Background: an optimization exercise with open tools, aiming at small area, a short achievable clock period and few clock cycles. Do not read the settings as production practice. In this exercise RTL edits were held to simulation tests only and were not proved equivalent to the original. Not every run is shown, and edits may drop behaviour that the tests do not exercise.

<file path="constraint.sdc">
create_clock -name core_clock -period 12.0 [get_ports {clk}]
set_input_delay 2.4000 -clock core_clock [delete_from_list [all_inputs] [get_ports {clk}]]
set_output_delay 2.4000 -clock core_clock [all_outputs]
set_load 0.01 [all_outputs]
</file>
<file path="config.mk">
export PLATFORM = sky130hd
export DESIGN_NAME = stack_cpu
export DESIGN_NICKNAME = stack_cpu
export VERILOG_FILES = /design/flow/design.v
export SDC_FILE = /design/flow/constraint.sdc
export NUM_CORES = 4
export LEC_CHECK = 0
export CAP_MARGIN = 20
export CORE_MARGIN = 2
export CORE_UTILIZATION = 40
export PLACE_DENSITY = 0.6
export SLEW_MARGIN = 20
</file>
<file path="design.v">
`timescale 1ns / 1ps
module stack
(
	data_in,  
	data_out,  
	sp,  
	reset,  
	clk,  
	push,  
	pop,  
	full  
);
parameter CPU_BIT_WIDTH = 32;
input[CPU_BIT_WIDTH-1:0] data_in;
output[CPU_BIT_WIDTH-1:0] data_out;
output[CPU_BIT_WIDTH-1:0] sp;
output full;
input reset;
input clk;
input push;
input pop;
reg[CPU_BIT_WIDTH-1:0] data_out;
reg[CPU_BIT_WIDTH-1:0] sp;
reg full;
parameter stack_addr_bits=4;
parameter stack_addr_max=15;
reg[CPU_BIT_WIDTH-1:0] mem[stack_addr_max:0];
always @ (posedge clk) begin
	if(reset == 1) begin
		data_out <= 0;
		sp <= -1;
		full <= 0;
	end
	else if( (pop==1) && (push==1) ) begin
		data_out <= data_in;
	end
	else if( pop==1) begin
		if(sp > stack_addr_max) begin
			sp <= -1;
			data_out <= mem[0];
		end
		else begin
			sp <= sp -1;
			data_out <= mem[sp[stack_addr_bits-1:0]];
		end
		full <= 0;
	end
	else if( push==1) begin
		if(sp==stack_addr_max) begin
			mem[stack_addr_max] <= data_in;
			full <= 1;
		end
		else begin
			sp <= sp +1;
			full <= 0;
			mem[sp[stack_addr_bits-1:0]+1'b1] <= data_in;
		end
	end
end
endmodule
`timescale 1ns / 1ps
module stack_cpu
(
	clk,  
	rst,  
	inst,  
	inst_ready,  
	inst_complete,  
	pc_next,  
	mem_we,  
	mem_addr,  
	mem_wdata,  
	mem_rdata  
);
parameter CPU_BIT_WIDTH = 32;
parameter OP_CODE_BITS = 5;  
parameter CONST_INST_BITS = CPU_BIT_WIDTH - OP_CODE_BITS;  
input clk;
input rst;
input [CPU_BIT_WIDTH-1:0] inst;
input inst_ready;
output reg inst_complete;
output reg [CPU_BIT_WIDTH-1:0] pc_next;
output reg mem_we;
output reg [7:0] mem_addr;
output reg [CPU_BIT_WIDTH-1:0] mem_wdata;
input [CPU_BIT_WIDTH-1:0] mem_rdata;
reg [CPU_BIT_WIDTH-1:0] pc_current;
reg COMPARE;  
reg [CPU_BIT_WIDTH-1:0] next_open_mem;  
reg [CPU_BIT_WIDTH-1:0] current_sframe_addr;
localparam FETCH_STATE = 1'b0;
localparam EXECUTE_STATE = 1'b1;
reg current_state;
reg [OP_CODE_BITS-1:0] current_op_code;
reg [CONST_INST_BITS-1:0] current_constant;
reg [3:0] step;
reg [1:0] sub;
reg [CPU_BIT_WIDTH-1:0] tmp0, tmp1, tmp2, tmp3;
reg [CPU_BIT_WIDTH-1:0] arg_i;
localparam U_END  = 3'd0;  
localparam U_POP  = 3'd1;  
localparam U_PUSH = 3'd2;  
localparam U_RD   = 3'd3;  
localparam U_WR   = 3'd4;  
localparam U_SET  = 3'd5;  
localparam U_LOOP = 3'd6;  
reg [2:0] u_op;
reg [1:0] u_dst;
reg [CPU_BIT_WIDTH-1:0] u_val;
reg [CPU_BIT_WIDTH-1:0] u_addr;
reg [3:0] u_next;
wire [CPU_BIT_WIDTH-1:0] stack_data_out;
wire [CPU_BIT_WIDTH-1:0] stack_sp;
wire stack_full;
wire stack_push = (current_state == EXECUTE_STATE) && (u_op == U_PUSH);
wire stack_pop = (current_state == EXECUTE_STATE) && (u_op == U_POP) && (sub == 2'd0);
stack cpu_stack(
	.data_in(u_val),
	.data_out(stack_data_out),
	.sp(stack_sp),
	.full(stack_full),
	.reset(rst),
	.clk(clk),
	.push(stack_push),
	.pop(stack_pop)
);
always @(*) begin
	u_op = U_END;
	u_dst = 2'd0;
	u_val = 0;
	u_addr = 0;
	u_next = step + 4'd1;
	case (current_op_code)
	5'd1: begin  
		if (step == 0) begin u_op = U_PUSH; u_val = {{OP_CODE_BITS{1'b0}}, current_constant}; end
	end
	5'd2: begin  
		case (step)
		4'd0: begin u_op = U_POP; u_dst = 2'd0; end
		4'd1: begin u_op = U_RD; u_addr = tmp0; u_dst = 2'd1; end
		4'd2: begin u_op = U_PUSH; u_val = tmp1; end
		default: ;
		endcase
	end
	5'd3: begin  
		case (step)
		4'd0: begin u_op = U_POP; u_dst = 2'd0; end
		4'd1: begin u_op = U_POP; u_dst = 2'd1; end
		4'd2: begin u_op = U_WR; u_addr = tmp0; u_val = tmp1; end
		default: ;
		endcase
	end
	5'd4, 5'd5, 5'd15, 5'd16, 5'd17: begin  
		case (step)
		4'd0: begin u_op = U_POP; u_dst = 2'd0; end
		4'd1: begin u_op = U_POP; u_dst = 2'd1; end
		4'd2: begin
			if (current_op_code == 5'd15) begin u_op = U_PUSH; u_val = tmp0 + tmp1; end
			else if (current_op_code == 5'd16) begin u_op = U_PUSH; u_val = tmp0 - tmp1; end
			else if (current_op_code == 5'd17) begin u_op = U_PUSH; u_val = tmp0 * tmp1; end
		end
		default: ;
		endcase
	end
	5'd6, 5'd7, 5'd8, 5'd13: begin  
		if (step == 0) begin u_op = U_POP; u_dst = 2'd0; end
	end
	5'd9: begin  
		case (step)
		4'd0: begin u_op = U_POP; u_dst = 2'd0; end  
		4'd1: begin u_op = U_POP; u_dst = 2'd1; end  
		4'd2: begin u_op = U_SET; end
		4'd3: begin u_op = U_WR; u_addr = tmp2; u_val = pc_current + 1; end
		4'd4: begin u_op = U_WR; u_addr = tmp2 + 1; u_val = tmp1; end
		4'd5: begin u_op = U_LOOP; u_next = (arg_i < tmp1) ? 4'd6 : 4'd8; end
		4'd6: begin u_op = U_POP; u_dst = 2'd3; end
		4'd7: begin u_op = U_WR; u_addr = tmp2 + 2 + arg_i; u_val = tmp3; u_next = 4'd5; end
		4'd8: begin u_op = U_PUSH; u_val = tmp2; end
		default: ;
		endcase
	end
	5'd10: begin  
		case (step)
		4'd0: begin u_op = U_POP; u_dst = 2'd3; end  
		4'd1: begin u_op = U_POP; u_dst = 2'd0; end  
		4'd2: begin u_op = U_RD; u_addr = tmp0; u_dst = 2'd1; end  
		4'd3: begin u_op = U_RD; u_addr = tmp0 + 1; u_dst = 2'd2; end  
		4'd4: begin u_op = U_POP; u_dst = 2'd3; end  
		default: ;
		endcase
	end
	5'd11: begin  
		if (step == 0) begin u_op = U_PUSH; u_val = current_sframe_addr + 2 + {{OP_CODE_BITS{1'b0}}, current_constant}; end
	end
	5'd12: begin  
		if (step == 0) begin u_op = U_PUSH; u_val = 0; end
	end
	default: ;  
	endcase
end
always @(posedge clk) begin
	mem_we <= 1'b0;
	if (rst) begin
		current_state <= FETCH_STATE;
		inst_complete <= 1'b1;
		pc_next <= 0;
		pc_current <= 0;
		next_open_mem <= 0;
		current_sframe_addr <= 0;
		COMPARE <= 1'b0;
		mem_addr <= 8'd0;
		step <= 0;
		sub <= 0;
	end
	else if (current_state == FETCH_STATE) begin
		if (inst_ready) begin
			current_op_code <= inst[CPU_BIT_WIDTH-1:CPU_BIT_WIDTH-OP_CODE_BITS];
			current_constant <= inst[CONST_INST_BITS-1:0];
			pc_current <= pc_next;
			inst_complete <= 1'b0;
			current_state <= EXECUTE_STATE;
			step <= 0;
			sub <= 0;
		end
	end
	else begin
		case (u_op)
		U_POP: begin
			if (sub == 2'd0) sub <= 2'd1;
			else begin
				sub <= 2'd0;
				step <= u_next;
				case (u_dst)
				2'd0: tmp0 <= stack_data_out;
				2'd1: tmp1 <= stack_data_out;
				2'd2: tmp2 <= stack_data_out;
				default: tmp3 <= stack_data_out;
				endcase
			end
		end
		U_PUSH: step <= u_next;
		U_RD: begin
			if (sub == 2'd0) begin
				mem_addr <= u_addr[7:0];
				sub <= 2'd1;
			end
			else if (sub == 2'd1) sub <= 2'd2;
			else begin
				sub <= 2'd0;
				step <= u_next;
				case (u_dst)
				2'd0: tmp0 <= mem_rdata;
				2'd1: tmp1 <= mem_rdata;
				2'd2: tmp2 <= mem_rdata;
				default: tmp3 <= mem_rdata;
				endcase
			end
		end
		U_WR: begin
			mem_we <= 1'b1;
			mem_addr <= u_addr[7:0];
			mem_wdata <= u_val;
			if (u_addr >= next_open_mem) next_open_mem <= u_addr + 1;
			if (current_op_code == 5'd9 && step == 4'd7) arg_i <= arg_i + 1;
			step <= u_next;
		end
		U_SET: begin
			tmp2 <= next_open_mem;
			arg_i <= 0;
			step <= u_next;
		end
		U_LOOP: step <= u_next;
		default: begin  
			current_state <= FETCH_STATE;
			inst_complete <= 1'b1;
			pc_next <= pc_current + 1;
			case (current_op_code)
			5'd4: COMPARE <= (tmp0 == tmp1);
			5'd5: COMPARE <= (tmp0 < tmp1);
			5'd6: pc_next <= tmp0;
			5'd7: if (COMPARE == 1'b0) pc_next <= tmp0;
			5'd8: if (COMPARE != 1'b0) pc_next <= tmp0;
			5'd9: begin
				current_sframe_addr <= tmp2;
				pc_next <= tmp0;
			end
			5'd10: begin
				next_open_mem <= tmp0;
				pc_next <= tmp1;
				current_sframe_addr <= tmp3;
			end
			default: ;
			endcase
		end
		endcase
	end
end
endmodule
</file>
<file path="run.sh">
#!/bin/bash
# synth_recipe.tcl (not shown) runs the flow's synth.tcl, then flattens the netlist and writes it again
# the make line also repeats each setting of config.mk as NAME=value (left out here)
make -C /OpenROAD-flow-scripts/flow DESIGN_CONFIG=/design/flow/config.mk WORK_HOME=/design/flow/orfs CLKGATE_MAP_FILE= SYNTH_SCRIPT=/design/flow/synth_recipe.tcl finish
</file>
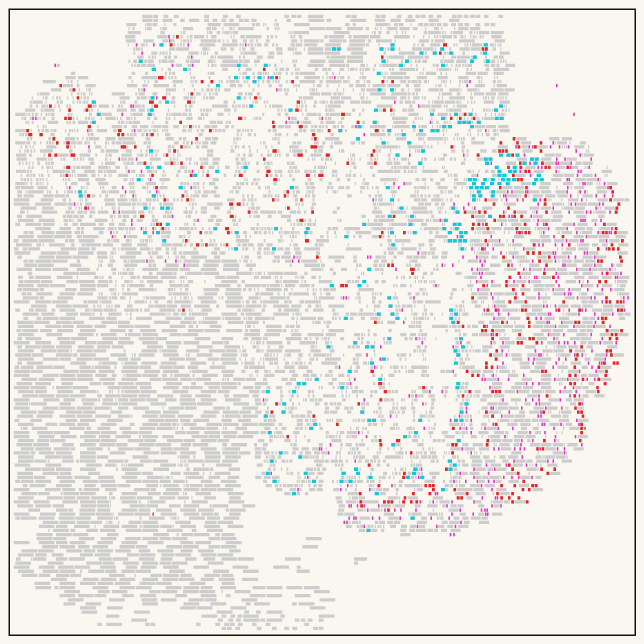
Fig. 1. Selected gate families (run 1).
(1.5 px per um)
| family | color | cells |
|---|---|---|
| AND and OR gates | red | 411 |
| XOR/XNOR gates | cyan | 251 |
| inverters | magenta | 545 |

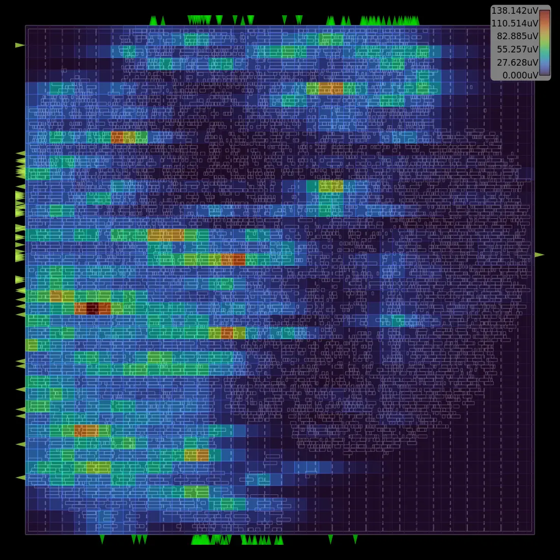
Fig. 2. Supply voltage drop heat map (run 1).

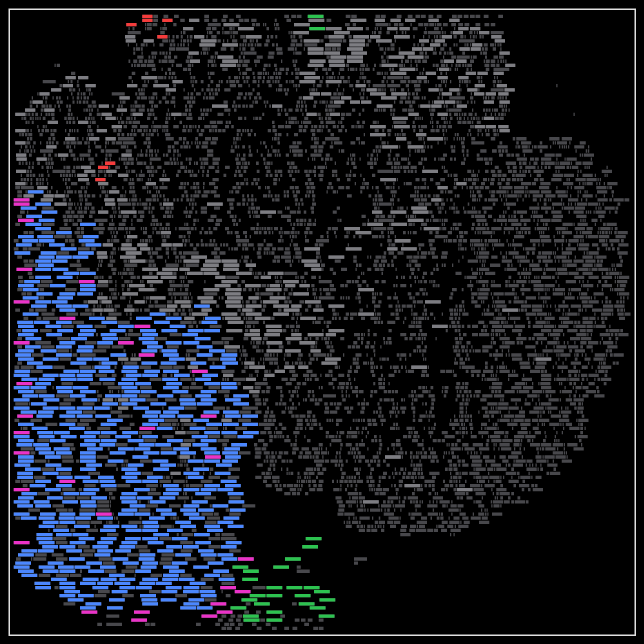
Fig. 3. Where the registers sit (run 1).
(1.5 px per um)
| name in the netlist | color | sequential cells |
|---|---|---|
| mem_wdata | magenta | 32 |
| current_constant | green | 27 |
| mem_addr | red | 8 |
| cpu_stack.mem | blue | 512 |
not colored: 371

## run 1: state kept, by name, indices dropped and copies added, names as in the netlist, 2 cells and up, named ones only
name / cells
cpu_stack.mem: 512
arg_i: 32
cpu_stack.data_out: 32
cpu_stack.sp: 32
current_sframe_addr: 32
mem_wdata: 32
next_open_mem: 32
pc_current: 32
pc_next: 32
tmp0: 32
tmp1: 32
tmp2: 32
tmp3: 32
current_constant: 27
mem_addr: 8
current_op_code: 5
step: 4
sub: 2
## run 1: cell families (layout without fill, tap and decap cells)
group / Yosys count / after routing / share of synthesized area
other cells: 0 / 11 / 0
simple gates: 2012 / 2012 / 0.1420
buf+inv: 945 / 1036 / 0.05330
xor+xnor: 251 / 251 / 0.03233
compound gates: 1283 / 1283 / 0.1283
mux: 242 / 242 / 0.06565
flops: 950 / 950 / 0.3880
fa+ha+maj: 788 / 788 / 0.1905
## run 1: Yosys cell counts (35+ instances only)
library cell / number
a22oi_1: 56
inv_1: 543
nor2_1: 464
o22ai_1: 40
nor2b_1: 36
nor3_1: 107
ha_1: 376
clkbuf_1: 349
xnor2_1: 160
o21ai_0: 196
fa_1: 412
nand4_1: 57
a21o_1: 58
a211oi_1: 66
mux2i_1: 50
a31oi_1: 45
a311oi_1: 51
a221oi_1: 35
and3_1: 42
nand2b_1: 39
xor2_1: 91
o211ai_1: 38
dfxtp_1: 214
and2_1: 272
a21oi_1: 366
a222oi_1: 48
nand3_1: 122
nand2_1: 705
mux4_2: 160
edfxtp_1: 736
## run 1: metal layers
layer,share of wire,track usage,vias up
met2,0.44,0.4689,2981
met1,0.40,0.4085,27420
li1,-,-,23180
met4,0.065,0.1713,8
met5,0.00050,0.003890,-
met3,0.093,0.05286,607
## run 1: layout make-up
class | instances | area [um2] | area share
diodes | 11 | 27.53 | 0.0003637
clock buffers | 111 | 2585 | 0.03415
clock inverters | 72 | 862.1 | 0.01139
inverters | 545 | 2046 | 0.02703
multi-input cells | 4576 | 38340 | 0.5065
flip-flops and latches | 950 | 26400 | 0.3487
well taps | 2218 | 2775 | 0.03666
repair buffers | 308 | 2665 | 0.03521
## run 1: through the flow
step	setup WS, ns	hold WS (ns)	util
floorplan	4.353	0.4427	-
global placement	3.242	0.4468	0.4269
detailed placement	3.030	0.4541	0.4270
CTS	3.018	0.4690	0.4474
global route	2.608	0.5040	0.4475
finish	2.854	0.4660	0.4476
==> results.json, run 1 <==
{
  "cts_resized": 0,
  "synthesis.area_mm2": 0.06800,
  "wl_per_cell_um": 30.56,
  "yosysTopAreaCell": "edfxtp_1",
  "endpoint_kind": "flip-flop",
  "final_area_mm2": 0.07569,
  "r2r_end": "cpu_stack.mem[6][28]$_DFFE_PP_",
  "num_io_pins": 141,
  "grt_pass1_wl_um": 381600,
  "whs_endpoint": "inst_complete$_SDFFE_PP1P_",
  "h-tree-depth": 3,
  "rsz0062_at_grt": "no",
  "cp-start-kind": "flip-flop",
  "drv_slew": 0,
  "crit_end": "cpu_stack.mem[6][28]$_DFFE_PP_",
  "hold_class": "reg -> reg",
  "synth.avg_cell_area_um2": 10.51,
  "cp_data_arrival_time_ns": 9.39,
  "area_growth_pct": 11.31,
  "synth_cell_types": 115,
  "cts_setup_buffers": 0,
  "hold_violations": 0,
  "drt-pass1-iter-count": 9,
  "status": "timing/DRC/antenna clean"
}
Testbench counts for the RTL of run 1, summed over its fixed seeds: cycles 93,686.
## Run 2: files that changed since run 1, shown whole
==> design.v <==
`timescale 1ns / 1ps
module stack
(
	clk,
	we,      
	waddr,
	wdata,
	raddr,
	rdata
);
parameter CPU_BIT_WIDTH = 32;
parameter DEPTH = 14;
input clk;
input we;
input [3:0] waddr;
input [CPU_BIT_WIDTH-1:0] wdata;
input [3:0] raddr;
output [CPU_BIT_WIDTH-1:0] rdata;
reg [CPU_BIT_WIDTH-1:0] mem [0:DEPTH-1];
integer i;
always @(posedge clk) begin
	for (i = 0; i < DEPTH; i = i + 1)
		if (we && waddr == i) mem[i] <= wdata;
end
assign rdata = (raddr < DEPTH) ? mem[raddr] : {CPU_BIT_WIDTH{1'b0}};
endmodule
`timescale 1ns / 1ps
module stack_cpu
(
	clk,  
	rst,  
	inst,  
	inst_ready,  
	inst_complete,  
	pc_next,  
	mem_we,  
	mem_addr,  
	mem_wdata,  
	mem_rdata  
);
input clk;
input rst;
input [31:0] inst;
input inst_ready;
output inst_complete;
output reg [31:0] pc_next;
output mem_we;
output [7:0] mem_addr;
output [31:0] mem_wdata;
input [31:0] mem_rdata;
localparam OP_SC = 5'd1, OP_SL = 5'd2, OP_SS = 5'd3, OP_SCMP = 5'd4,
           OP_SSLT = 5'd5, OP_JMP = 5'd6, OP_JZ = 5'd7, OP_JNZ = 5'd8,
           OP_SCALL = 5'd9, OP_SRTN = 5'd10, OP_SLAA = 5'd11, OP_ALLOC = 5'd12,
           OP_DEALLOC = 5'd13, OP_SADD = 5'd15, OP_SSUB = 5'd16, OP_SMULT = 5'd17;
reg COMPARE;
reg [31:0] next_open_mem;
reg [31:0] sframe;  
reg [4:0] op;
reg [26:0] cst;
reg [1:0] st;  
reg [3:0] argc;  
reg [31:0] T, N;
reg tv, nv;
reg [3:0] top;  
wire arr_empty = (top == 4'd15);
wire [31:0] R;
reg [31:0] P;
wire is_sc = (op == OP_SC);
wire is_sl = (op == OP_SL);
wire is_ss = (op == OP_SS);
wire is_scmp = (op == OP_SCMP);
wire is_sslt = (op == OP_SSLT);
wire is_j = (op == OP_JMP) || (op == OP_JZ) || (op == OP_JNZ) || (op == OP_DEALLOC);
wire is_scall = (op == OP_SCALL);
wire is_srtn = (op == OP_SRTN);
wire is_slaa = (op == OP_SLAA);
wire is_alloc = (op == OP_ALLOC);
wire is_sadd = (op == OP_SADD);
wire is_ssub = (op == OP_SSUB);
wire is_smult = (op == OP_SMULT);
wire needs_n = is_ss || is_scmp || is_sslt || is_sadd || is_ssub || is_smult || (is_srtn && st == 2'd0);
wire use_sub = is_ssub || is_sslt;
wire [32:0] alu = {1'b0, T} + {1'b0, N ^ {32{use_sub}}} + {32'd0, use_sub};
wire t_lt_n = ~alu[32];
wire t_eq_n = (T == N);
wire [31:0] msum = P + (T & {32{N[0]}}) + ({T[30:0], 1'b0} & {32{N[1]}})
                 + ({T[29:0], 2'b0} & {32{N[2]}}) + ({T[28:0], 3'b0} & {32{N[3]}});
wire mlast = (N[31:4] == 28'd0);
reg fin;
always @(*) begin
	fin = 1'b1;
	if (is_sl) fin = (st == 2'd1);
	else if (is_ss || is_scmp || is_sslt || is_sadd || is_ssub) fin = nv;
	else if (is_smult) fin = (st == 2'd1);
	else if (is_scall) fin = (st == 2'd1) ? (T[3:0] == 4'd0) : (st == 2'd2) ? (argc == 4'd0) : 1'b0;
	else if (is_srtn) fin = (st == 2'd2);
end
assign inst_complete = fin;
wire take = fin && inst_ready;
wire wr_ss = is_ss && nv;
assign mem_we = wr_ss || is_scall;
assign mem_addr = is_scall ? next_open_mem[7:0] : (is_srtn && st == 2'd0) ? N[7:0] : T[7:0];
assign mem_wdata = wr_ss ? N : (is_scall && st == 2'd0) ? sframe : T;
reg s_push, s_pop1, s_pop2, s_pop1_keep, s_refill, s_set;
reg [31:0] s_val;
reg mstep;
always @(*) begin
	s_push = 1'b0; s_pop1 = 1'b0; s_pop2 = 1'b0; s_pop1_keep = 1'b0;
	s_refill = 1'b0; s_set = 1'b0; s_val = 32'd0; mstep = 1'b0;
	if (needs_n && !nv) s_refill = 1'b1;
	else case (op)
	OP_SC: begin s_push = 1'b1; s_val = {5'd0, cst}; end
	OP_SLAA: begin s_push = 1'b1; s_val = sframe + 32'd2 + {5'd0, cst}; end
	OP_ALLOC: begin s_push = 1'b1; s_val = 32'd0; end
	OP_SL: begin
		if (st == 2'd1) begin s_set = 1'b1; s_val = mem_rdata; end
	end
	OP_SS, OP_SCMP, OP_SSLT: s_pop2 = 1'b1;
	OP_SADD, OP_SSUB: begin s_pop1_keep = 1'b1; s_val = alu[31:0]; end
	OP_SMULT: begin
		if (st == 2'd0) mstep = 1'b1;
		else begin s_pop1_keep = 1'b1; s_val = P; end
	end
	OP_JMP, OP_JZ, OP_JNZ, OP_DEALLOC: s_pop1 = 1'b1;
	OP_SCALL: begin
		if (st == 2'd0) s_pop1 = 1'b1;
		else if (fin) begin s_set = 1'b1; s_val = sframe; end
		else s_pop1 = 1'b1;
	end
	OP_SRTN: begin
		if (st == 2'd0) s_pop2 = 1'b1;
		else if (st == 2'd1) s_pop1 = 1'b1;
	end
	default: ;
	endcase
end
wire arr_we = s_push && tv && nv && !rst;
wire [3:0] arr_waddr = top + 4'd1;
stack cpu_stack(
	.clk(clk),
	.we(arr_we),
	.waddr(arr_waddr),
	.wdata(N),
	.raddr(top),
	.rdata(R)
);
reg [31:0] t_next;
always @(*) begin
	t_next = T;
	if (s_push || s_set) t_next = s_val;
	else if (s_pop1_keep) t_next = s_val;
	else if (s_pop1) t_next = nv ? N : R;
	else if (s_pop2) t_next = R;
	else if (mstep) t_next = {T[27:0], 4'd0};
end
wire c_next = is_scmp && nv ? t_eq_n : is_sslt && nv ? t_lt_n : COMPARE;
wire [4:0] iop = inst[31:27];
wire jump = (iop == OP_JMP) || (iop == OP_SCALL) || (iop == OP_JZ && !c_next) || (iop == OP_JNZ && c_next);
wire [31:0] pc_inc = pc_next + 32'd1;
always @(posedge clk) begin
	if (rst) begin
		pc_next <= 32'd0;
		op <= 5'd0;
		st <= 2'd0;
		COMPARE <= 1'b0;
		next_open_mem <= 32'd0;
		sframe <= 32'd0;
		tv <= 1'b0;
		nv <= 1'b0;
		top <= 4'd15;
	end
	else begin
		if (take) begin
			op <= iop;
			cst <= inst[26:0];
			pc_next <= jump ? t_next : pc_inc;
			if (iop == OP_SCALL) sframe <= pc_inc;
		end
		else if (fin) op <= 5'd0;
		if (fin) st <= 2'd0;
		else if (!(needs_n && !nv) && !(is_smult && st == 2'd0 && !mlast)) st <= st + ((st == 2'd2) ? 2'd0 : 2'd1);
		COMPARE <= c_next;
		T <= t_next;
		if (s_push) begin
			tv <= 1'b1;
			if (tv) begin
				N <= T;
				nv <= 1'b1;
				if (nv) top <= top + 4'd1;
			end
		end
		else if (s_pop1) begin
			if (nv) begin
				if (!arr_empty) begin N <= R; top <= top - 4'd1; end
				else nv <= 1'b0;
			end
			else if (!arr_empty) top <= top - 4'd1;
			else tv <= 1'b0;
		end
		else if (s_pop1_keep) begin
			if (!arr_empty) begin N <= R; top <= top - 4'd1; end
			else nv <= 1'b0;
		end
		else if (s_pop2) begin
			nv <= 1'b0;
			if (!arr_empty) top <= top - 4'd1;
			else tv <= 1'b0;
		end
		else if (s_refill) begin
			N <= R;
			nv <= 1'b1;
			if (!arr_empty) top <= top - 4'd1;
		end
		else if (mstep && !mlast) N <= {4'd0, N[31:4]};
		if (wr_ss && (T >= next_open_mem)) next_open_mem <= T + 32'd1;
		if (is_scall) begin
			next_open_mem <= next_open_mem + 32'd1;
			if (st == 2'd0) sframe <= next_open_mem;
			if (st == 2'd1) argc <= T[3:0] - 4'd1;
			else argc <= argc - 4'd1;
		end
		if (is_srtn && st == 2'd0 && nv) next_open_mem <= N;
		if (is_srtn && st == 2'd1) begin
			pc_next <= mem_rdata;
			sframe <= T;
		end
	end
end
always @(posedge clk) begin
	if (rst) P <= 32'd0;
	else if (mstep) P <= msum;
	else P <= 32'd0;
end
endmodule
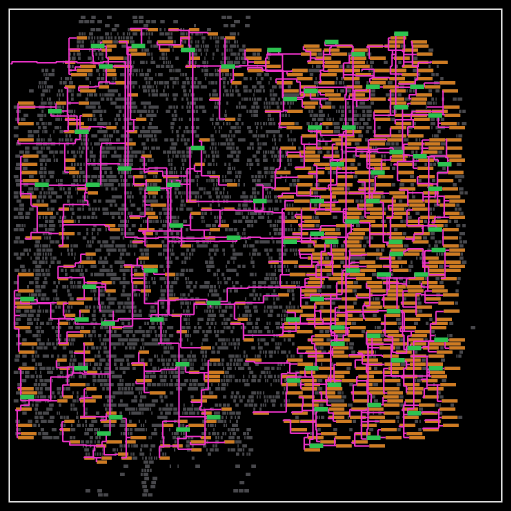
Fig. 4. Clock network drawn from the DEF (run 2).
(1.5 px per um)
[cells driving clock nets] green | count: 79
[clock wires] magenta | length: 9620 um
[flip-flops] orange | count: 685
flops lie: all over the die
routed clock nets: 80
Final Skew: 0.02963 ns
Clk Latency, worst-skew pair: 0.66 ns

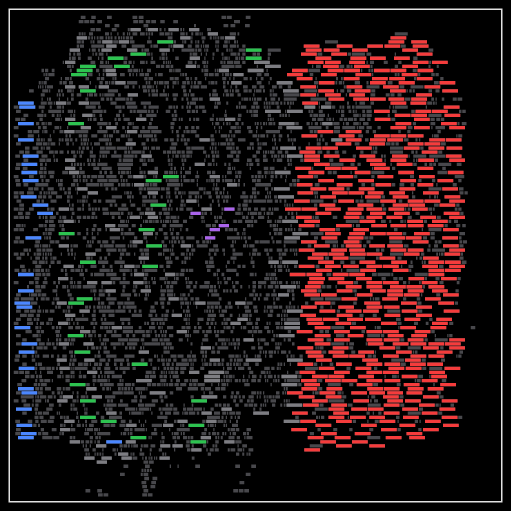
Fig. 5. Where the registers sit (run 2).
(1.5 px per um)
| name in the netlist | color | sequential cells |
|---|---|---|
| cst | blue | 27 |
| op | purple | 5 |
| cpu_stack.mem | red | 448 |
| T | green | 32 |

==> results.json, run 2 <==
{
  "status": "timing/DRC/antenna clean",
  "ff_latch_area_mm2": 0.01915,
  "synth_fa_ha_area_frac": 0.09457,
  "nWellTaps": 1380,
  "n_sequential_cell": 685,
  "seq_share": 0.4035,
  "diodes": 1,
  "drv_slew": 0,
  "synth.avg_cell_area_um2": 10.39,
  "endpoint_kind": "output pin",
  "synthMuxAreaShare": 0.03903,
  "cp-start-kind": "flip-flop",
  "num_io_pins": 141,
  "synth-compound-area-share": 0.1902,
  "hold_class": "reg -> reg",
  "multiInputGateArea_mm2": 0.02125,
  "nonClkBufAreaFrac": 0.04892,
  "layout.area.top_class": "multi-input combinational cells",
  "wl_per_cell_um": 28.92,
  "clkCellAreaFrac": 0.05643,
  "n_all_buffers": 263,
  "synth_xor_area_frac": 0.04211,
  "hold_violations": 0,
  "comb.multi_input.count": 2930,
  "n_clock_buffer": 92,
  "final_area_mm2": 0.04747,
  "inv_count": 91,
  "area_growth_pct": 13.54,
  "top_register": "cpu_stack.mem",
  "synth_cell_types": 100,
  "cp_data_arrival_time_ns": 4.48,
  "h-tree-depth": 3,
  "grt_pass1_wl_um": 230400,
  "yosysTopAreaCell": "edfxtp_1",
  "first_iter_violations": 4102,
  "synth_simple_gate_area_frac": 0.1362,
  "die_w_um": 327.3,
  "rsz0062_at_grt": "no",
  "synth_top_family_by_area": "compound AO/OA/AOI/OAI gates",
  "cts_resized": 0
}
Testbench counts for the RTL of run 2, summed over its fixed seeds: cycles 23,973.
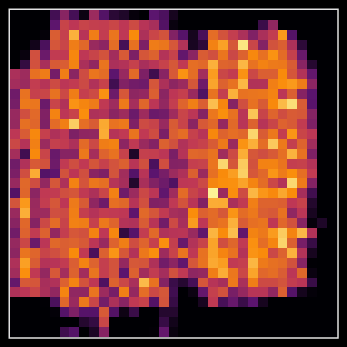
Fig. 6. Placement density heat map (run 2).
(1 px per um) 33 x 33 tiles, from black (low) to pale yellow (high), 0 to 100% covered.
mean over tiles: 43%
tiles over 75% full: 7.3%
fullest tile: 98%
nearly empty tiles: 18%

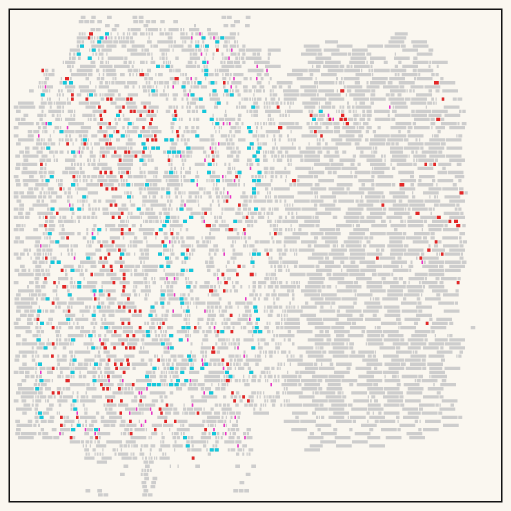
Fig. 7. Selected gate families (run 2).
(1.5 px per um)
commonest non-fill, non-tap cell in the layout: edfxtp_1
fraction of area in multi-input gates: 0.4476

[run 2: cell types whose count changed after synthesis, sizes merged, moves of 72 or more]
cell / previous run / this run
a21oi: 366 / 234
and2: 272 / 131
clkbuf: 350 / 247
dfxtp: 214 / 142
edfxtp: 736 / 543
fa: 412 / 90
ha: 376 / 172
inv: 544 / 91
mux2i: 50 / 136
mux4: 160 / 1
nand2: 708 / 397
nor2: 470 / 248
[run 2: cell families after synthesis]
family,after synthesis
buffers and inverters,409
xor gates and xnor gates,201
DFF,685
adders and majority gates,262
AOI/OAI and AO/OA,1144
and+or+nand+nor,1164
muxes,159
[run 2: per-layer routing]
metal,GRT usage,vias up,wire [um]
li1,-,15200,-
met1,0.3983,17220,65060
met2,0.4596,1886,71730
met3,0.04741,331,15240
met4,0.1135,4,6891
met5,0,-,23
[run 2: worst paths after layout]
path / depth (start not counted) / endpoint / start / slack, ns
worst max-delay path: 8 / mem_wdata[2] / op[0]$_SDFFE_PP0P_ / 5.12
worst min-delay path: 2 / next_open_mem[28]$_SDFFE_PP0P_ / next_open_mem[28]$_SDFFE_PP0P_ / 0.54
worst max register to register: 17 / pc_next[26]$_SDFFE_PP0P_ / op[4]$_SDFFE_PP0P_ / 5.64
worst min register to register: 2 / next_open_mem[28]$_SDFFE_PP0P_ / next_open_mem[28]$_SDFFE_PP0P_ / 0.54
[run 2: per-stage QoR]
step / hold slack, ns / util / worst slack, ns / std cells
floorplan: 0.4697 / - / 6.853 / 4024
global placement: 0.5016 / 0.4321 / 5.862 / 5349
detailed placement: 0.5210 / 0.4321 / 5.811 / 5349
CTS: 0.5327 / 0.4580 / 5.130 / 5494
global route: 0.5684 / 0.4580 / 4.820 / 5494
finish: 0.5386 / 0.4580 / 5.121 / 5495
[run 2: worst max-delay path: stages (launching register included)]
cell	delay, ns
dfxtp_1	0.66
nor2b_1	0.63
nand2_2	0.15
nor2_4	0.12
buf_4	0.50
buf_4	0.70
mux2i_1	0.16
o21ai_0	0.25
clkdlybuf4s50_1	0.59
--- run 3 (changed files replaced; the others as in run 2) ---
removed: run.sh
==> design.v <==
`timescale 1ns / 1ps
module stack
(
	clk,
	we,      
	waddr,
	wdata,
	raddr,
	rdata
);
parameter CPU_BIT_WIDTH = 32;
parameter DEPTH = 14;
input clk;
input we;
input [3:0] waddr;
input [CPU_BIT_WIDTH-1:0] wdata;
input [3:0] raddr;
output [CPU_BIT_WIDTH-1:0] rdata;
reg [CPU_BIT_WIDTH-1:0] mem [0:DEPTH-1];
integer i;
always @(posedge clk) begin
	for (i = 0; i < DEPTH; i = i + 1)
		if (we && waddr == i) mem[i] <= wdata;
end
assign rdata = (raddr < DEPTH) ? mem[raddr] : {CPU_BIT_WIDTH{1'b0}};
endmodule
`timescale 1ns / 1ps
module stack_cpu
(
	clk,  
	rst,  
	inst,  
	inst_ready,  
	inst_complete,  
	pc_next,  
	mem_we,  
	mem_addr,  
	mem_wdata,  
	mem_rdata  
);
input clk;
input rst;
input [31:0] inst;
input inst_ready;
output reg inst_complete;
output reg [31:0] pc_next;
output reg mem_we;
output reg [7:0] mem_addr;
output reg [31:0] mem_wdata;
input [31:0] mem_rdata;
localparam OP_SC = 5'd1, OP_SL = 5'd2, OP_SS = 5'd3, OP_SCMP = 5'd4,
           OP_SSLT = 5'd5, OP_JMP = 5'd6, OP_JZ = 5'd7, OP_JNZ = 5'd8,
           OP_SCALL = 5'd9, OP_SRTN = 5'd10, OP_SLAA = 5'd11, OP_ALLOC = 5'd12,
           OP_DEALLOC = 5'd13, OP_SADD = 5'd15, OP_SSUB = 5'd16, OP_SMULT = 5'd17;
reg COMPARE;
reg [31:0] next_open_mem;
reg [31:0] sframe;  
reg x_push, x_slaa, x_sl, x_ss, x_cmp, x_lt, x_add, x_sub, x_mul, x_pop1, x_scall, x_srtn;
reg [1:0] st;  
reg [3:0] argc;  
reg hit;  
reg [31:0] T, N;
reg tv, nv;
reg [3:0] top;  
wire arr_empty = (top == 4'd15);
wire [31:0] R;
wire two = x_ss || x_cmp || x_add || x_sub || x_mul || (x_srtn && st == 2'd0);
wire refill = two && !nv;
wire use_sub = x_sub || x_lt || x_mul;
wire [31:0] alu_a = x_slaa ? sframe : T;
wire [31:0] alu_b = x_slaa ? mem_wdata : (N ^ {32{use_sub}});
wire [32:0] alu = {1'b0, alu_a} + {1'b0, alu_b} + {32'd0, use_sub || x_slaa};
wire t_lt_n = ~alu[32];
wire t_eq_n = (T == N);
wire mswap = x_mul && nv && st == 2'd0 && t_lt_n;
wire mstep = x_mul && st != 2'd0;
wire [31:0] msum = mem_wdata + (T & {32{N[0]}}) + ({T[30:0], 1'b0} & {32{N[1]}});
wire mlast = (N[31:2] == 30'd0);
wire fin = inst_complete;
wire take = fin && inst_ready;
wire s_push = x_push;
wire s_setl = x_sl && fin;
wire s_keep = (x_add || x_sub) && nv || x_mul && mstep && mlast;
wire s_pop2 = (x_ss || x_cmp) && nv || x_srtn && st == 2'd0 && nv;
wire s_pop1 = x_pop1 || x_scall && !fin || x_srtn && st == 2'd1;
wire s_setf = x_scall && fin;
wire s_shift = mstep && !mlast;
wire arr_we = s_push && tv && nv && !rst;
wire [3:0] arr_waddr = top + 4'd1;
stack cpu_stack(
	.clk(clk),
	.we(arr_we),
	.waddr(arr_waddr),
	.wdata(N),
	.raddr(top),
	.rdata(R)
);
reg [31:0] t_next;
always @(*) begin
	t_next = T;
	if (s_push) t_next = x_slaa ? alu[31:0] : mem_wdata;
	else if (s_setl) t_next = mem_rdata;
	else if (s_keep) t_next = (x_mul ? msum : alu[31:0]);
	else if (s_pop1) t_next = nv ? N : R;
	else if (s_pop2) t_next = R;
	else if (s_setf) t_next = sframe;
	else if (mswap) t_next = N;
	else if (s_shift) t_next = {T[29:0], 2'b0};
end
reg [31:0] n_next;
always @(*) begin
	n_next = N;
	if (s_push || mswap) n_next = T;
	else if (s_pop1 && nv || s_keep || refill) n_next = R;
	else if (s_shift) n_next = {2'b0, N[31:2]};
end
wire c_next = (x_cmp && nv) ? (x_lt ? t_lt_n : t_eq_n) : COMPARE;
wire [31:0] no_inc = next_open_mem + 32'd1;
reg [31:0] no_next;
always @(*) begin
	no_next = next_open_mem;
	if (x_ss && nv && (T >= next_open_mem)) no_next = T + 32'd1;
	else if (x_scall) no_next = no_inc;
	else if (x_srtn && st == 2'd0 && nv) no_next = N;
end
wire [4:0] iop = inst[31:27];
wire i_push = (iop == OP_SC) || (iop == OP_SLAA) || (iop == OP_ALLOC);
wire jump = (iop == OP_JMP) || (iop == OP_SCALL) || (iop == OP_JZ && !c_next) || (iop == OP_JNZ && c_next);
wire [31:0] pc_inc = pc_next + 32'd1;
wire i_slaa = (iop == OP_SLAA);
wire [31:0] i_val = i_slaa ? {5'd0, inst[26:0]} + 32'd1 : (iop == OP_ALLOC) ? 32'd0 : {5'd0, inst[26:0]};
wire [7:0] i_addr = i_slaa ? sframe[7:0] + 8'd2 + inst[7:0] : (iop == OP_ALLOC) ? 8'd0 : inst[7:0];
reg m_we;
reg [7:0] m_addr;
reg [31:0] m_wdata;
always @(*) begin
	m_we = 1'b0;
	m_addr = t_next[7:0];
	m_wdata = t_next;
	if (take) begin
		if (iop == OP_SS && nv_next) begin m_we = 1'b1; m_wdata = n_next; end
		else if (iop == OP_SCALL) begin m_we = 1'b1; m_addr = no_next[7:0]; m_wdata = pc_inc; end
		else if (i_push) begin m_addr = i_addr; m_wdata = i_val; end
		else if ((iop == OP_JMP) || (iop == OP_JZ) || (iop == OP_JNZ) || (iop == OP_DEALLOC) || (iop == OP_SRTN)) m_addr = n_next[7:0];
	end
	else if (!fin) begin
		if (x_ss) begin m_we = 1'b1; m_wdata = n_next; end
		else if (x_scall) begin
			m_we = 1'b1; m_addr = no_next[7:0];
		end
		else if (x_srtn) m_addr = n_next[7:0];
		else if (x_mul) m_wdata = (st == 2'd0) ? 32'd0 : msum;
	end
end
reg tv_next, nv_next;
reg [3:0] top_next;
always @(*) begin
	tv_next = tv; nv_next = nv; top_next = top;
	if (s_push) begin
		tv_next = 1'b1;
		if (tv) begin
			nv_next = 1'b1;
			if (nv) top_next = top + 4'd1;
		end
	end
	else if (s_pop1) begin
		if (!arr_empty) top_next = top - 4'd1;
		else if (nv) nv_next = 1'b0;
		else tv_next = 1'b0;
	end
	else if (s_keep) begin
		if (!arr_empty) top_next = top - 4'd1;
		else nv_next = 1'b0;
	end
	else if (s_pop2) begin
		nv_next = 1'b0;
		if (!arr_empty) top_next = top - 4'd1;
		else tv_next = 1'b0;
	end
	else if (refill) begin
		nv_next = 1'b1;
		if (!arr_empty) top_next = top - 4'd1;
	end
end
wire hit_next = !mem_we && (mem_addr == t_next[7:0]);
wire [1:0] st_next = fin ? 2'd0 : refill ? st : (st == 2'd2) ? 2'd2 : st + 2'd1;
wire [3:0] argc_next = (x_scall && st == 2'd1) ? T[3:0] - 4'd1 : argc - 4'd1;
reg n_push, n_slaa, n_sl, n_ss, n_cmp, n_lt, n_add, n_sub, n_mul, n_pop1, n_scall, n_srtn;
always @(*) begin
	{n_push, n_slaa, n_sl, n_ss, n_cmp, n_lt, n_add, n_sub, n_mul, n_pop1, n_scall, n_srtn} = 12'd0;
	if (take) begin
		n_push = i_push;
		n_slaa = i_slaa;
		n_sl = (iop == OP_SL);
		n_ss = (iop == OP_SS);
		n_cmp = (iop == OP_SCMP) || (iop == OP_SSLT);
		n_lt = (iop == OP_SSLT);
		n_add = (iop == OP_SADD);
		n_sub = (iop == OP_SSUB);
		n_mul = (iop == OP_SMULT);
		n_pop1 = (iop == OP_JMP) || (iop == OP_JZ) || (iop == OP_JNZ) || (iop == OP_DEALLOC);
		n_scall = (iop == OP_SCALL);
		n_srtn = (iop == OP_SRTN);
	end
	else if (!fin) {n_push, n_slaa, n_sl, n_ss, n_cmp, n_lt, n_add, n_sub, n_mul, n_pop1, n_scall, n_srtn} =
		{x_push, x_slaa, x_sl, x_ss, x_cmp, x_lt, x_add, x_sub, x_mul, x_pop1, x_scall, x_srtn};
end
wire fin_next = n_sl ? (hit_next || st_next == 2'd1) :
                (n_ss || n_cmp || n_add || n_sub) ? nv_next :
                n_mul ? (st_next != 2'd0 && n_next[31:2] == 30'd0) :
                n_scall ? ((st_next == 2'd1) ? (t_next[3:0] == 4'd0) : (st_next == 2'd2) ? (argc_next == 4'd0) : 1'b0) :
                n_srtn ? (st_next == 2'd2) : 1'b1;
always @(posedge clk) begin
	if (rst) begin
		pc_next <= 32'd0;
		{x_push, x_slaa, x_sl, x_ss, x_cmp, x_lt, x_add, x_sub, x_mul, x_pop1, x_scall, x_srtn} <= 12'd0;
		st <= 2'd0;
		COMPARE <= 1'b0;
		next_open_mem <= 32'd0;
		sframe <= 32'd0;
		tv <= 1'b0;
		nv <= 1'b0;
		top <= 4'd15;
		mem_we <= 1'b0;
		hit <= 1'b0;
		inst_complete <= 1'b1;
	end
	else begin
		if (take) begin
			pc_next <= jump ? t_next : pc_inc;
		end
		{x_push, x_slaa, x_sl, x_ss, x_cmp, x_lt, x_add, x_sub, x_mul, x_pop1, x_scall, x_srtn} <=
			{n_push, n_slaa, n_sl, n_ss, n_cmp, n_lt, n_add, n_sub, n_mul, n_pop1, n_scall, n_srtn};
		st <= st_next;
		inst_complete <= fin_next;
		argc <= argc_next;
		COMPARE <= c_next;
		T <= t_next;
		N <= n_next;
		tv <= tv_next;
		nv <= nv_next;
		top <= top_next;
		next_open_mem <= no_next;
		if (x_scall && st == 2'd0) sframe <= next_open_mem;
		if (x_srtn && st == 2'd1) begin
			pc_next <= mem_rdata;
			sframe <= T;
		end
		hit <= hit_next;
		mem_we <= m_we;
		mem_addr <= m_addr;
		mem_wdata <= m_wdata;
	end
end
endmodule
==> flow/run.sh <==
#!/bin/bash
set -euo pipefail
bash standard.sh SETUP_SLACK_MARGIN=8 TNS_END_PERCENT=100 finish > standard.log 2>&1
==> standard.sh <==
#!/bin/bash
# synth_recipe.tcl (not shown) runs the flow's synth.tcl, then flattens the netlist and writes it again
# the make line also repeats each setting of config.mk as NAME=value (left out here)
make -C /OpenROAD-flow-scripts/flow DESIGN_CONFIG=/design/flow/config.mk WORK_HOME=/design/flow/orfs CLKGATE_MAP_FILE= SYNTH_SCRIPT=/design/flow/synth_recipe.tcl "${@:-finish}"
==> config.mk <==
export PLATFORM = sky130hd
export DESIGN_NAME = stack_cpu
export DESIGN_NICKNAME = stack_cpu
export VERILOG_FILES = /design/flow/design.v
export SDC_FILE = /design/flow/constraint.sdc
export NUM_CORES = 4
export LEC_CHECK = 0
export ABC_CLOCK_PERIOD_IN_PS = 3500
export CAP_MARGIN = 20
export CORE_MARGIN = 2
export CORE_UTILIZATION = 50
export PLACE_DENSITY = 0.65
export SLEW_MARGIN = 20
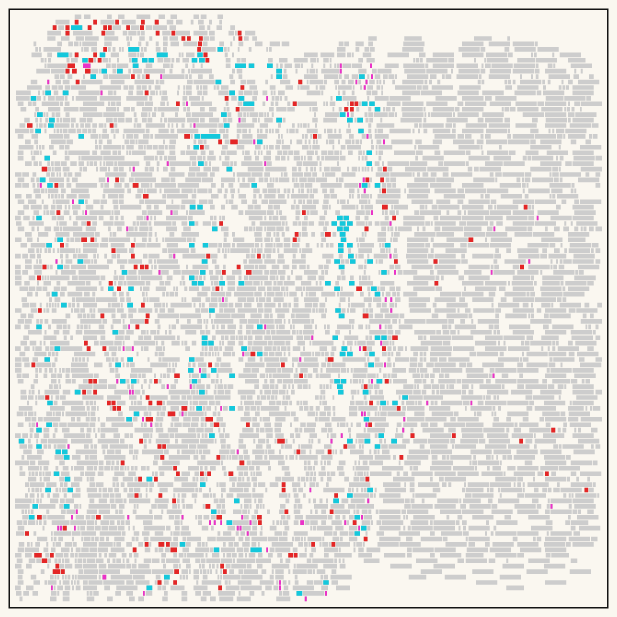
Fig. 8. Selected gate families (run 3).
(2 px per um)
| family | color | cells |
|---|---|---|
| XOR/XNOR gates | cyan | 195 |
| AND and OR gates | red | 209 |
| inverters | magenta | 112 |
final cell count without fillers: 6126
fraction of area in multi-input gates: 0.4622

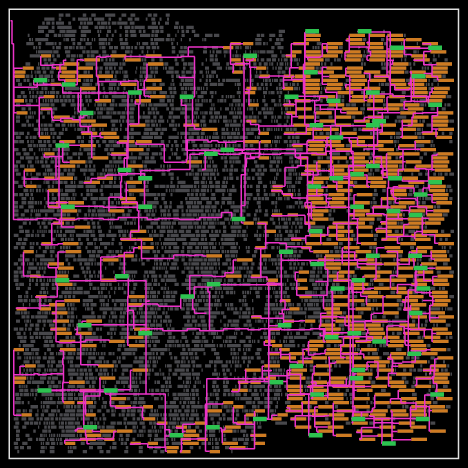
Fig. 9. Clock network drawn from the DEF (run 3).
(1.5 px per um)
[cells driving clock nets] green | count: 75
[flip-flops] orange | count: 675
[clock wires] magenta | length: 9590 um
flops lie: all over the die
Clk Latency, worst-skew pair: 0.69 ns
Final Skew: 0.03945 ns

==> results.json, run 3 <==
{
  "met2_usage": 0.6296,
  "drt-pass1-iter-count": 10,
  "synth_cell_types": 97,
  "finalWorstSetupSlack_ns": 7.019,
  "dp_slack_ns": 5.720,
  "cp-start-kind": "primary input",
  "largest_register_ff_count": 448,
  "h-tree-depth": 3,
  "fin_hold_ws_ns": 0.4978,
  "status": "timing/DRC/antenna clean",
  "cpMostUsedCell": "a31oi_1",
  "die_w_um": 298.5,
  "synth.avg_cell_area_um2": 9.474,
  "drv_slew": 0,
  "use_met3": 0.1221,
  "wl_per_cell_um": 32.76,
  "netlist_top_cells_count": "556 x edfxtp_1, 512 x nand2_1, 374 x nor2_1, 277 x o21ai_0",
  "cpLargestDelayFamily": "compound AO/OA/AOI/OAI gates",
  "mostFrequentLayoutCell": "edfxtp_1",
  "first_iter_violations": 7002,
  "area_growth_pct": 27.22,
  "rsz0062_at_grt": "yes",
  "top_layer": "met4",
  "top_register": "cpu_stack.mem",
  "busiest_layer": "met2",
  "grt_pass1_wl_um": 279900,
  "drt-met1-wl_um": 71660,
  "cp_slowest_cell": "clkdlybuf4s50_1",
  "multiInputGateArea_mm2": 0.02550,
  "r2r_slack_ns": 7.05,
  "hold_violations": 0,
  "met3WireLength_um": 27900,
  "endpoint_kind": "flip-flop",
  "cp_data_arrival_time_ns": 5.59,
  "met2_length_um": 83820,
  "yosysTopAreaCell": "edfxtp_1"
}
Testbench counts for the RTL of run 3, summed over its fixed seeds: cycles 22,535.
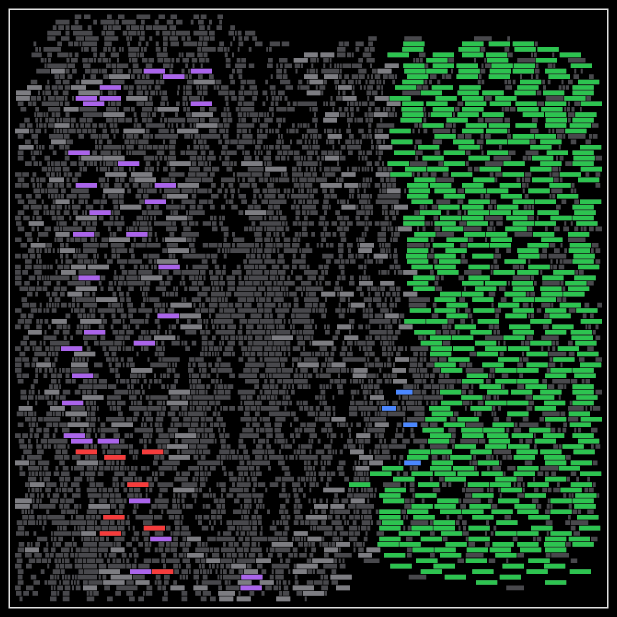
Fig. 10. Where the registers sit (run 3).
(2 px per um)
| name in the netlist | color | sequential cells |
|---|---|---|
| cpu_stack.mem | green | 448 |
| T | purple | 32 |
| top | blue | 4 |
| mem_addr | red | 8 |
Final Core Density: 0.6389
sequential cell area share: 0.3468
register area: 0.01913 mm2

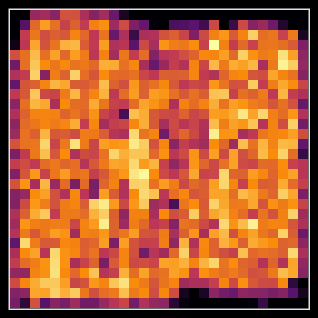
Fig. 11. Placement density heat map (run 3).
(1 px per um) 30 x 30 tiles, from black (low) to pale yellow (high), 0 to 100% covered.
nearly empty tiles: 4.6%
mean over tiles: 60%
emptiest ninth of the die: north
fullest tile: 100%
tiles over 75% full: 25%

run 3: path summary, 6_finish.rpt:
kind / cells past startpoint / to / from
min: 2 / sframe[17]$_SDFFE_PP0P_ / next_open_mem[17]$_SDFFE_PP0P_
max reg2reg: 15 / inst_complete$_SDFF_PP1_ / st[0]$_SDFF_PP0_
max: 11 / inst_complete$_SDFF_PP1_ / mem_rdata[4]
min reg2reg: 2 / sframe[17]$_SDFFE_PP0P_ / next_open_mem[17]$_SDFFE_PP0P_
run 3: stage by stage:
stage / instances / instance area, um2
floorplan: 4577 / 44390
finish: 6126 / 55170
global placement: 5639 / 46650
CTS: 6017 / 53190
global route: 6124 / 55160
detailed placement: 5639 / 46650
run 3: final cells by class:
type | instances | share of cell area
well taps | 1155 | 0.02620
inverters | 112 | 0.007847
flip-flops and latches | 675 | 0.3468
clock buffers | 100 | 0.03704
multi-input cells | 3422 | 0.4622
repair buffers | 622 | 0.1130
diodes | 2 | 0.00009072
clock inverters | 38 | 0.006895
run 3: cell families (layout without fill, tap and decap cells):
group | Yosys count | after routing | synth area share
AND/OR/NAND/NOR | 1499 | 1501 | 0.1623
AO/OA/AOI/OAI | 1414 | 1414 | 0.2258
flip-flops | 675 | 675 | 0.4400
buffers and inverters | 482 | 872 | 0.04400
XOR/XNOR | 195 | 195 | 0.03939
adder cells (fa/ha/maj) | 157 | 157 | 0.05119
multiplexers | 155 | 155 | 0.03742
other | 0 | 2 | 0
run 3: repair_timing:
| action | CTS | global route |
|---|---|---|
| gates resized for setup | 520 | 214 |
| pin swaps | 135 | 122 |
| gates cloned | 18 | 3 |
| setup buffers | 222 | 103 |
| endpoints found under the setup margin | 535 | 174 |
run 3: worst reg2reg max path, cell delays in order, from the launching register on:
cell and delay (ns):
dfxtp_1 0.40, inv_1 0.08, ha_1 0.35, buf_4 0.32, a211oi_2 0.44, nor2_1 0.11, buf_4 0.24, nor2_2 0.67
nand2_2 0.47, nor4_2 0.32, a311o_1 0.23, nor3_1 0.07, or4_1 0.60, nor4_4 0.25, a31oi_1 0.15, a311oi_2 0.18
--- run 4 (diff from run 3) ---
--- a/design.v
+++ b/design.v
@@ -56,6 +56,8 @@
 reg [31:0] next_open_mem;
 reg [31:0] sframe;  
 reg x_push, x_slaa, x_sl, x_ss, x_cmp, x_lt, x_add, x_sub, x_mul, x_pop1, x_scall, x_srtn;
+reg x_jmp, x_jz, x_jnz;  
+reg x_jlate;  
 reg [1:0] st;  
 reg [3:0] argc;  
 reg hit;  
@@ -66,13 +68,15 @@
 wire [31:0] R;
 wire two = x_ss || x_cmp || x_add || x_sub || x_mul || (x_srtn && st == 2'd0);
 wire refill = two && !nv;
-wire use_sub = x_sub || x_lt || x_mul;
+wire use_sub = x_sub || x_lt;
 wire [31:0] alu_a = x_slaa ? sframe : T;
 wire [31:0] alu_b = x_slaa ? mem_wdata : (N ^ {32{use_sub}});
 wire [32:0] alu = {1'b0, alu_a} + {1'b0, alu_b} + {32'd0, use_sub || x_slaa};
 wire t_lt_n = ~alu[32];
 wire t_eq_n = (T == N);
-wire mswap = x_mul && nv && st == 2'd0 && t_lt_n;
+wire t_fewer = (T[31:8] == 24'd0 && N[31:8] != 24'd0) || (T[31:16] == 16'd0 && N[31:16] != 16'd0) ||
+               (T[31:24] == 8'd0 && N[31:24] != 8'd0);
+wire mswap = x_mul && nv && st == 2'd0 && t_fewer;
 wire mstep = x_mul && st != 2'd0;
 wire [31:0] msum = mem_wdata + (T & {32{N[0]}}) + ({T[30:0], 1'b0} & {32{N[1]}});
 wire mlast = (N[31:2] == 30'd0);
@@ -82,7 +86,7 @@
 wire s_setl = x_sl && fin;
 wire s_keep = (x_add || x_sub) && nv || x_mul && mstep && mlast;
 wire s_pop2 = (x_ss || x_cmp) && nv || x_srtn && st == 2'd0 && nv;
-wire s_pop1 = x_pop1 || x_scall && !fin || x_srtn && st == 2'd1;
+wire s_pop1 = x_pop1 && st == 2'd0 || x_scall && !fin || x_srtn && st == 2'd1;
 wire s_setf = x_scall && fin;
 wire s_shift = mstep && !mlast;
 wire arr_we = s_push && tv && nv && !rst;
@@ -107,6 +111,7 @@
 	else if (mswap) t_next = N;
 	else if (s_shift) t_next = {T[29:0], 2'b0};
 end
+wire late = !(x_push && !x_slaa);
 reg [31:0] n_next;
 always @(*) begin
 	n_next = N;
@@ -125,7 +130,9 @@
 end
 wire [4:0] iop = inst[31:27];
 wire i_push = (iop == OP_SC) || (iop == OP_SLAA) || (iop == OP_ALLOC);
-wire jump = (iop == OP_JMP) || (iop == OP_SCALL) || (iop == OP_JZ && !c_next) || (iop == OP_JNZ && c_next);
+wire i_jump = (iop == OP_JMP) || (iop == OP_JZ) || (iop == OP_JNZ);
+wire jump = (iop == OP_JMP) || (iop == OP_JZ && !COMPARE) || (iop == OP_JNZ && COMPARE);
+wire jtaken = x_jmp || x_jz && !COMPARE || x_jnz && COMPARE;
 wire [31:0] pc_inc = pc_next + 32'd1;
 wire i_slaa = (iop == OP_SLAA);
 wire [31:0] i_val = i_slaa ? {5'd0, inst[26:0]} + 32'd1 : (iop == OP_ALLOC) ? 32'd0 : {5'd0, inst[26:0]};
@@ -185,9 +192,9 @@
 wire hit_next = !mem_we && (mem_addr == t_next[7:0]);
 wire [1:0] st_next = fin ? 2'd0 : refill ? st : (st == 2'd2) ? 2'd2 : st + 2'd1;
 wire [3:0] argc_next = (x_scall && st == 2'd1) ? T[3:0] - 4'd1 : argc - 4'd1;
-reg n_push, n_slaa, n_sl, n_ss, n_cmp, n_lt, n_add, n_sub, n_mul, n_pop1, n_scall, n_srtn;
-always @(*) begin
-	{n_push, n_slaa, n_sl, n_ss, n_cmp, n_lt, n_add, n_sub, n_mul, n_pop1, n_scall, n_srtn} = 12'd0;
+reg n_push, n_slaa, n_sl, n_ss, n_cmp, n_lt, n_add, n_sub, n_mul, n_pop1, n_scall, n_srtn, n_jmp, n_jz, n_jnz, n_jlate;
+always @(*) begin
+	{n_push, n_slaa, n_sl, n_ss, n_cmp, n_lt, n_add, n_sub, n_mul, n_pop1, n_scall, n_srtn, n_jmp, n_jz, n_jnz, n_jlate} = 16'd0;
 	if (take) begin
 		n_push = i_push;
 		n_slaa = i_slaa;
@@ -201,19 +208,24 @@
 		n_pop1 = (iop == OP_JMP) || (iop == OP_JZ) || (iop == OP_JNZ) || (iop == OP_DEALLOC);
 		n_scall = (iop == OP_SCALL);
 		n_srtn = (iop == OP_SRTN);
-	end
-	else if (!fin) {n_push, n_slaa, n_sl, n_ss, n_cmp, n_lt, n_add, n_sub, n_mul, n_pop1, n_scall, n_srtn} =
-		{x_push, x_slaa, x_sl, x_ss, x_cmp, x_lt, x_add, x_sub, x_mul, x_pop1, x_scall, x_srtn};
+		n_jmp = (iop == OP_JMP);
+		n_jz = (iop == OP_JZ);
+		n_jnz = (iop == OP_JNZ);
+		n_jlate = i_jump && late;
+	end
+	else if (!fin) {n_push, n_slaa, n_sl, n_ss, n_cmp, n_lt, n_add, n_sub, n_mul, n_pop1, n_scall, n_srtn, n_jmp, n_jz, n_jnz, n_jlate} =
+		{x_push, x_slaa, x_sl, x_ss, x_cmp, x_lt, x_add, x_sub, x_mul, x_pop1, x_scall, x_srtn, x_jmp, x_jz, x_jnz, x_jlate};
 end
 wire fin_next = n_sl ? (hit_next || st_next == 2'd1) :
                 (n_ss || n_cmp || n_add || n_sub) ? nv_next :
                 n_mul ? (st_next != 2'd0 && n_next[31:2] == 30'd0) :
                 n_scall ? ((st_next == 2'd1) ? (t_next[3:0] == 4'd0) : (st_next == 2'd2) ? (argc_next == 4'd0) : 1'b0) :
-                n_srtn ? (st_next == 2'd2) : 1'b1;
+                n_srtn ? (st_next == 2'd2) :
+                n_jlate ? (st_next != 2'd0) : 1'b1;
 always @(posedge clk) begin
 	if (rst) begin
 		pc_next <= 32'd0;
-		{x_push, x_slaa, x_sl, x_ss, x_cmp, x_lt, x_add, x_sub, x_mul, x_pop1, x_scall, x_srtn} <= 12'd0;
+		{x_push, x_slaa, x_sl, x_ss, x_cmp, x_lt, x_add, x_sub, x_mul, x_pop1, x_scall, x_srtn, x_jmp, x_jz, x_jnz, x_jlate} <= 16'd0;
 		st <= 2'd0;
 		COMPARE <= 1'b0;
 		next_open_mem <= 32'd0;
@@ -227,10 +239,12 @@
 	end
 	else begin
 		if (take) begin
-			pc_next <= jump ? t_next : pc_inc;
-		end
-		{x_push, x_slaa, x_sl, x_ss, x_cmp, x_lt, x_add, x_sub, x_mul, x_pop1, x_scall, x_srtn} <=
-			{n_push, n_slaa, n_sl, n_ss, n_cmp, n_lt, n_add, n_sub, n_mul, n_pop1, n_scall, n_srtn};
+			if (!(i_jump && late) && iop != OP_SCALL) pc_next <= jump ? mem_wdata : pc_inc;
+		end
+		else if (x_jlate && st == 2'd0) pc_next <= jtaken ? T : pc_inc;
+		else if (x_scall && st == 2'd0) pc_next <= T;
+		{x_push, x_slaa, x_sl, x_ss, x_cmp, x_lt, x_add, x_sub, x_mul, x_pop1, x_scall, x_srtn, x_jmp, x_jz, x_jnz, x_jlate} <=
+			{n_push, n_slaa, n_sl, n_ss, n_cmp, n_lt, n_add, n_sub, n_mul, n_pop1, n_scall, n_srtn, n_jmp, n_jz, n_jnz, n_jlate};
 		st <= st_next;
 		inst_complete <= fin_next;
 		argc <= argc_next;
==> flow/run.sh (replaced) <==
#!/bin/bash
set -euo pipefail
bash standard.sh SETUP_SLACK_MARGIN=8 TNS_END_PERCENT=100 MATCH_CELL_FOOTPRINT=0 \
  'BUFFER_PORTS_ARGS=-buffer_cell sky130_fd_sc_hd__buf_4' finish > standard.log 2>&1
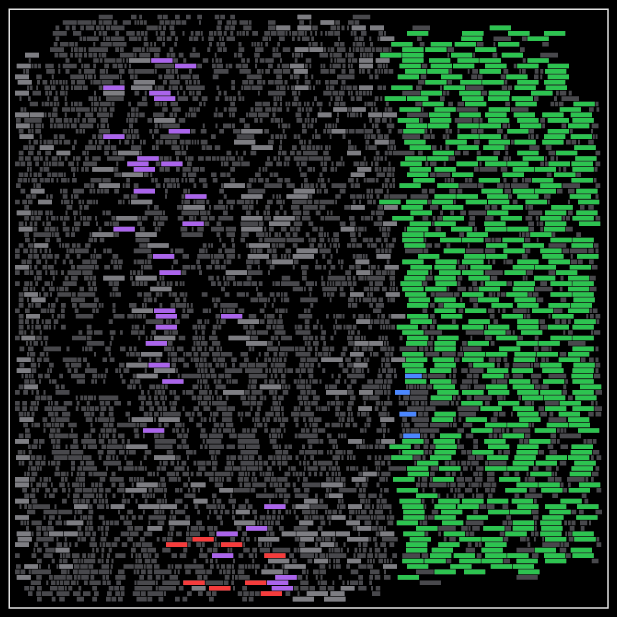
Fig. 12. Where the registers sit (run 4).
(2 px per um)
| name in the netlist | color | sequential cells |
|---|---|---|
| mem_addr | red | 8 |
| cpu_stack.mem | green | 448 |
| T | purple | 32 |
| top | blue | 4 |
register area: 0.01918 mm2
Final Core Density: 0.6010
sequential cell area share: 0.3696

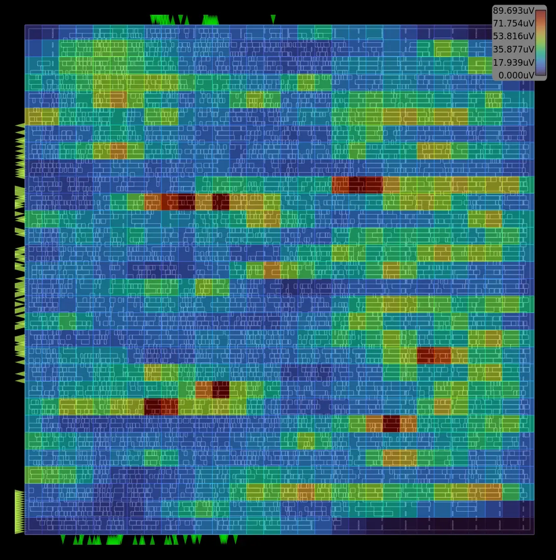
Fig. 13. Supply voltage drop heat map (run 4).

==> results.json, run 4 <==
{
  "num_vias": 41950,
  "synth_simple_gate_area_frac": 0.1611,
  "synth_cell_types": 108,
  "synthMuxAreaShare": 0.02727,
  "synth.most_common_cell": "edfxtp_1",
  "synth.avg_cell_area_um2": 9.435,
  "dpl_cell_area_mm2": 0.04613,
  "dp.cells": 5674,
  "hold_violations": 0,
  "async_flop_share": 0,
  "slowest_delay_ns": 0.58,
  "synth_top_family_by_area": "compound AO/OA/AOI/OAI gates",
  "die_w_um": 298.6,
  "cpLargestDelayFamily": "compound AO/OA/AOI/OAI gates",
  "first_iter_violations": 6320,
  "r2r_end": "mem_wdata[29]$_DFFE_PN_",
  "final_area_mm2": 0.05189,
  "drt-pass1-iter-count": 9,
  "wl_per_cell_um": 32.73,
  "r2r_slack_ns": 7.67,
  "netlist_top_cells_count": "556 x edfxtp_1, 483 x nand2_1, 436 x nor2_1, 291 x a21oi_1, 265 x o21ai_0",
  "fin_hold_ws_ns": 0.4930,
  "synthesis.area_mm2": 0.04340,
  "dp_slack_ns": 6.653,
  "finalWorstSetupSlack_ns": 7.673,
  "largest_register_ff_count": 448,
  "cts_sinks": 679,
  "status": "timing/DRC/antenna clean",
  "reg2reg_from": "N[1]$_DFFE_PN_",
  "h-tree-depth": 3,
  "cp_slowest_cell": "fa_1",
  "synth_xor_area_frac": 0.04073,
  "area_growth_pct": 19.57,
  "yosysTopAreaCell": "edfxtp_1",
  "rsz0062_at_grt": "yes",
  "cp_num_buf_inv": 2,
  "synth_fa_ha_area_frac": 0.05085,
  "startpoint": "N[1]$_DFFE_PN_",
  "cp_cell_sequence": "buf_12 > ha_1 > fa_1 > inv_1 > fa_2 > nor2b_4 > o31ai_4 > a211o_4 > a21oi_4 > o211ai_1 > a31o_4 > o21ai_4 > xnor2_2 > o221a_2 > a211oi_2 > a21o_1",
  "synth-compound-area-share": 0.2337,
  "cts_buffers": 77,
  "fmaxAchievable_mhz": 231.1,
  "crit_end": "mem_wdata[29]$_DFFE_PN_",
  "cp-start-kind": "flip-flop",
  "endpoint_kind": "flip-flop",
  "hold_class": "reg -> reg",
  "num_io_pins": 141,
  "fin_cells": 5978,
  "grt_pass1_wl_um": 276600,
  "cp.depth": 16
}
Testbench counts for the RTL of run 4, summed over its fixed seeds: cycles 22,589.
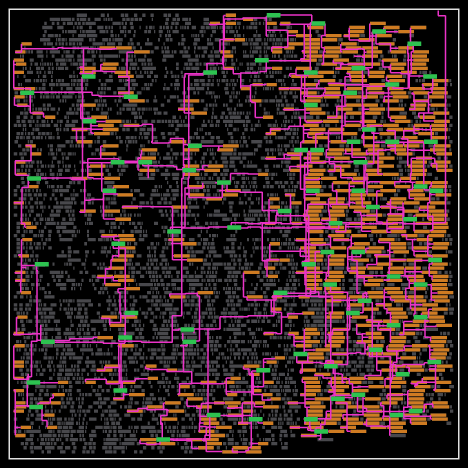
Fig. 14. Clock network drawn from the DEF (run 4).
(1.5 px per um)
Clk Latency, worst-skew pair: 0.68 ns
Final Skew: 0.03223 ns

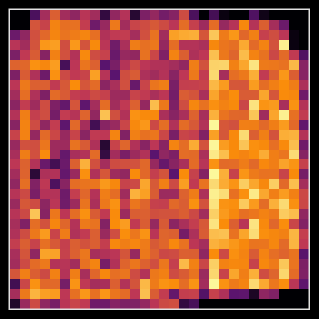
Fig. 15. Placement density heat map (run 4).
(1 px per um) 30 x 30 tiles, from black (low) to pale yellow (high), 0 to 100% covered.
core area: 0.08635 mm2
Starting Density: 0.5026

-- run 4: changes by cell type after synthesis, sizes merged, moves of 25 or more --
| cell | change |
|---|---|
| nor2 | +62 |
| mux2i | -36 |
| o211ai | +33 |
| nand2 | -30 |
| buf | +29 |
| a22oi | +27 |
| clkbuf | -25 |
-- run 4: repair_timing --
action	in CTS	in global routing
gates resized for setup	242	130
setup buffers	115	35
setup endpoints to repair	382	147
cloned	6	1
pin swaps	62	49
-- run 4: cells by family after synthesis --
| logic type | Yosys count |
|---|---|
| xor+xnor | 201 |
| fa+ha+maj | 156 |
| simple gates | 1500 |
| compound gates | 1465 |
| flops | 679 |
| mux | 113 |
| buf+inv | 486 |
-- run 4: how the worst min path moves through the flow --
stage / depth (start not counted) / slack (ns) / end / startpoint
2_1_floorplan: 2 / 0.46 / sframe[21]$_SDFFE_PP0N_ / next_open_mem[21]$_SDFFE_PP0P_
3_3_place_gp: 2 / 0.48 / x_push$_SDFFE_PP0P_ / x_push$_SDFFE_PP0P_
3_5_place_dp: 2 / 0.48 / x_push$_SDFFE_PP0P_ / x_push$_SDFFE_PP0P_
4_1_cts: 2 / 0.49 / x_push$_SDFFE_PP0P_ / x_push$_SDFFE_PP0P_
5_1_grt: 2 / 0.51 / x_push$_SDFFE_PP0P_ / x_push$_SDFFE_PP0P_
6_report: 2 / 0.49 / pc_next[1]$_SDFFE_PP0P_ / pc_next[1]$_SDFFE_PP0P_
-- run 4: worst register-to-register path, cell delays in order, from the launching register on --
cell and delay, ns:
edfxtp_1 0.44, buf_12 0.19, ha_1 0.26, fa_1 0.58, inv_1 0.09, fa_2 0.42
nor2b_4 0.15, o31ai_4 0.09, a211o_4 0.39, a21oi_4 0.18, o211ai_1 0.14, a31o_4 0.30
o21ai_4 0.16, xnor2_2 0.12, o221a_2 0.31, a211oi_2 0.21, a21o_1 0.15
-- run 4: final cells by class --
class                   instances  area [um2]  share of cell area
repair buffers                448        3902             0.07520
multi-input cells            3437       24300              0.4683
clock buffers                  98        2036             0.03923
diodes                          4       10.01           0.0001929
flip-flops and latches        679       19180              0.3696
well taps                    1155        1445             0.02785
clock inverters                45       563.0             0.01085
inverters                     112       454.2            0.008752
-- run 4: per-layer routing --
layer	vias to the layer above	track usage	wire, um
li1	17790	-	-
met1	20060	0.5508	70950
met2	3322	0.6564	85970
met3	774	0.09756	24740
met4	6	0.2443	13960
met5	-	0	44
--- run 5 (diff from run 4) ---
==> flow/run.sh (replaced) <==
#!/bin/bash
set -euo pipefail
bash standard.sh SETUP_SLACK_MARGIN=7 TNS_END_PERCENT=100 MATCH_CELL_FOOTPRINT=0 \
  'BUFFER_PORTS_ARGS=-buffer_cell sky130_fd_sc_hd__buf_4' finish > standard.log 2>&1
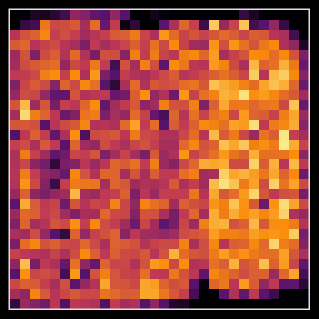
Fig. 16. Placement density heat map (run 5).
(1 px per um) 30 x 30 tiles, from black (low) to pale yellow (high), 0 to 100% covered.
Final Core Density: 0.5628

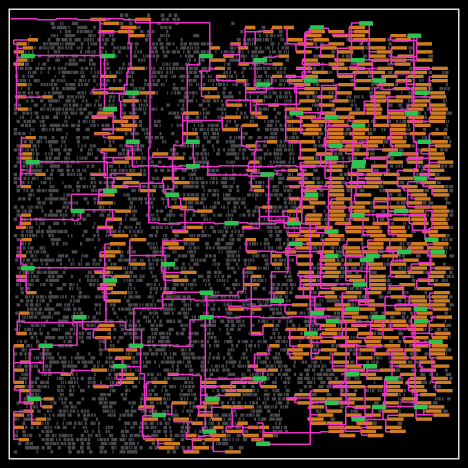
Fig. 17. Clock network drawn from the DEF (run 5).
(1.5 px per um)
[clock wires] magenta | length: 9220 um
[cells driving clock nets] green | count: 78
[flip-flops] orange | count: 679
flops lie: all over the die

==> results.json, run 5 <==
{
  "endpoint_kind": "flip-flop",
  "drv_slew": 0,
  "reg2reg_from": "st[1]$_SDFF_PP0_",
  "top_register": "cpu_stack.mem",
  "synth.most_common_cell": "edfxtp_1",
  "cts_buffers": 78,
  "finalWorstSetupSlack_ns": 7.050,
  "area_growth_pct": 11.96,
  "slowest_delay_ns": 0.54,
  "status": "timing/DRC/antenna clean",
  "num_io_pins": 141,
  "die_w_um": 298.6,
  "async_flop_share": 0,
  "first_iter_violations": 6118,
  "fmaxAchievable_mhz": 202.0,
  "core_mm2": 0.08635,
  "grt_pass1_wl_um": 259900,
  "dp.cells": 5682,
  "drt-pass1-iter-count": 7,
  "cpMostUsedCell": "buf_4",
  "cp_slowest_cell": "a2111oi_2",
  "initial_core_util": 0.5026,
  "synthesis.area_mm2": 0.04340,
  "hold_violations": 0,
  "startpoint": "st[1]$_SDFF_PP0_"
}
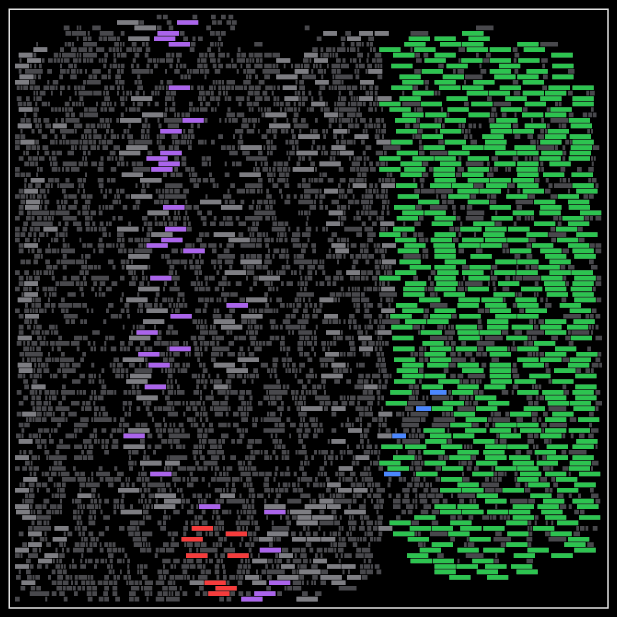
Fig. 18. Where the registers sit (run 5).
(2 px per um)
| name in the netlist | color | sequential cells |
|---|---|---|
| cpu_stack.mem | green | 448 |
| T | purple | 32 |
| top | blue | 4 |
| mem_addr | red | 8 |
not colored: 187

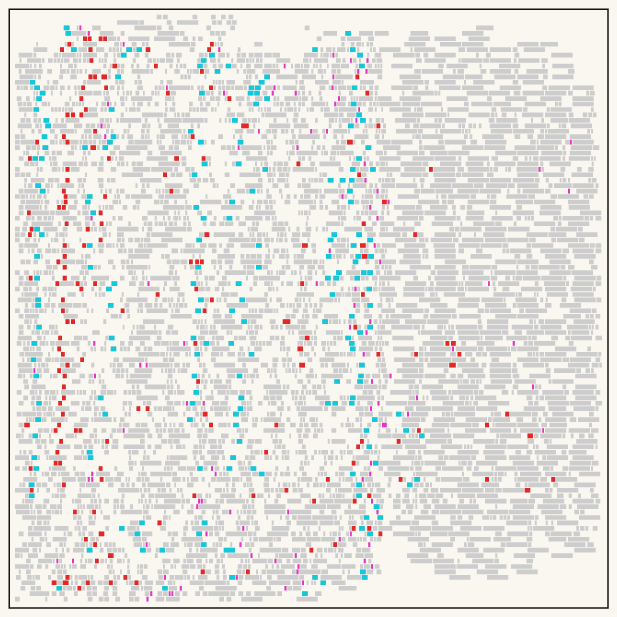
Fig. 19. Selected gate families (run 5).
(2 px per um)
final cell count without fillers: 5835
fraction of area in multi-input gates: 0.4666

## run 5: cell types whose count changed in the layout (fill, tap and decap cells not counted), moves of 14 or more
cell | before | now
o21ai_1 | 58 | 17
ha_1 | 99 | 118
buf_4 | 386 | 301
o21ai_0 | 197 | 260
a21oi_2 | 28 | 6
a211oi_2 | 15 | 1
buf_12 | 16 | 2
o21ai_2 | 19 | 2
a21oi_1 | 258 | 287
buf_6 | 24 | 4
## run 5: kinds of logic (layout without fill, tap and decap cells)
logic type                 count (synthesis)  count (layout)  synth area share
AOI/OAI and AO/OA                       1465            1465            0.2337
muxes                                    113             113           0.02727
buffers and inverters                    486             563           0.04491
and+or+nand+nor                         1500            1500            0.1611
other                                      0               3                 0
xor gates and xnor gates                 201             201           0.04073
DFF                                      679             679            0.4414
adders and majority gates                156             156           0.05085
## run 5: cell type report
cell class | instances | area [um2]
multi-input combinational | 3435 | 22680
clock inverter | 33 | 367.9
timing repair buffer | 309 | 2375
fill | 7729 | 37760
clock buffer | 109 | 2123
inverter | 112 | 424.2
antenna | 3 | 7.507
tap | 1155 | 1445
sequential | 679 | 19170
## run 5: layer usage
metal	GRT usage	up-vias	routed length [um]	share of wire
met5	0	-	37	0.00020
met4	0.2139	6	11950	0.066
met3	0.07735	648	21040	0.12
met2	0.6126	2905	79940	0.44
met1	0.5206	19510	67970	0.38
li1	-	17500	-	-
## run 5: worst paths after layout
check / end / cells after the start
setup / recovery: mem_addr[0]$_DFFE_PN_ / 17
hold / removal: pc_next[31]$_SDFFE_PP0P_ / 2
setup reg to reg: mem_addr[0]$_DFFE_PN_ / 17
hold reg to reg: pc_next[31]$_SDFFE_PP0P_ / 2
## run 5: timing repair
action	4_1_cts	5_1_grt
cloned	0	0
endpoints found under the setup margin	23	32
resized for setup	9	40
pin swaps	1	0
buffers inserted	5	3
## run 5: critical path: cells and delay by family (launching register included)
kind                     cells  cell delay (ns)
flip-flops                   1             0.33
buffers and inverters        5             1.21
AND/OR/NAND/NOR              5             1.20
adder cells (fa/ha/maj)      1             0.17
AO/OA/AOI/OAI                6             1.70
--- run 6 (diff from run 5) ---
--- a/design.v
+++ b/design.v
@@ -54,7 +54,7 @@
            OP_DEALLOC = 5'd13, OP_SADD = 5'd15, OP_SSUB = 5'd16, OP_SMULT = 5'd17;
 reg COMPARE;
 reg [31:0] next_open_mem;
-reg [31:0] sframe;  
+reg [31:0] sframe1;  
 reg x_push, x_slaa, x_sl, x_ss, x_cmp, x_lt, x_add, x_sub, x_mul, x_pop1, x_scall, x_srtn;
 reg x_jmp, x_jz, x_jnz;  
 reg x_jlate;  
@@ -69,8 +69,8 @@
 wire two = x_ss || x_cmp || x_add || x_sub || x_mul || (x_srtn && st == 2'd0);
 wire refill = two && !nv;
 wire use_sub = x_sub || x_lt;
-wire [31:0] alu_a = x_slaa ? sframe : T;
-wire [31:0] alu_b = x_slaa ? mem_wdata : (N ^ {32{use_sub}});
+wire [31:0] alu_a = (x_slaa || x_scall) ? sframe1 : T;
+wire [31:0] alu_b = x_slaa ? mem_wdata : x_scall ? 32'hffffffff : (N ^ {32{use_sub}});
 wire [32:0] alu = {1'b0, alu_a} + {1'b0, alu_b} + {32'd0, use_sub || x_slaa};
 wire t_lt_n = ~alu[32];
 wire t_eq_n = (T == N);
@@ -107,7 +107,7 @@
 	else if (s_keep) t_next = (x_mul ? msum : alu[31:0]);
 	else if (s_pop1) t_next = nv ? N : R;
 	else if (s_pop2) t_next = R;
-	else if (s_setf) t_next = sframe;
+	else if (s_setf) t_next = alu[31:0];
 	else if (mswap) t_next = N;
 	else if (s_shift) t_next = {T[29:0], 2'b0};
 end
@@ -135,8 +135,8 @@
 wire jtaken = x_jmp || x_jz && !COMPARE || x_jnz && COMPARE;
 wire [31:0] pc_inc = pc_next + 32'd1;
 wire i_slaa = (iop == OP_SLAA);
-wire [31:0] i_val = i_slaa ? {5'd0, inst[26:0]} + 32'd1 : (iop == OP_ALLOC) ? 32'd0 : {5'd0, inst[26:0]};
-wire [7:0] i_addr = i_slaa ? sframe[7:0] + 8'd2 + inst[7:0] : (iop == OP_ALLOC) ? 8'd0 : inst[7:0];
+wire [31:0] i_val = (iop == OP_ALLOC) ? 32'd0 : {5'd0, inst[26:0]};
+wire [7:0] i_addr = i_slaa ? sframe1[7:0] + inst[7:0] + 8'd1 : (iop == OP_ALLOC) ? 8'd0 : inst[7:0];
 reg m_we;
 reg [7:0] m_addr;
 reg [31:0] m_wdata;
@@ -189,7 +189,18 @@
 		if (!arr_empty) top_next = top - 4'd1;
 	end
 end
-wire hit_next = !mem_we && (mem_addr == t_next[7:0]);
+reg [7:0] t_lo;
+always @(*) begin
+	t_lo = T[7:0];
+	if (s_push) t_lo = x_slaa ? alu[7:0] : mem_wdata[7:0];
+	else if (s_keep) t_lo = (x_mul ? msum[7:0] : alu[7:0]);
+	else if (s_pop1) t_lo = nv ? N[7:0] : R[7:0];
+	else if (s_pop2) t_lo = R[7:0];
+	else if (s_setf) t_lo = alu[7:0];
+	else if (mswap) t_lo = N[7:0];
+	else if (s_shift) t_lo = {T[5:0], 2'b0};
+end
+wire hit_next = !mem_we && !s_setl && (mem_addr == t_lo);
 wire [1:0] st_next = fin ? 2'd0 : refill ? st : (st == 2'd2) ? 2'd2 : st + 2'd1;
 wire [3:0] argc_next = (x_scall && st == 2'd1) ? T[3:0] - 4'd1 : argc - 4'd1;
 reg n_push, n_slaa, n_sl, n_ss, n_cmp, n_lt, n_add, n_sub, n_mul, n_pop1, n_scall, n_srtn, n_jmp, n_jz, n_jnz, n_jlate;
@@ -219,7 +230,7 @@
 wire fin_next = n_sl ? (hit_next || st_next == 2'd1) :
                 (n_ss || n_cmp || n_add || n_sub) ? nv_next :
                 n_mul ? (st_next != 2'd0 && n_next[31:2] == 30'd0) :
-                n_scall ? ((st_next == 2'd1) ? (t_next[3:0] == 4'd0) : (st_next == 2'd2) ? (argc_next == 4'd0) : 1'b0) :
+                n_scall ? ((st_next == 2'd1) ? ((nv ? N[3:0] : R[3:0]) == 4'd0) : (st_next == 2'd2) ? (argc_next == 4'd0) : 1'b0) :
                 n_srtn ? (st_next == 2'd2) :
                 n_jlate ? (st_next != 2'd0) : 1'b1;
 always @(posedge clk) begin
@@ -229,7 +240,7 @@
 		st <= 2'd0;
 		COMPARE <= 1'b0;
 		next_open_mem <= 32'd0;
-		sframe <= 32'd0;
+		sframe1 <= 32'd1;
 		tv <= 1'b0;
 		nv <= 1'b0;
 		top <= 4'd15;
@@ -255,10 +266,10 @@
 		nv <= nv_next;
 		top <= top_next;
 		next_open_mem <= no_next;
-		if (x_scall && st == 2'd0) sframe <= next_open_mem;
+		if (x_scall && st == 2'd0) sframe1 <= no_inc;
 		if (x_srtn && st == 2'd1) begin
 			pc_next <= mem_rdata;
-			sframe <= T;
+			sframe1 <= T + 32'd1;
 		end
 		hit <= hit_next;
 		mem_we <= m_we;
==> flow/run.sh (replaced) <==
#!/bin/bash
set -euo pipefail
bash standard.sh SETUP_SLACK_MARGIN=8 TNS_END_PERCENT=100 MATCH_CELL_FOOTPRINT=0 \
  'BUFFER_PORTS_ARGS=-buffer_cell sky130_fd_sc_hd__buf_4' finish > standard.log 2>&1
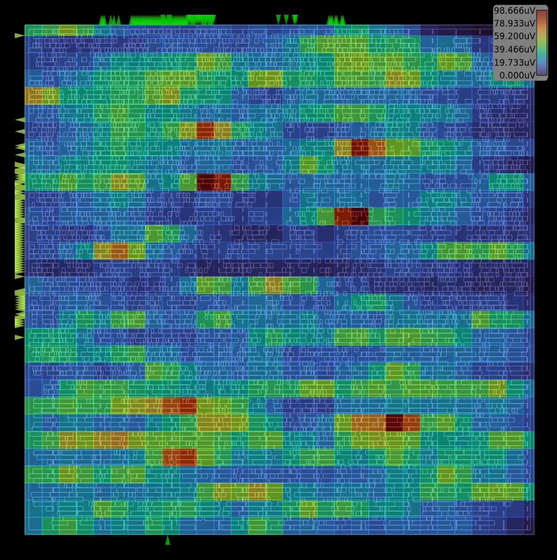
Fig. 20. Supply voltage drop heat map (run 6).

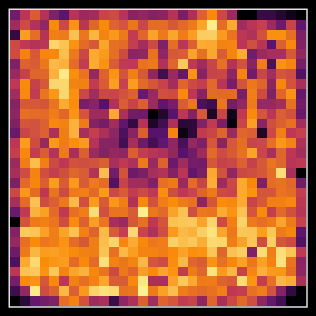
Fig. 21. Placement density heat map (run 6).
(1 px per um) 30 x 30 tiles, from black (low) to pale yellow (high), 0 to 100% covered.
Starting Density: 0.5029
Final Core Density: 0.6266
core area: 0.08488 mm2

==> results.json, run 6 <==
{
  "status": "timing/DRC/antenna clean",
  "drt-pass1-iter-count": 12,
  "cp_num_buf_inv": 3,
  "hold_violations": 0,
  "dp.cells": 5569,
  "met2_usage": 0.6560,
  "synth.avg_cell_area_um2": 9.562,
  "mostFrequentLayoutCell": "edfxtp_1",
  "top_register": "cpu_stack.mem",
  "dp_slack_ns": 6.484,
  "area_growth_pct": 24.59,
  "busiest_layer": "met2",
  "grt_use_met1": 0.6374,
  "cpMostUsedCell": "buf_6",
  "netlist_top_cells_count": "556 x edfxtp_1, 437 x nor2_1, 422 x nand2_1, 382 x a21oi_1, 272 x clkbuf_1",
  "use_met3": 0.2137,
  "num_io_pins": 141,
  "h-tree-depth": 3,
  "synthesis.area_mm2": 0.04269,
  "startpoint": "N[0]$_DFFE_PN_",
  "cpLargestDelayFamily": "compound AO/OA/AOI/OAI gates",
  "crit_end": "mem_wdata[29]$_DFFE_PN_",
  "endpoint_kind": "flip-flop",
  "fill_cells": 7071,
  "cts_buffers": 77,
  "fmaxAchievable_mhz": 224.9
}
Testbench counts for the RTL of run 6, summed over its fixed seeds: cycles 22,589.
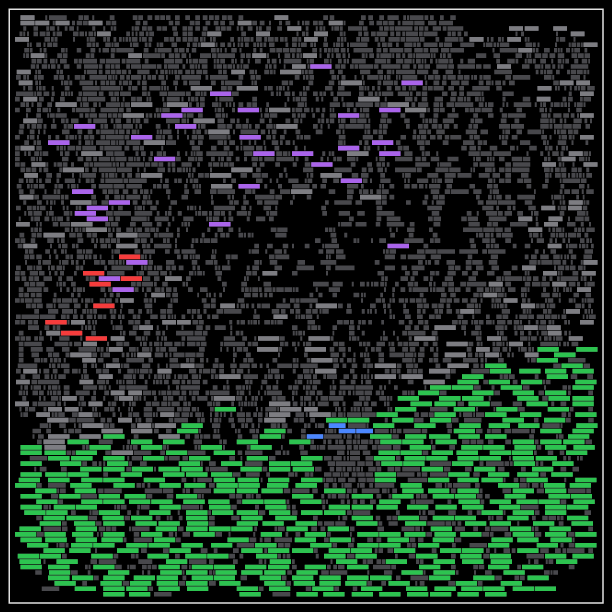
Fig. 22. Where the registers sit (run 6).
(2 px per um)
sequential cell area share: 0.3607

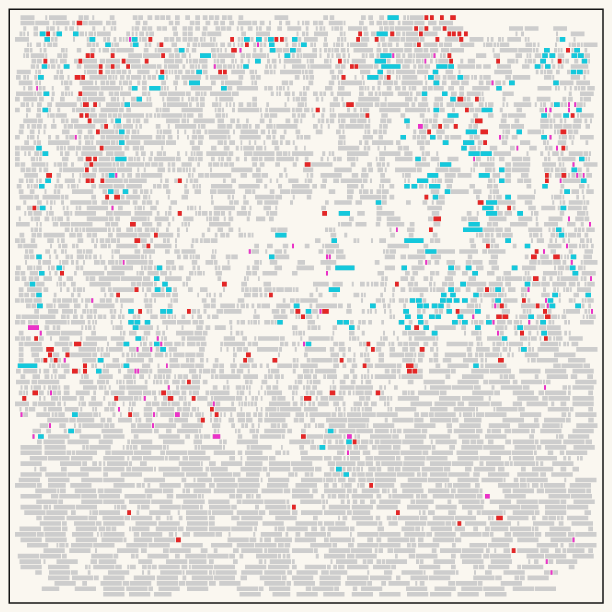
Fig. 23. Selected gate families (run 6).
(2 px per um)
final cell count without fillers: 5971
fraction of area in multi-input gates: 0.4660

## run 6: worst min path at each step
| stage | startpoint | to | slack, ns | cells past startpoint |
|---|---|---|---|---|
| 6_report | x_jnz$_SDFFE_PP0P_ | x_jnz$_SDFFE_PP0P_ | 0.49 | 2 |
| 5_1_grt | x_jz$_SDFFE_PP0P_ | x_jz$_SDFFE_PP0P_ | 0.52 | 2 |
| 4_1_cts | x_jz$_SDFFE_PP0P_ | x_jz$_SDFFE_PP0P_ | 0.49 | 2 |
| 3_5_place_dp | x_jz$_SDFFE_PP0P_ | x_jz$_SDFFE_PP0P_ | 0.48 | 2 |
| 3_3_place_gp | x_jnz$_SDFFE_PP0P_ | x_jnz$_SDFFE_PP0P_ | 0.47 | 2 |
| 2_1_floorplan | x_jnz$_SDFFE_PP0P_ | x_jnz$_SDFFE_PP0P_ | 0.44 | 2 |
## run 6: layer usage
metal  wire length (um)  vias to the layer above  part of all wire
li1                   -                    17510                 -
met1              79400                    20980              0.36
met2              85100                     3968              0.39
met3              36980                     1099              0.17
met4              17820                       26             0.081
met5                403                        -            0.0018
## run 6: per-stage QoR
| stage | hold slack, ns | area [um2] |
|---|---|---|
| global route | 0.5225 | 53150 |
| CTS | 0.4928 | 51570 |
| global placement | 0.4669 | 45770 |
| floorplan | 0.4443 | 43400 |
| finish | 0.4904 | 53180 |
| detailed placement | 0.4779 | 45780 |
## run 6: cells by family (layout without fill, tap and decap cells)
logic type      after synthesis  after routing  share of synthesized area
buf+inv                     437            780                    0.03928
flops                       679            679                     0.4488
xor+xnor                    231            231                    0.04740
other cells                   0             19                          0
compound gates             1453           1453                     0.2303
mux                         156            156                    0.03884
simple gates               1358           1359                     0.1454
fa+ha+maj                   150            150                    0.04995
## run 6: what timing repair did
item                       in CTS  in global routing
buffers inserted              162                 63
setup endpoints to repair     588                161
resized for setup             339                231
cloned                         15                  0
pin swaps                     111                121
## run 6: cell type report
class / instances / area, um2 / share of cell area
Tap cell: 1144 / 1431 / 0.02692
Clock inverter: 42 / 431.7 / 0.008117
Sequential cell: 679 / 19180 / 0.3607
Multi-Input combinational cell: 3349 / 24780 / 0.4660
Timing Repair Buffer: 555 / 4857 / 0.09133
Clock buffer: 101 / 2108 / 0.03964
Inverter: 82 / 342.8 / 0.006446
Antenna cell: 19 / 47.55 / 0.0008940
--- run 7 (diff from run 6) ---
--- a/design.v
+++ b/design.v
@@ -143,17 +143,17 @@
 always @(*) begin
 	m_we = 1'b0;
 	m_addr = t_next[7:0];
-	m_wdata = t_next;
+	m_wdata = n_next;
 	if (take) begin
-		if (iop == OP_SS && nv_next) begin m_we = 1'b1; m_wdata = n_next; end
+		if (iop == OP_SS && nv_next) m_we = 1'b1;
 		else if (iop == OP_SCALL) begin m_we = 1'b1; m_addr = no_next[7:0]; m_wdata = pc_inc; end
 		else if (i_push) begin m_addr = i_addr; m_wdata = i_val; end
 		else if ((iop == OP_JMP) || (iop == OP_JZ) || (iop == OP_JNZ) || (iop == OP_DEALLOC) || (iop == OP_SRTN)) m_addr = n_next[7:0];
 	end
 	else if (!fin) begin
-		if (x_ss) begin m_we = 1'b1; m_wdata = n_next; end
+		if (x_ss) m_we = 1'b1;
 		else if (x_scall) begin
-			m_we = 1'b1; m_addr = no_next[7:0];
+			m_we = 1'b1; m_addr = no_next[7:0]; m_wdata = nv ? N : R;
 		end
 		else if (x_srtn) m_addr = n_next[7:0];
 		else if (x_mul) m_wdata = (st == 2'd0) ? 32'd0 : msum;
==> flow/run.sh (replaced) <==
#!/bin/bash
set -euo pipefail
bash standard.sh SETUP_SLACK_MARGIN=9 TNS_END_PERCENT=0 MATCH_CELL_FOOTPRINT=0 \
  'BUFFER_PORTS_ARGS=-buffer_cell sky130_fd_sc_hd__buf_4' finish > standard.log 2>&1
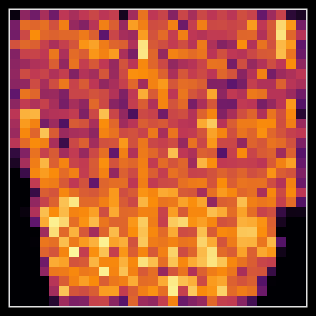
Fig. 24. Placement density heat map (run 7).
(1 px per um) 30 x 30 tiles, from black (low) to pale yellow (high), 0 to 100% covered.
tiles over 75% full: 15%
nearly empty tiles: 7.2%
mean over tiles: 55%
fullest tile: 98%
Final Core Density: 0.5825
Starting Density: 0.5021

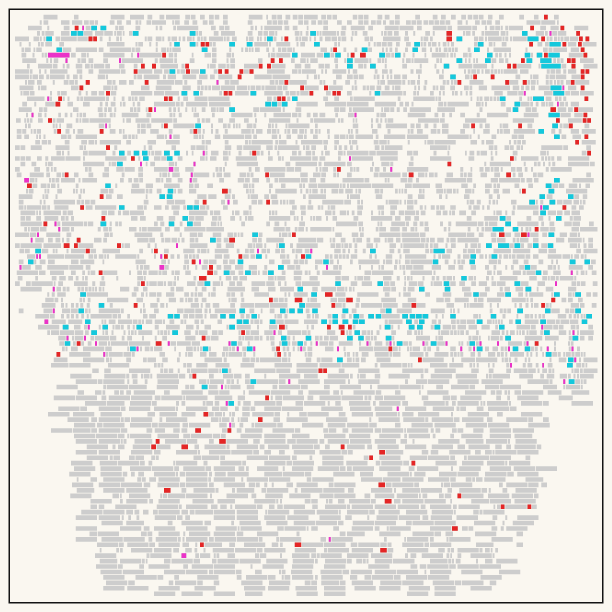
Fig. 25. Selected gate families (run 7).
(2 px per um)
| family | color | cells |
|---|---|---|
| AND and OR gates | red | 182 |
| XOR/XNOR gates | cyan | 230 |
| inverters | magenta | 86 |

==> results.json, run 7 <==
{
  "dp.cells": 5399,
  "grt_pass1_wl_um": 266800,
  "rsz0062_at_grt": "yes",
  "fin_cells": 5647,
  "endpoint_kind": "flip-flop",
  "num_vias": 40260,
  "synth_xor_area_frac": 0.04727,
  "dpl_cell_area_mm2": 0.04503,
  "synth.avg_cell_area_um2": 9.867,
  "mostFrequentLayoutCell": "edfxtp_1",
  "drv_slew": 0,
  "final_area_mm2": 0.04944,
  "netlist_top_cells_count": "556 x edfxtp_1, 401 x nand2_1, 377 x nor2_1, 341 x a21oi_1, 255 x clkbuf_1",
  "status": "timing/DRC/antenna clean",
  "finalWorstSetupSlack_ns": 7.586,
  "crit_end": "mem_addr[7]$_DFFE_PN_",
  "die_w_um": 296.0,
  "fmaxAchievable_mhz": 226.5,
  "cts_buffers": 77,
  "largest_register_ff_count": 448,
  "synth_fa_ha_area_frac": 0.04973,
  "num_io_pins": 141,
  "cp_slowest_cell": "nor3_1",
  "synth_cell_types": 99,
  "fill_cells": 7347,
  "startpoint": "nv$_SDFF_PP0_",
  "synthMuxAreaShare": 0.04900,
  "synth-compound-area-share": 0.2223,
  "yosysTopAreaCell": "edfxtp_1",
  "synth.most_common_cell": "edfxtp_1",
  "synth_simple_gate_area_frac": 0.1410,
  "hold_class": "reg -> reg",
  "ff2ff_path_depth": 10,
  "cp.depth": 10,
  "dp_slack_ns": 6.491,
  "r2r_slack_ns": 7.59,
  "slowest_delay_ns": 1.03,
  "clk_latency_ns": 0.67
}
Testbench counts for the RTL of run 7, summed over its fixed seeds: cycles 22,589.
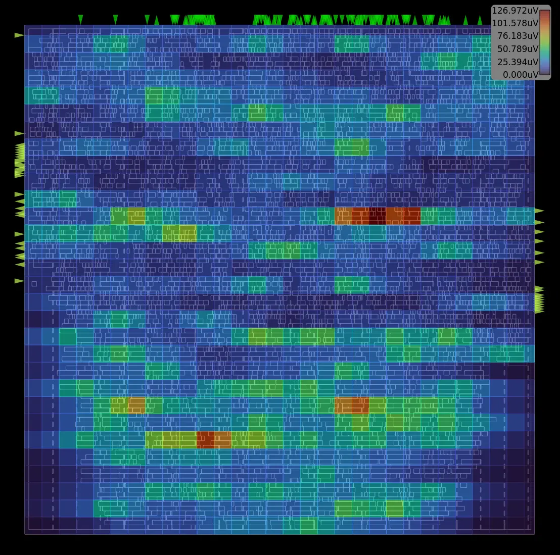
Fig. 26. Supply voltage drop heat map (run 7).

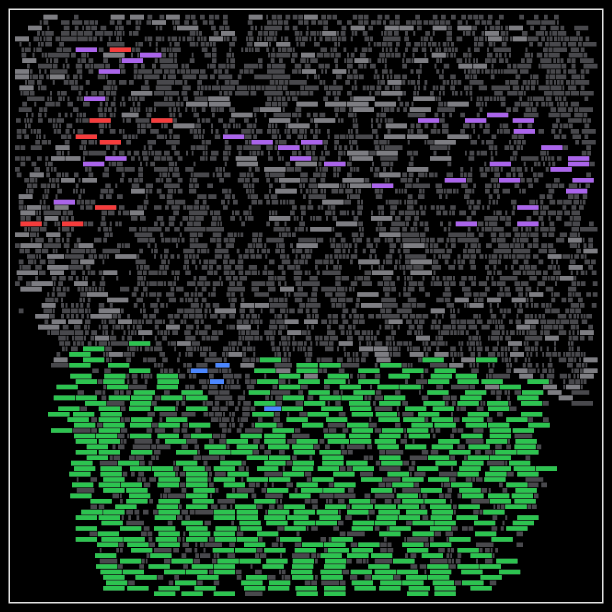
Fig. 27. Where the registers sit (run 7).
(2 px per um)
| name in the netlist | color | sequential cells |
|---|---|---|
| T | purple | 32 |
| top | blue | 4 |
| mem_addr | red | 8 |
| cpu_stack.mem | green | 448 |
not colored: 187

## run 7: layout make-up
class / count / area (um2) / area share
multi-input combinational: 3213 / 22700 / 0.4592
antenna: 9 / 22.52 / 0.0004555
sequential: 679 / 19180 / 0.3879
clock inverter: 36 / 411.6 / 0.008325
timing repair buffer: 376 / 3269 / 0.06612
clock buffer: 104 / 2059 / 0.04165
inverter: 86 / 366.6 / 0.007414
tap: 1144 / 1431 / 0.02895
## run 7: metal layers
metal,part of all wire,track usage
met1,0.37,0.5774
met2,0.40,0.5879
met3,0.14,0.1302
met4,0.078,0.2621
met5,0.00049,0
## run 7: how the worst min path moves through the flow
| stage | startpoint | endpoint | depth (start not counted) |
|---|---|---|---|
| final | x_jnz$_SDFFE_PP0P_ | x_jnz$_SDFFE_PP0P_ | 2 |
| after global routing | x_jnz$_SDFFE_PP0P_ | x_jnz$_SDFFE_PP0P_ | 2 |
| after CTS | x_jnz$_SDFFE_PP0P_ | x_jnz$_SDFFE_PP0P_ | 2 |
| after detailed placement | x_jnz$_SDFFE_PP0P_ | x_jnz$_SDFFE_PP0P_ | 2 |
| after global placement | x_jnz$_SDFFE_PP0P_ | x_jnz$_SDFFE_PP0P_ | 2 |
| after floorplan | x_jnz$_SDFFE_PP0P_ | x_jnz$_SDFFE_PP0P_ | 2 |
## run 7: repair_timing
action / 4_1_cts / 5_1_grt
gates resized for setup: 171 / 41
pin swaps: 35 / 15
cloned: 10 / 0
buffers inserted: 86 / 3
endpoints found under the setup margin: 799 / 802
hold buffers: 0 / 0
## run 7: worst reg2reg max path, delay by kind of cell (launching register included)
kind | cells | cell delay, ns
simple gates | 4 | 1.83
buf+inv | 3 | 1.15
compound gates | 3 | 0.91
flops | 1 | 0.43
## run 7: logic make-up (layout without fill, tap and decap cells)
logic type	count (synthesis)	after routing
other	0	9
DFF	679	679
adders and majority gates	149	149
AOI/OAI and AO/OA	1366	1366
and+or+nand+nor	1270	1270
xor gates and xnor gates	230	230
buffers and inverters	427	602
muxes	198	198
--- run 8 (diff from run 7) ---
--- a/design.v
+++ b/design.v
@@ -22,7 +22,7 @@
 	for (i = 0; i < DEPTH; i = i + 1)
 		if (we && waddr == i) mem[i] <= wdata;
 end
-assign rdata = (raddr < DEPTH) ? mem[raddr] : {CPU_BIT_WIDTH{1'b0}};
+assign rdata = mem[raddr];
 endmodule
 `timescale 1ns / 1ps
 module stack_cpu
@@ -156,7 +156,7 @@
 			m_we = 1'b1; m_addr = no_next[7:0]; m_wdata = nv ? N : R;
 		end
 		else if (x_srtn) m_addr = n_next[7:0];
-		else if (x_mul) m_wdata = (st == 2'd0) ? 32'd0 : msum;
+		else if (x_mul) m_wdata = 32'd0;
 	end
 end
 reg tv_next, nv_next;
@@ -274,7 +274,7 @@
 		hit <= hit_next;
 		mem_we <= m_we;
 		mem_addr <= m_addr;
-		mem_wdata <= m_wdata;
+		mem_wdata <= (x_mul && st != 2'd0 && !fin) ? msum : m_wdata;
 	end
 end
 endmodule
--- a/config.mk
+++ b/config.mk
@@ -8,6 +8,6 @@
 export ABC_CLOCK_PERIOD_IN_PS = 3500
 export CAP_MARGIN = 20
 export CORE_MARGIN = 2
-export CORE_UTILIZATION = 50
-export PLACE_DENSITY = 0.65
+export CORE_UTILIZATION = 40
+export PLACE_DENSITY = 0.6
 export SLEW_MARGIN = 20
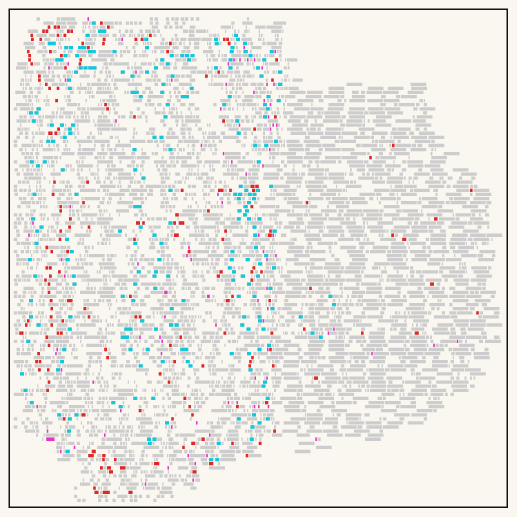
Fig. 28. Selected gate families (run 8).
(1.5 px per um)
| family | color | cells |
|---|---|---|
| AND and OR gates | red | 190 |
| inverters | magenta | 96 |
| XOR/XNOR gates | cyan | 229 |
final cell count without fillers: 5915
fraction of area in multi-input gates: 0.4546

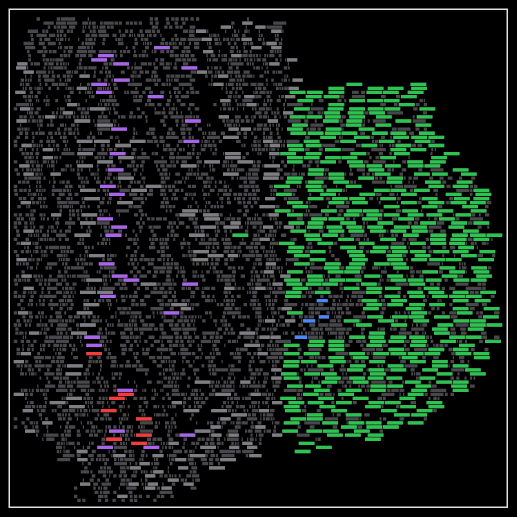
Fig. 29. Where the registers sit (run 8).
(1.5 px per um)
| name in the netlist | color | sequential cells |
|---|---|---|
| T | purple | 32 |
| top | blue | 4 |
| mem_addr | red | 8 |
| cpu_stack.mem | green | 448 |
not colored: 187

==> results.json, run 8 <==
{
  "cts_resized": 153,
  "clk_latency_ns": 0.70,
  "cts_setup_buffers": 60,
  "top_register": "cpu_stack.mem",
  "cp_slowest_cell": "nor4_1",
  "ff_latch_area_mm2": 0.01918,
  "cts_hold_repair.buffers": 0,
  "wl_per_cell_um": 31.66,
  "cp_num_buf_inv": 1,
  "largest_register_ff_count": 448,
  "endpoint_kind": "flip-flop",
  "drt-pass1-iter-count": 8,
  "slowest_delay_ns": 0.77,
  "cts_sinks": 679,
  "met3WireLength_um": 21590,
  "cp_cell_sequence": "buf_4 > or4_1 > o211ai_2 > o211a_4 > nand2_1 > o32ai_1 > a2111oi_0 > nor4_1 > o31ai_1 > xor2_1 > o31ai_1",
  "utilization": 0.4738,
  "top_layer": "met5",
  "synth_cell_types": 102,
  "hold_class": "reg -> reg",
  "setup_viol": 0,
  "fmaxAchievable_mhz": 225.9,
  "netlist_top_cells_count": "556 x edfxtp_1, 417 x nor2_1, 344 x nand2_1, 324 x a21oi_1, 220 x o21ai_0",
  "cts_buffers": 78,
  "first_iter_violations": 5236,
  "rsz0062_at_grt": "yes",
  "h-tree-depth": 3,
  "yosysTopAreaCell": "edfxtp_1",
  "met2_length_um": 81370,
  "synth-seq-cells": 679,
  "cpLargestDelayFamily": "compound AO/OA/AOI/OAI gates",
  "hold_violations": 0,
  "synth_top_area_frac": 0.3902,
  "drt-met1-wl_um": 72300,
  "synth.most_common_cell": "edfxtp_1",
  "num_io_pins": 141,
  "cp-start-kind": "flip-flop",
  "grt_pass1_wl_um": 264200,
  "fill_cells": 9894,
  "cp_data_arrival_time_ns": 5.02,
  "die_w_um": 331.0,
  "worst_pin_slew_ns": 1.204,
  "drv_slew": 0,
  "synthesis.area_mm2": 0.04278,
  "multiInputGateArea_mm2": 0.02277,
  "async_flop_share": 0,
  "num_vias": 39120,
  "mostFrequentLayoutCell": "edfxtp_1",
  "synth_flop_cell": "edfxtp_1",
  "status": "timing/DRC/antenna clean",
  "cpMostUsedCell": "o31ai_1",
  "synth.avg_cell_area_um2": 9.813,
  "area_growth_pct": 17.06,
  "fin_hold_ws_ns": 0.5058,
  "layout.nets": 4674
}
Testbench counts for the RTL of run 8, summed over its fixed seeds: cycles 22,589.
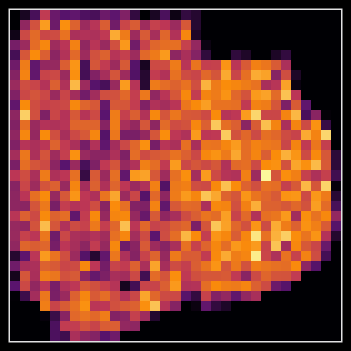
Fig. 30. Placement density heat map (run 8).
(1 px per um) 33 x 33 tiles, from black (low) to pale yellow (high), 0 to 100% covered.
mean over tiles: 44%
tiles over 75% full: 8.8%
fullest tile: 98%
core area: 0.1057 mm2
Starting Density: 0.4047

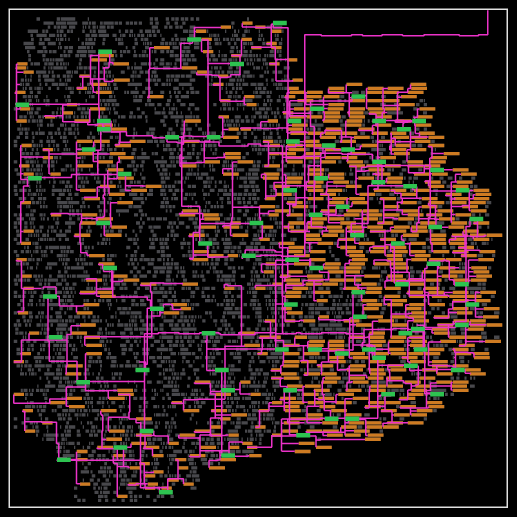
Fig. 31. Clock network drawn from the DEF (run 8).
(1.5 px per um)
Final Skew: 0.04396 ns

[run 8: cell types whose count changed after synthesis, moves of 16 or more]
cell      change
nand2_1      -57
a31oi_1      +16
a221o_1      -16
clkbuf_1     -43
o22ai_1      +30
nor2_1       +40
buf_2        +50
a21oi_1      -17
o21ai_0      +25
[run 8: layer usage]
layer | vias up | GRT usage
met5 | - | 0
met4 | 4 | 0.1746
met3 | 610 | 0.07913
met2 | 2677 | 0.5024
met1 | 19050 | 0.4399
li1 | 16780 | -
[run 8: layout make-up]
type	instances	share of cell area
antenna	3	0.0001499
clock buffer	105	0.04517
clock inverter	40	0.009868
inverter	96	0.007570
multi-input combinational	3229	0.4546
sequential	679	0.3830
tap	1391	0.03475
timing repair buffer	372	0.06490
[run 8: worst paths after layout]
check / to / start / slack (ns) / cells after the start
worst max register to register: inst_complete$_SDFF_PP1_ / T[17]$_DFFE_PP_ / 7.57 / 11
worst max-delay path: inst_complete$_SDFF_PP1_ / T[17]$_DFFE_PP_ / 7.57 / 11
worst min register to register: x_jnz$_SDFFE_PP0P_ / x_jnz$_SDFFE_PP0P_ / 0.51 / 2
worst min-delay path: x_jnz$_SDFFE_PP0P_ / x_jnz$_SDFFE_PP0P_ / 0.51 / 2
[run 8: kinds of logic (layout without fill, tap and decap cells)]
logic type / count (synthesis) / after routing / share of synthesized area
AND/OR/NAND/NOR: 1245 / 1247 / 0.1379
other: 0 / 3 / 0
buffers and inverters: 455 / 613 / 0.04536
adder cells (fa/ha/maj): 151 / 151 / 0.05013
flip-flops: 679 / 679 / 0.4478
multiplexers: 182 / 182 / 0.04474
AO/OA/AOI/OAI: 1419 / 1420 / 0.2272
XOR/XNOR: 229 / 229 / 0.04688
[run 8: worst min-delay path, stage by stage, from the launching register on]
cell     delay [ns]
dfxtp_1        0.34
a32oi_1        0.06
nor2_1         0.07
[run 8: through the flow]
step / setup slack, ns / cells / instance area, um2
global placement: 6.204 / 5658 / 45290
detailed placement: 6.206 / 5658 / 45290
global route: 7.567 / 5912 / 50080
floorplan: 7.616 / 4360 / 43000
CTS: 7.723 / 5876 / 49440
finish: 7.573 / 5915 / 50080
--- run 9 (diff from run 8) ---
--- a/config.mk
+++ b/config.mk
@@ -8,6 +8,6 @@
 export ABC_CLOCK_PERIOD_IN_PS = 3500
 export CAP_MARGIN = 20
 export CORE_MARGIN = 2
-export CORE_UTILIZATION = 40
-export PLACE_DENSITY = 0.6
+export CORE_UTILIZATION = 45
+export PLACE_DENSITY = 0.62
 export SLEW_MARGIN = 20
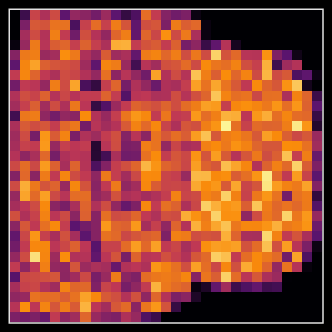
Fig. 32. Placement density heat map (run 9).
(1 px per um) 31 x 31 tiles, from black (low) to pale yellow (high), 0 to 100% covered.
densest ninth of the die: east
tiles over 75% full: 11%
nearly empty tiles: 11%
fullest tile: 98%
mean over tiles: 50%
Starting Density: 0.4523
core area: 0.09459 mm2
Final Core Density: 0.5286

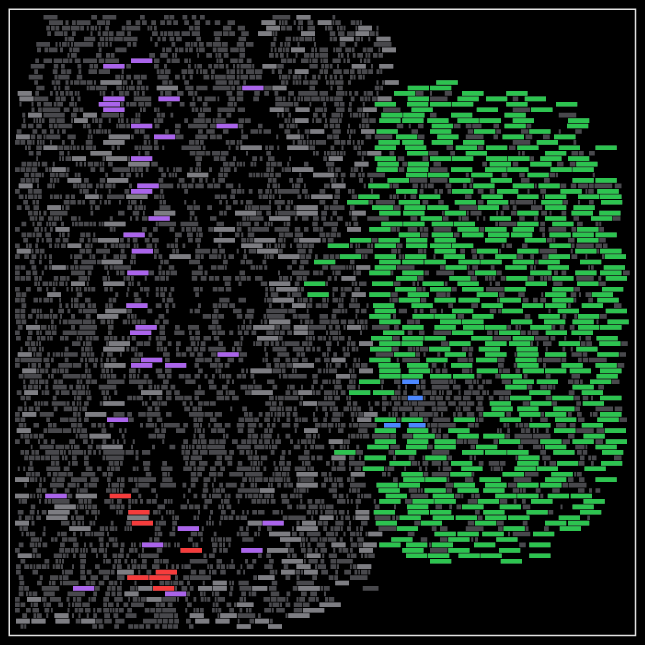
Fig. 33. Where the registers sit (run 9).
(2 px per um)
| name in the netlist | color | sequential cells |
|---|---|---|
| cpu_stack.mem | green | 448 |
| top | blue | 4 |
| mem_addr | red | 8 |
| T | purple | 32 |

==> results.json, run 9 <==
{
  "drv_slew": 0,
  "synth.most_common_cell": "edfxtp_1",
  "cpMostUsedCell": "and4_4",
  "cp-start-kind": "primary input",
  "area_growth_pct": 16.87,
  "synth_flop_cell": "edfxtp_1",
  "dpl_cell_area_mm2": 0.04525,
  "fill_cells": 8509,
  "cp_num_buf_inv": 2,
  "layout.nets": 4687,
  "cts_sinks": 679,
  "cp_cell_sequence": "buf_4 > and2_4 > buf_12 > and3_4 > nor2b_1 > a21oi_1 > and4_4 > nand3_4 > nor4_4 > and3_1 > and4_4 > o41ai_2 > o31ai_2",
  "top_register": "cpu_stack.mem",
  "wl_per_cell_um": 31.93,
  "cts_hold_repair.buffers": 0,
  "netlist_top_cells_count": "556 x edfxtp_1, 417 x nor2_1, 344 x nand2_1, 324 x a21oi_1, 220 x o21ai_0",
  "synth_cell_types": 102,
  "r2r_end": "T[31]$_DFFE_PP_",
  "fin_hold_ws_ns": 0.4915,
  "worst_pin_slew_ns": 1.141,
  "first_iter_violations": 5868,
  "num_io_pins": 141,
  "relSlewSlack": 0.2377,
  "cts_buffers": 78,
  "r2r_slack_ns": 7.74,
  "cp_slowest_cell": "nor4_4",
  "cpLargestDelayFamily": "simple AND/OR/NAND/NOR gates",
  "yosysTopAreaCell": "edfxtp_1",
  "largest_register_ff_count": 448,
  "mostFrequentLayoutCell": "edfxtp_1",
  "hold_violations": 0,
  "min-delay-start": "x_jnz$_SDFFE_PP0P_",
  "whs_endpoint": "x_jnz$_SDFFE_PP0P_",
  "endpoint_kind": "flip-flop",
  "grt_pass1_wl_um": 263000,
  "async_flop_share": 0,
  "drt-pass1-iter-count": 8,
  "synth.avg_cell_area_um2": 9.813,
  "status": "timing/DRC/antenna clean",
  "reg2reg_from": "N[0]$_DFFE_PN_",
  "slowest_delay_ns": 0.44,
  "synthesis.area_mm2": 0.04278
}
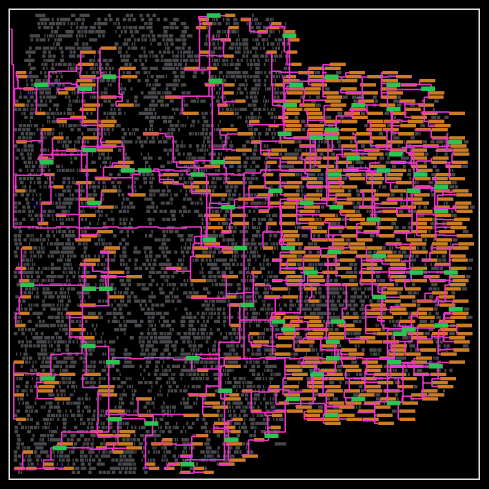
Fig. 34. Clock network drawn from the DEF (run 9).
(1.5 px per um)
[cells driving clock nets] green | count: 78
[clock wires] magenta | length: 9500 um
[flip-flops] orange | count: 679
routed clock nets: 79
flops lie: all over the die

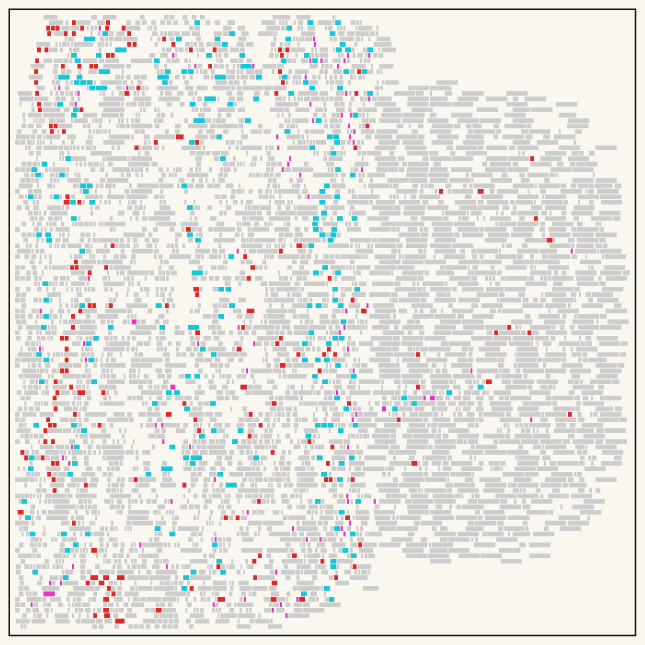
Fig. 35. Selected gate families (run 9).
(2 px per um)
| family | color | cells |
|---|---|---|
| XOR/XNOR gates | cyan | 229 |
| AND and OR gates | red | 190 |
| inverters | magenta | 97 |

run 9: repair_timing:
item,in CTS,in global routing
pin swaps,46,27
setup endpoints to repair,846,848
gates resized for setup,186,62
gates cloned,10,1
setup buffers,75,22
run 9: area by class of cell:
class / instances / area, um2 / area share
inverter: 96 / 382.9 / 0.007657
clock inverter: 41 / 455.4 / 0.009109
antenna: 3 / 7.507 / 0.0001501
clock buffer: 102 / 2153 / 0.04307
sequential: 679 / 19190 / 0.3838
timing repair buffer: 385 / 3288 / 0.06576
tap: 1265 / 1583 / 0.03166
multi-input combinational: 3228 / 22930 / 0.4586
timing repair inverter: 1 / 7.507 / 0.0001501
run 9: logic make-up after synthesis:
group | share of synthesized area
compound gates | 0.2272
xor+xnor | 0.04688
fa+ha+maj | 0.05013
buf+inv | 0.04536
flops | 0.4478
mux | 0.04474
simple gates | 0.1379
run 9: metrics by stage:
stage / utilization / cells / worst slack, ns
finish: 0.5286 / 5800 / 7.690
global route: 0.5285 / 5797 / 7.643
CTS: 0.5231 / 5774 / 7.796
detailed placement: 0.4784 / 5546 / 6.214
global placement: 0.4783 / 5546 / 6.210
floorplan: - / 4360 / 7.616
run 9: routing by layer:
metal  global-route usage  wire length, um
met1               0.4846            70320
met2               0.5540            79500
met3              0.09894            23820
met4               0.1949            11520
met5                    0               38
run 9: how the worst max path moves through the flow:
stage	depth (start not counted)	slack (ns)	start	endpoint
floorplan	15	7.62	inst[0]	mem_addr[6]$_DFFE_PN_
global route	15	7.64	top[1]$_SDFFE_PP1P_	mem_addr[0]$_DFFE_PN_
detailed placement	13	6.21	inst_ready	inst_complete$_SDFF_PP1_
global placement	13	6.21	inst_ready	inst_complete$_SDFF_PP1_
finish	13	7.69	inst_ready	inst_complete$_SDFF_PP1_
CTS	17	7.80	N[0]$_DFFE_PN_	T[24]$_DFFE_PP_
run 9: worst min-delay path: stages (launching register included):
cell and delay [ns]:
dfxtp_1 0.33, a32oi_1 0.05, nor2_1 0.07
--- run 10 (diff from run 9) ---
--- a/design.v
+++ b/design.v
@@ -156,7 +156,7 @@
 			m_we = 1'b1; m_addr = no_next[7:0]; m_wdata = nv ? N : R;
 		end
 		else if (x_srtn) m_addr = n_next[7:0];
-		else if (x_mul) m_wdata = 32'd0;
+		else if (x_mul) m_wdata = (st == 2'd0) ? 32'd0 : msum;
 	end
 end
 reg tv_next, nv_next;
@@ -274,7 +274,7 @@
 		hit <= hit_next;
 		mem_we <= m_we;
 		mem_addr <= m_addr;
-		mem_wdata <= (x_mul && st != 2'd0 && !fin) ? msum : m_wdata;
+		mem_wdata <= m_wdata;
 	end
 end
 endmodule
==> flow/run.sh (replaced) <==
#!/bin/bash
set -euo pipefail
bash standard.sh SETUP_SLACK_MARGIN=8.5 TNS_END_PERCENT=0 MATCH_CELL_FOOTPRINT=0 \
  'BUFFER_PORTS_ARGS=-buffer_cell sky130_fd_sc_hd__buf_4' finish > standard.log 2>&1
--- a/config.mk
+++ b/config.mk
@@ -8,6 +8,6 @@
 export ABC_CLOCK_PERIOD_IN_PS = 3500
 export CAP_MARGIN = 20
 export CORE_MARGIN = 2
-export CORE_UTILIZATION = 45
-export PLACE_DENSITY = 0.62
+export CORE_UTILIZATION = 40
+export PLACE_DENSITY = 0.6
 export SLEW_MARGIN = 20
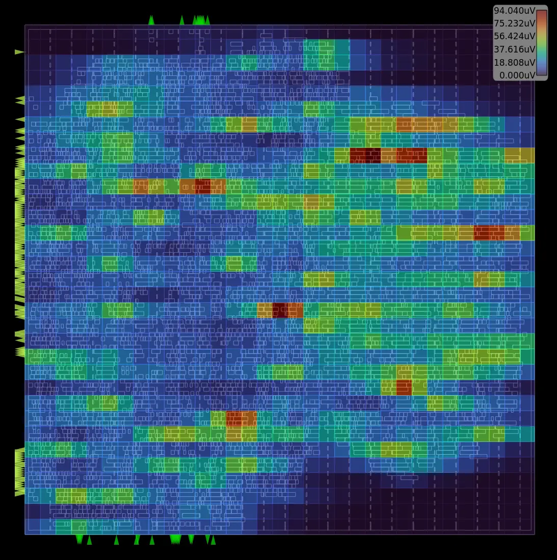
Fig. 36. Supply voltage drop heat map (run 10).

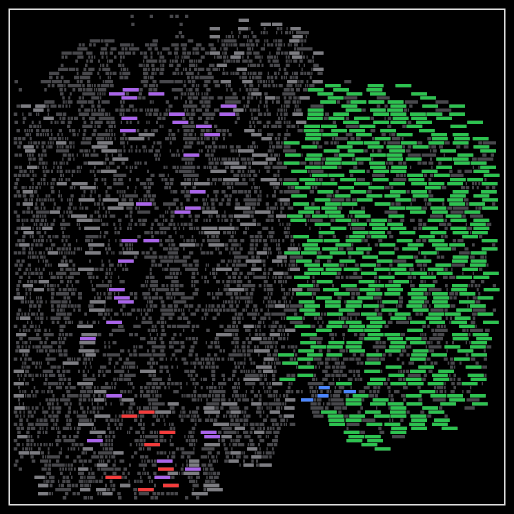
Fig. 37. Where the registers sit (run 10).
(1.5 px per um)
| name in the netlist | color | sequential cells |
|---|---|---|
| T | purple | 32 |
| top | blue | 4 |
| mem_addr | red | 8 |
| cpu_stack.mem | green | 448 |
not colored: 187

==> results.json, run 10 <==
{
  "nWellTaps": 1391,
  "first_iter_violations": 5897,
  "cts_buffers": 78,
  "area_growth_pct": 18.67,
  "cp_data_arrival_time_ns": 4.98,
  "n_all_buffers": 428,
  "synth_cell_types": 97,
  "layout.nets": 4733,
  "top_register": "cpu_stack.mem",
  "clk_latency_ns": 0.68,
  "n_sequential_cell": 679,
  "diodes": 3,
  "cts_setup_buffers": 96,
  "use_met3": 0.08985,
  "core_mm2": 0.1051,
  "n_clock_buffer": 99,
  "multiInputGateArea_mm2": 0.02260,
  "synth-seq-cells": 679,
  "layout.area.top_class": "multi-input combinational cells",
  "status": "timing/DRC/antenna clean",
  "h-tree-depth": 3,
  "drt-met1-wl_um": 73390,
  "yosysTopAreaCell": "edfxtp_1",
  "final_area_mm2": 0.05022,
  "synth_top_area_frac": 0.3946,
  "comb.multi_input.count": 3241,
  "die_w_um": 329.3,
  "met3WireLength_um": 23110,
  "synth.avg_cell_area_um2": 9.717,
  "hold_class": "reg -> reg",
  "setup_viol": 0,
  "dpl_cell_area_mm2": 0.04529,
  "num_io_pins": 141,
  "busiest_layer": "met2",
  "ff_latch_area_mm2": 0.01918,
  "clkCellAreaFrac": 0.05337,
  "async_flop_share": 0,
  "top_layer": "met4",
  "inv_count": 88
}
Testbench counts for the RTL of run 10, summed over its fixed seeds: cycles 22,589.
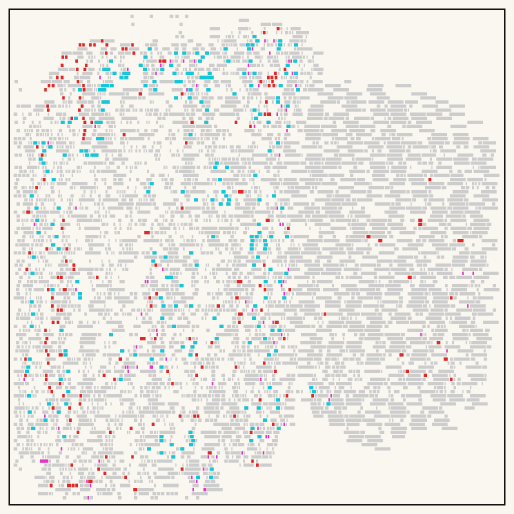
Fig. 38. Selected gate families (run 10).
(1.5 px per um)
| family | color | cells |
|---|---|---|
| XOR/XNOR gates | cyan | 227 |
| inverters | magenta | 88 |
| AND and OR gates | red | 187 |
fraction of area in multi-input gates: 0.4501
final cell count without fillers: 5972

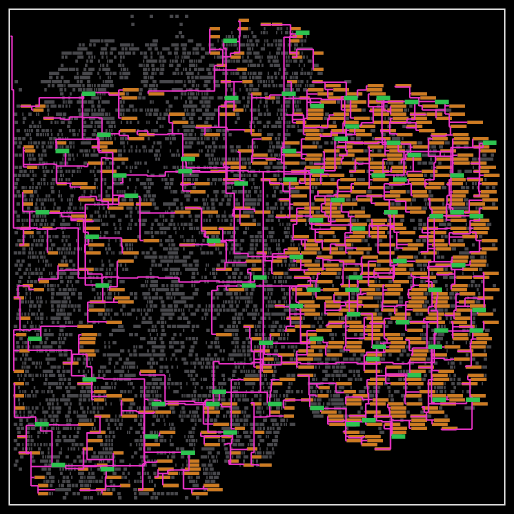
Fig. 39. Clock network drawn from the DEF (run 10).
(1.5 px per um)
Final Skew: 0.02903 ns

==> run 10: cell count changes after synthesis, sizes merged, moves of 16 or more <==
cell    previous run  this run
a211o             10        27
nand2            345       384
nor3              63        85
a21oi            327       310
buf              146        86
a211oi           111       128
xnor2            119       146
o21ai            228       270
xor2             110        81
mux2i            108        92
o211ai            97        35
a21o              62        42
clkbuf           213       262
==> run 10: through the flow <==
stage / utilization / hold slack (ns) / std cells / setup WS (ns)
2_1_floorplan: - / 0.4428 / 4355 / 7.571
3_3_place_gp: 0.4307 / 0.4614 / 5706 / 6.305
3_5_place_dp: 0.4308 / 0.4664 / 5706 / 6.242
4_1_cts: 0.4748 / 0.4749 / 5955 / 7.709
5_1_grt: 0.4776 / 0.5313 / 5969 / 7.486
6_report: 0.4777 / 0.4751 / 5972 / 7.460
==> run 10: critical path, stage by stage (launching register included) <==
cell,delay (ns)
edfxtp_1,0.36
buf_4,0.27
nor4_2,0.45
nand4_1,0.46
o32ai_4,0.42
buf_4,0.48
nor2_1,0.33
o21ai_0,0.20
a31oi_1,0.18
o31ai_1,0.54
a21o_1,0.20
a221oi_1,0.10
a22oi_1,0.23
nand2_1,0.06
==> run 10: worst paths after layout <==
kind                                   startpoint                     to  slack (ns)  cells past startpoint
worst max-delay path              N[17]$_DFFE_PN_  mem_addr[5]$_DFFE_PN_        7.46                     13
worst min-delay path            x_jz$_SDFFE_PP0P_      x_jz$_SDFFE_PP0P_        0.48                      2
worst max register to register    N[17]$_DFFE_PN_  mem_addr[5]$_DFFE_PN_        7.46                     13
worst min register to register  x_jz$_SDFFE_PP0P_      x_jz$_SDFFE_PP0P_        0.48                      2
==> run 10: logic make-up after synthesis <==
| family | count (synthesis) | share of synthesized area |
|---|---|---|
| AOI/OAI and AO/OA | 1391 | 0.2246 |
| and+or+nand+nor | 1316 | 0.1456 |
| DFF | 679 | 0.4527 |
| buffers and inverters | 436 | 0.04089 |
| xor gates and xnor gates | 227 | 0.04698 |
| muxes | 156 | 0.03879 |
| adders and majority gates | 150 | 0.05038 |

what the ideal ports hide:
In the flow no input, the clock included, has a driving cell. The finished layouts below were timed again as built, in two steps.
Step 1 (the two cells are an assumption about what drives the block):
set clk [get_ports {clk}]
set_driving_cell -lib_cell sky130_fd_sc_hd__clkbuf_16 $clk
set_driving_cell -lib_cell sky130_fd_sc_hd__buf_2 [delete_from_list [all_inputs] $clk]
Step 2 adds t to the input delays and takes it off the output delays; t is the mean of the earliest and latest rising clock arrival at the registers after step 1. Input paths then give back, and output paths get back, about the clock's delay inside the block.
Slacks: ideal / step 1 / step 2; pairs: ideal / step 1.
| run | t (ns) | setup slack, ns | latest minus earliest clock arrival (ns) | worst register clock-pin slew, ns | worst slew at a driven data input, ns |
|---|---|---|---|---|---|
| run 1 | 0.827 | 2.854 / 2.854 / 2.854 | 0.086 / 0.086 | 0.08 / 0.08 | 0.07 |
| run 2 | 0.721 | 5.121 / 5.049 / 5.642 | 0.032 / 0.032 | 0.07 / 0.07 | 0.07 |
| run 3 | 0.746 | 7.019 / 7.047 / 6.318 | 0.040 / 0.041 | 0.09 / 0.09 | 0.05 |
| run 4 | 0.740 | 7.673 / 7.673 / 6.992 | 0.032 / 0.032 | 0.08 / 0.08 | 0.19 |
| run 5 | 0.734 | 7.050 / 7.050 / 6.508 | 0.040 / 0.039 | 0.07 / 0.07 | 0.16 |
| run 6 | 0.757 | 7.554 / 7.554 / 6.965 | 0.079 / 0.078 | 0.08 / 0.08 | 0.11 |
| run 7 | 0.726 | 7.586 / 7.586 / 7.009 | 0.041 / 0.041 | 0.07 / 0.07 | 0.09 |
| run 8 | 0.750 | 7.573 / 7.573 / 7.014 | 0.043 / 0.044 | 0.07 / 0.07 | 0.14 |
| run 9 | 0.734 | 7.690 / 7.743 / 7.010 | 0.027 / 0.028 | 0.07 / 0.07 | 0.14 |
| run 10 | 0.750 | 7.460 / 7.460 / 6.886 | 0.032 / 0.031 | 0.07 / 0.07 | 0.06 |
After both steps setup and hold are still met in every run listed. The setup slack of run 3, which loses most, moves by +0.028 ns with the drivers and by -0.701 ns with both steps.
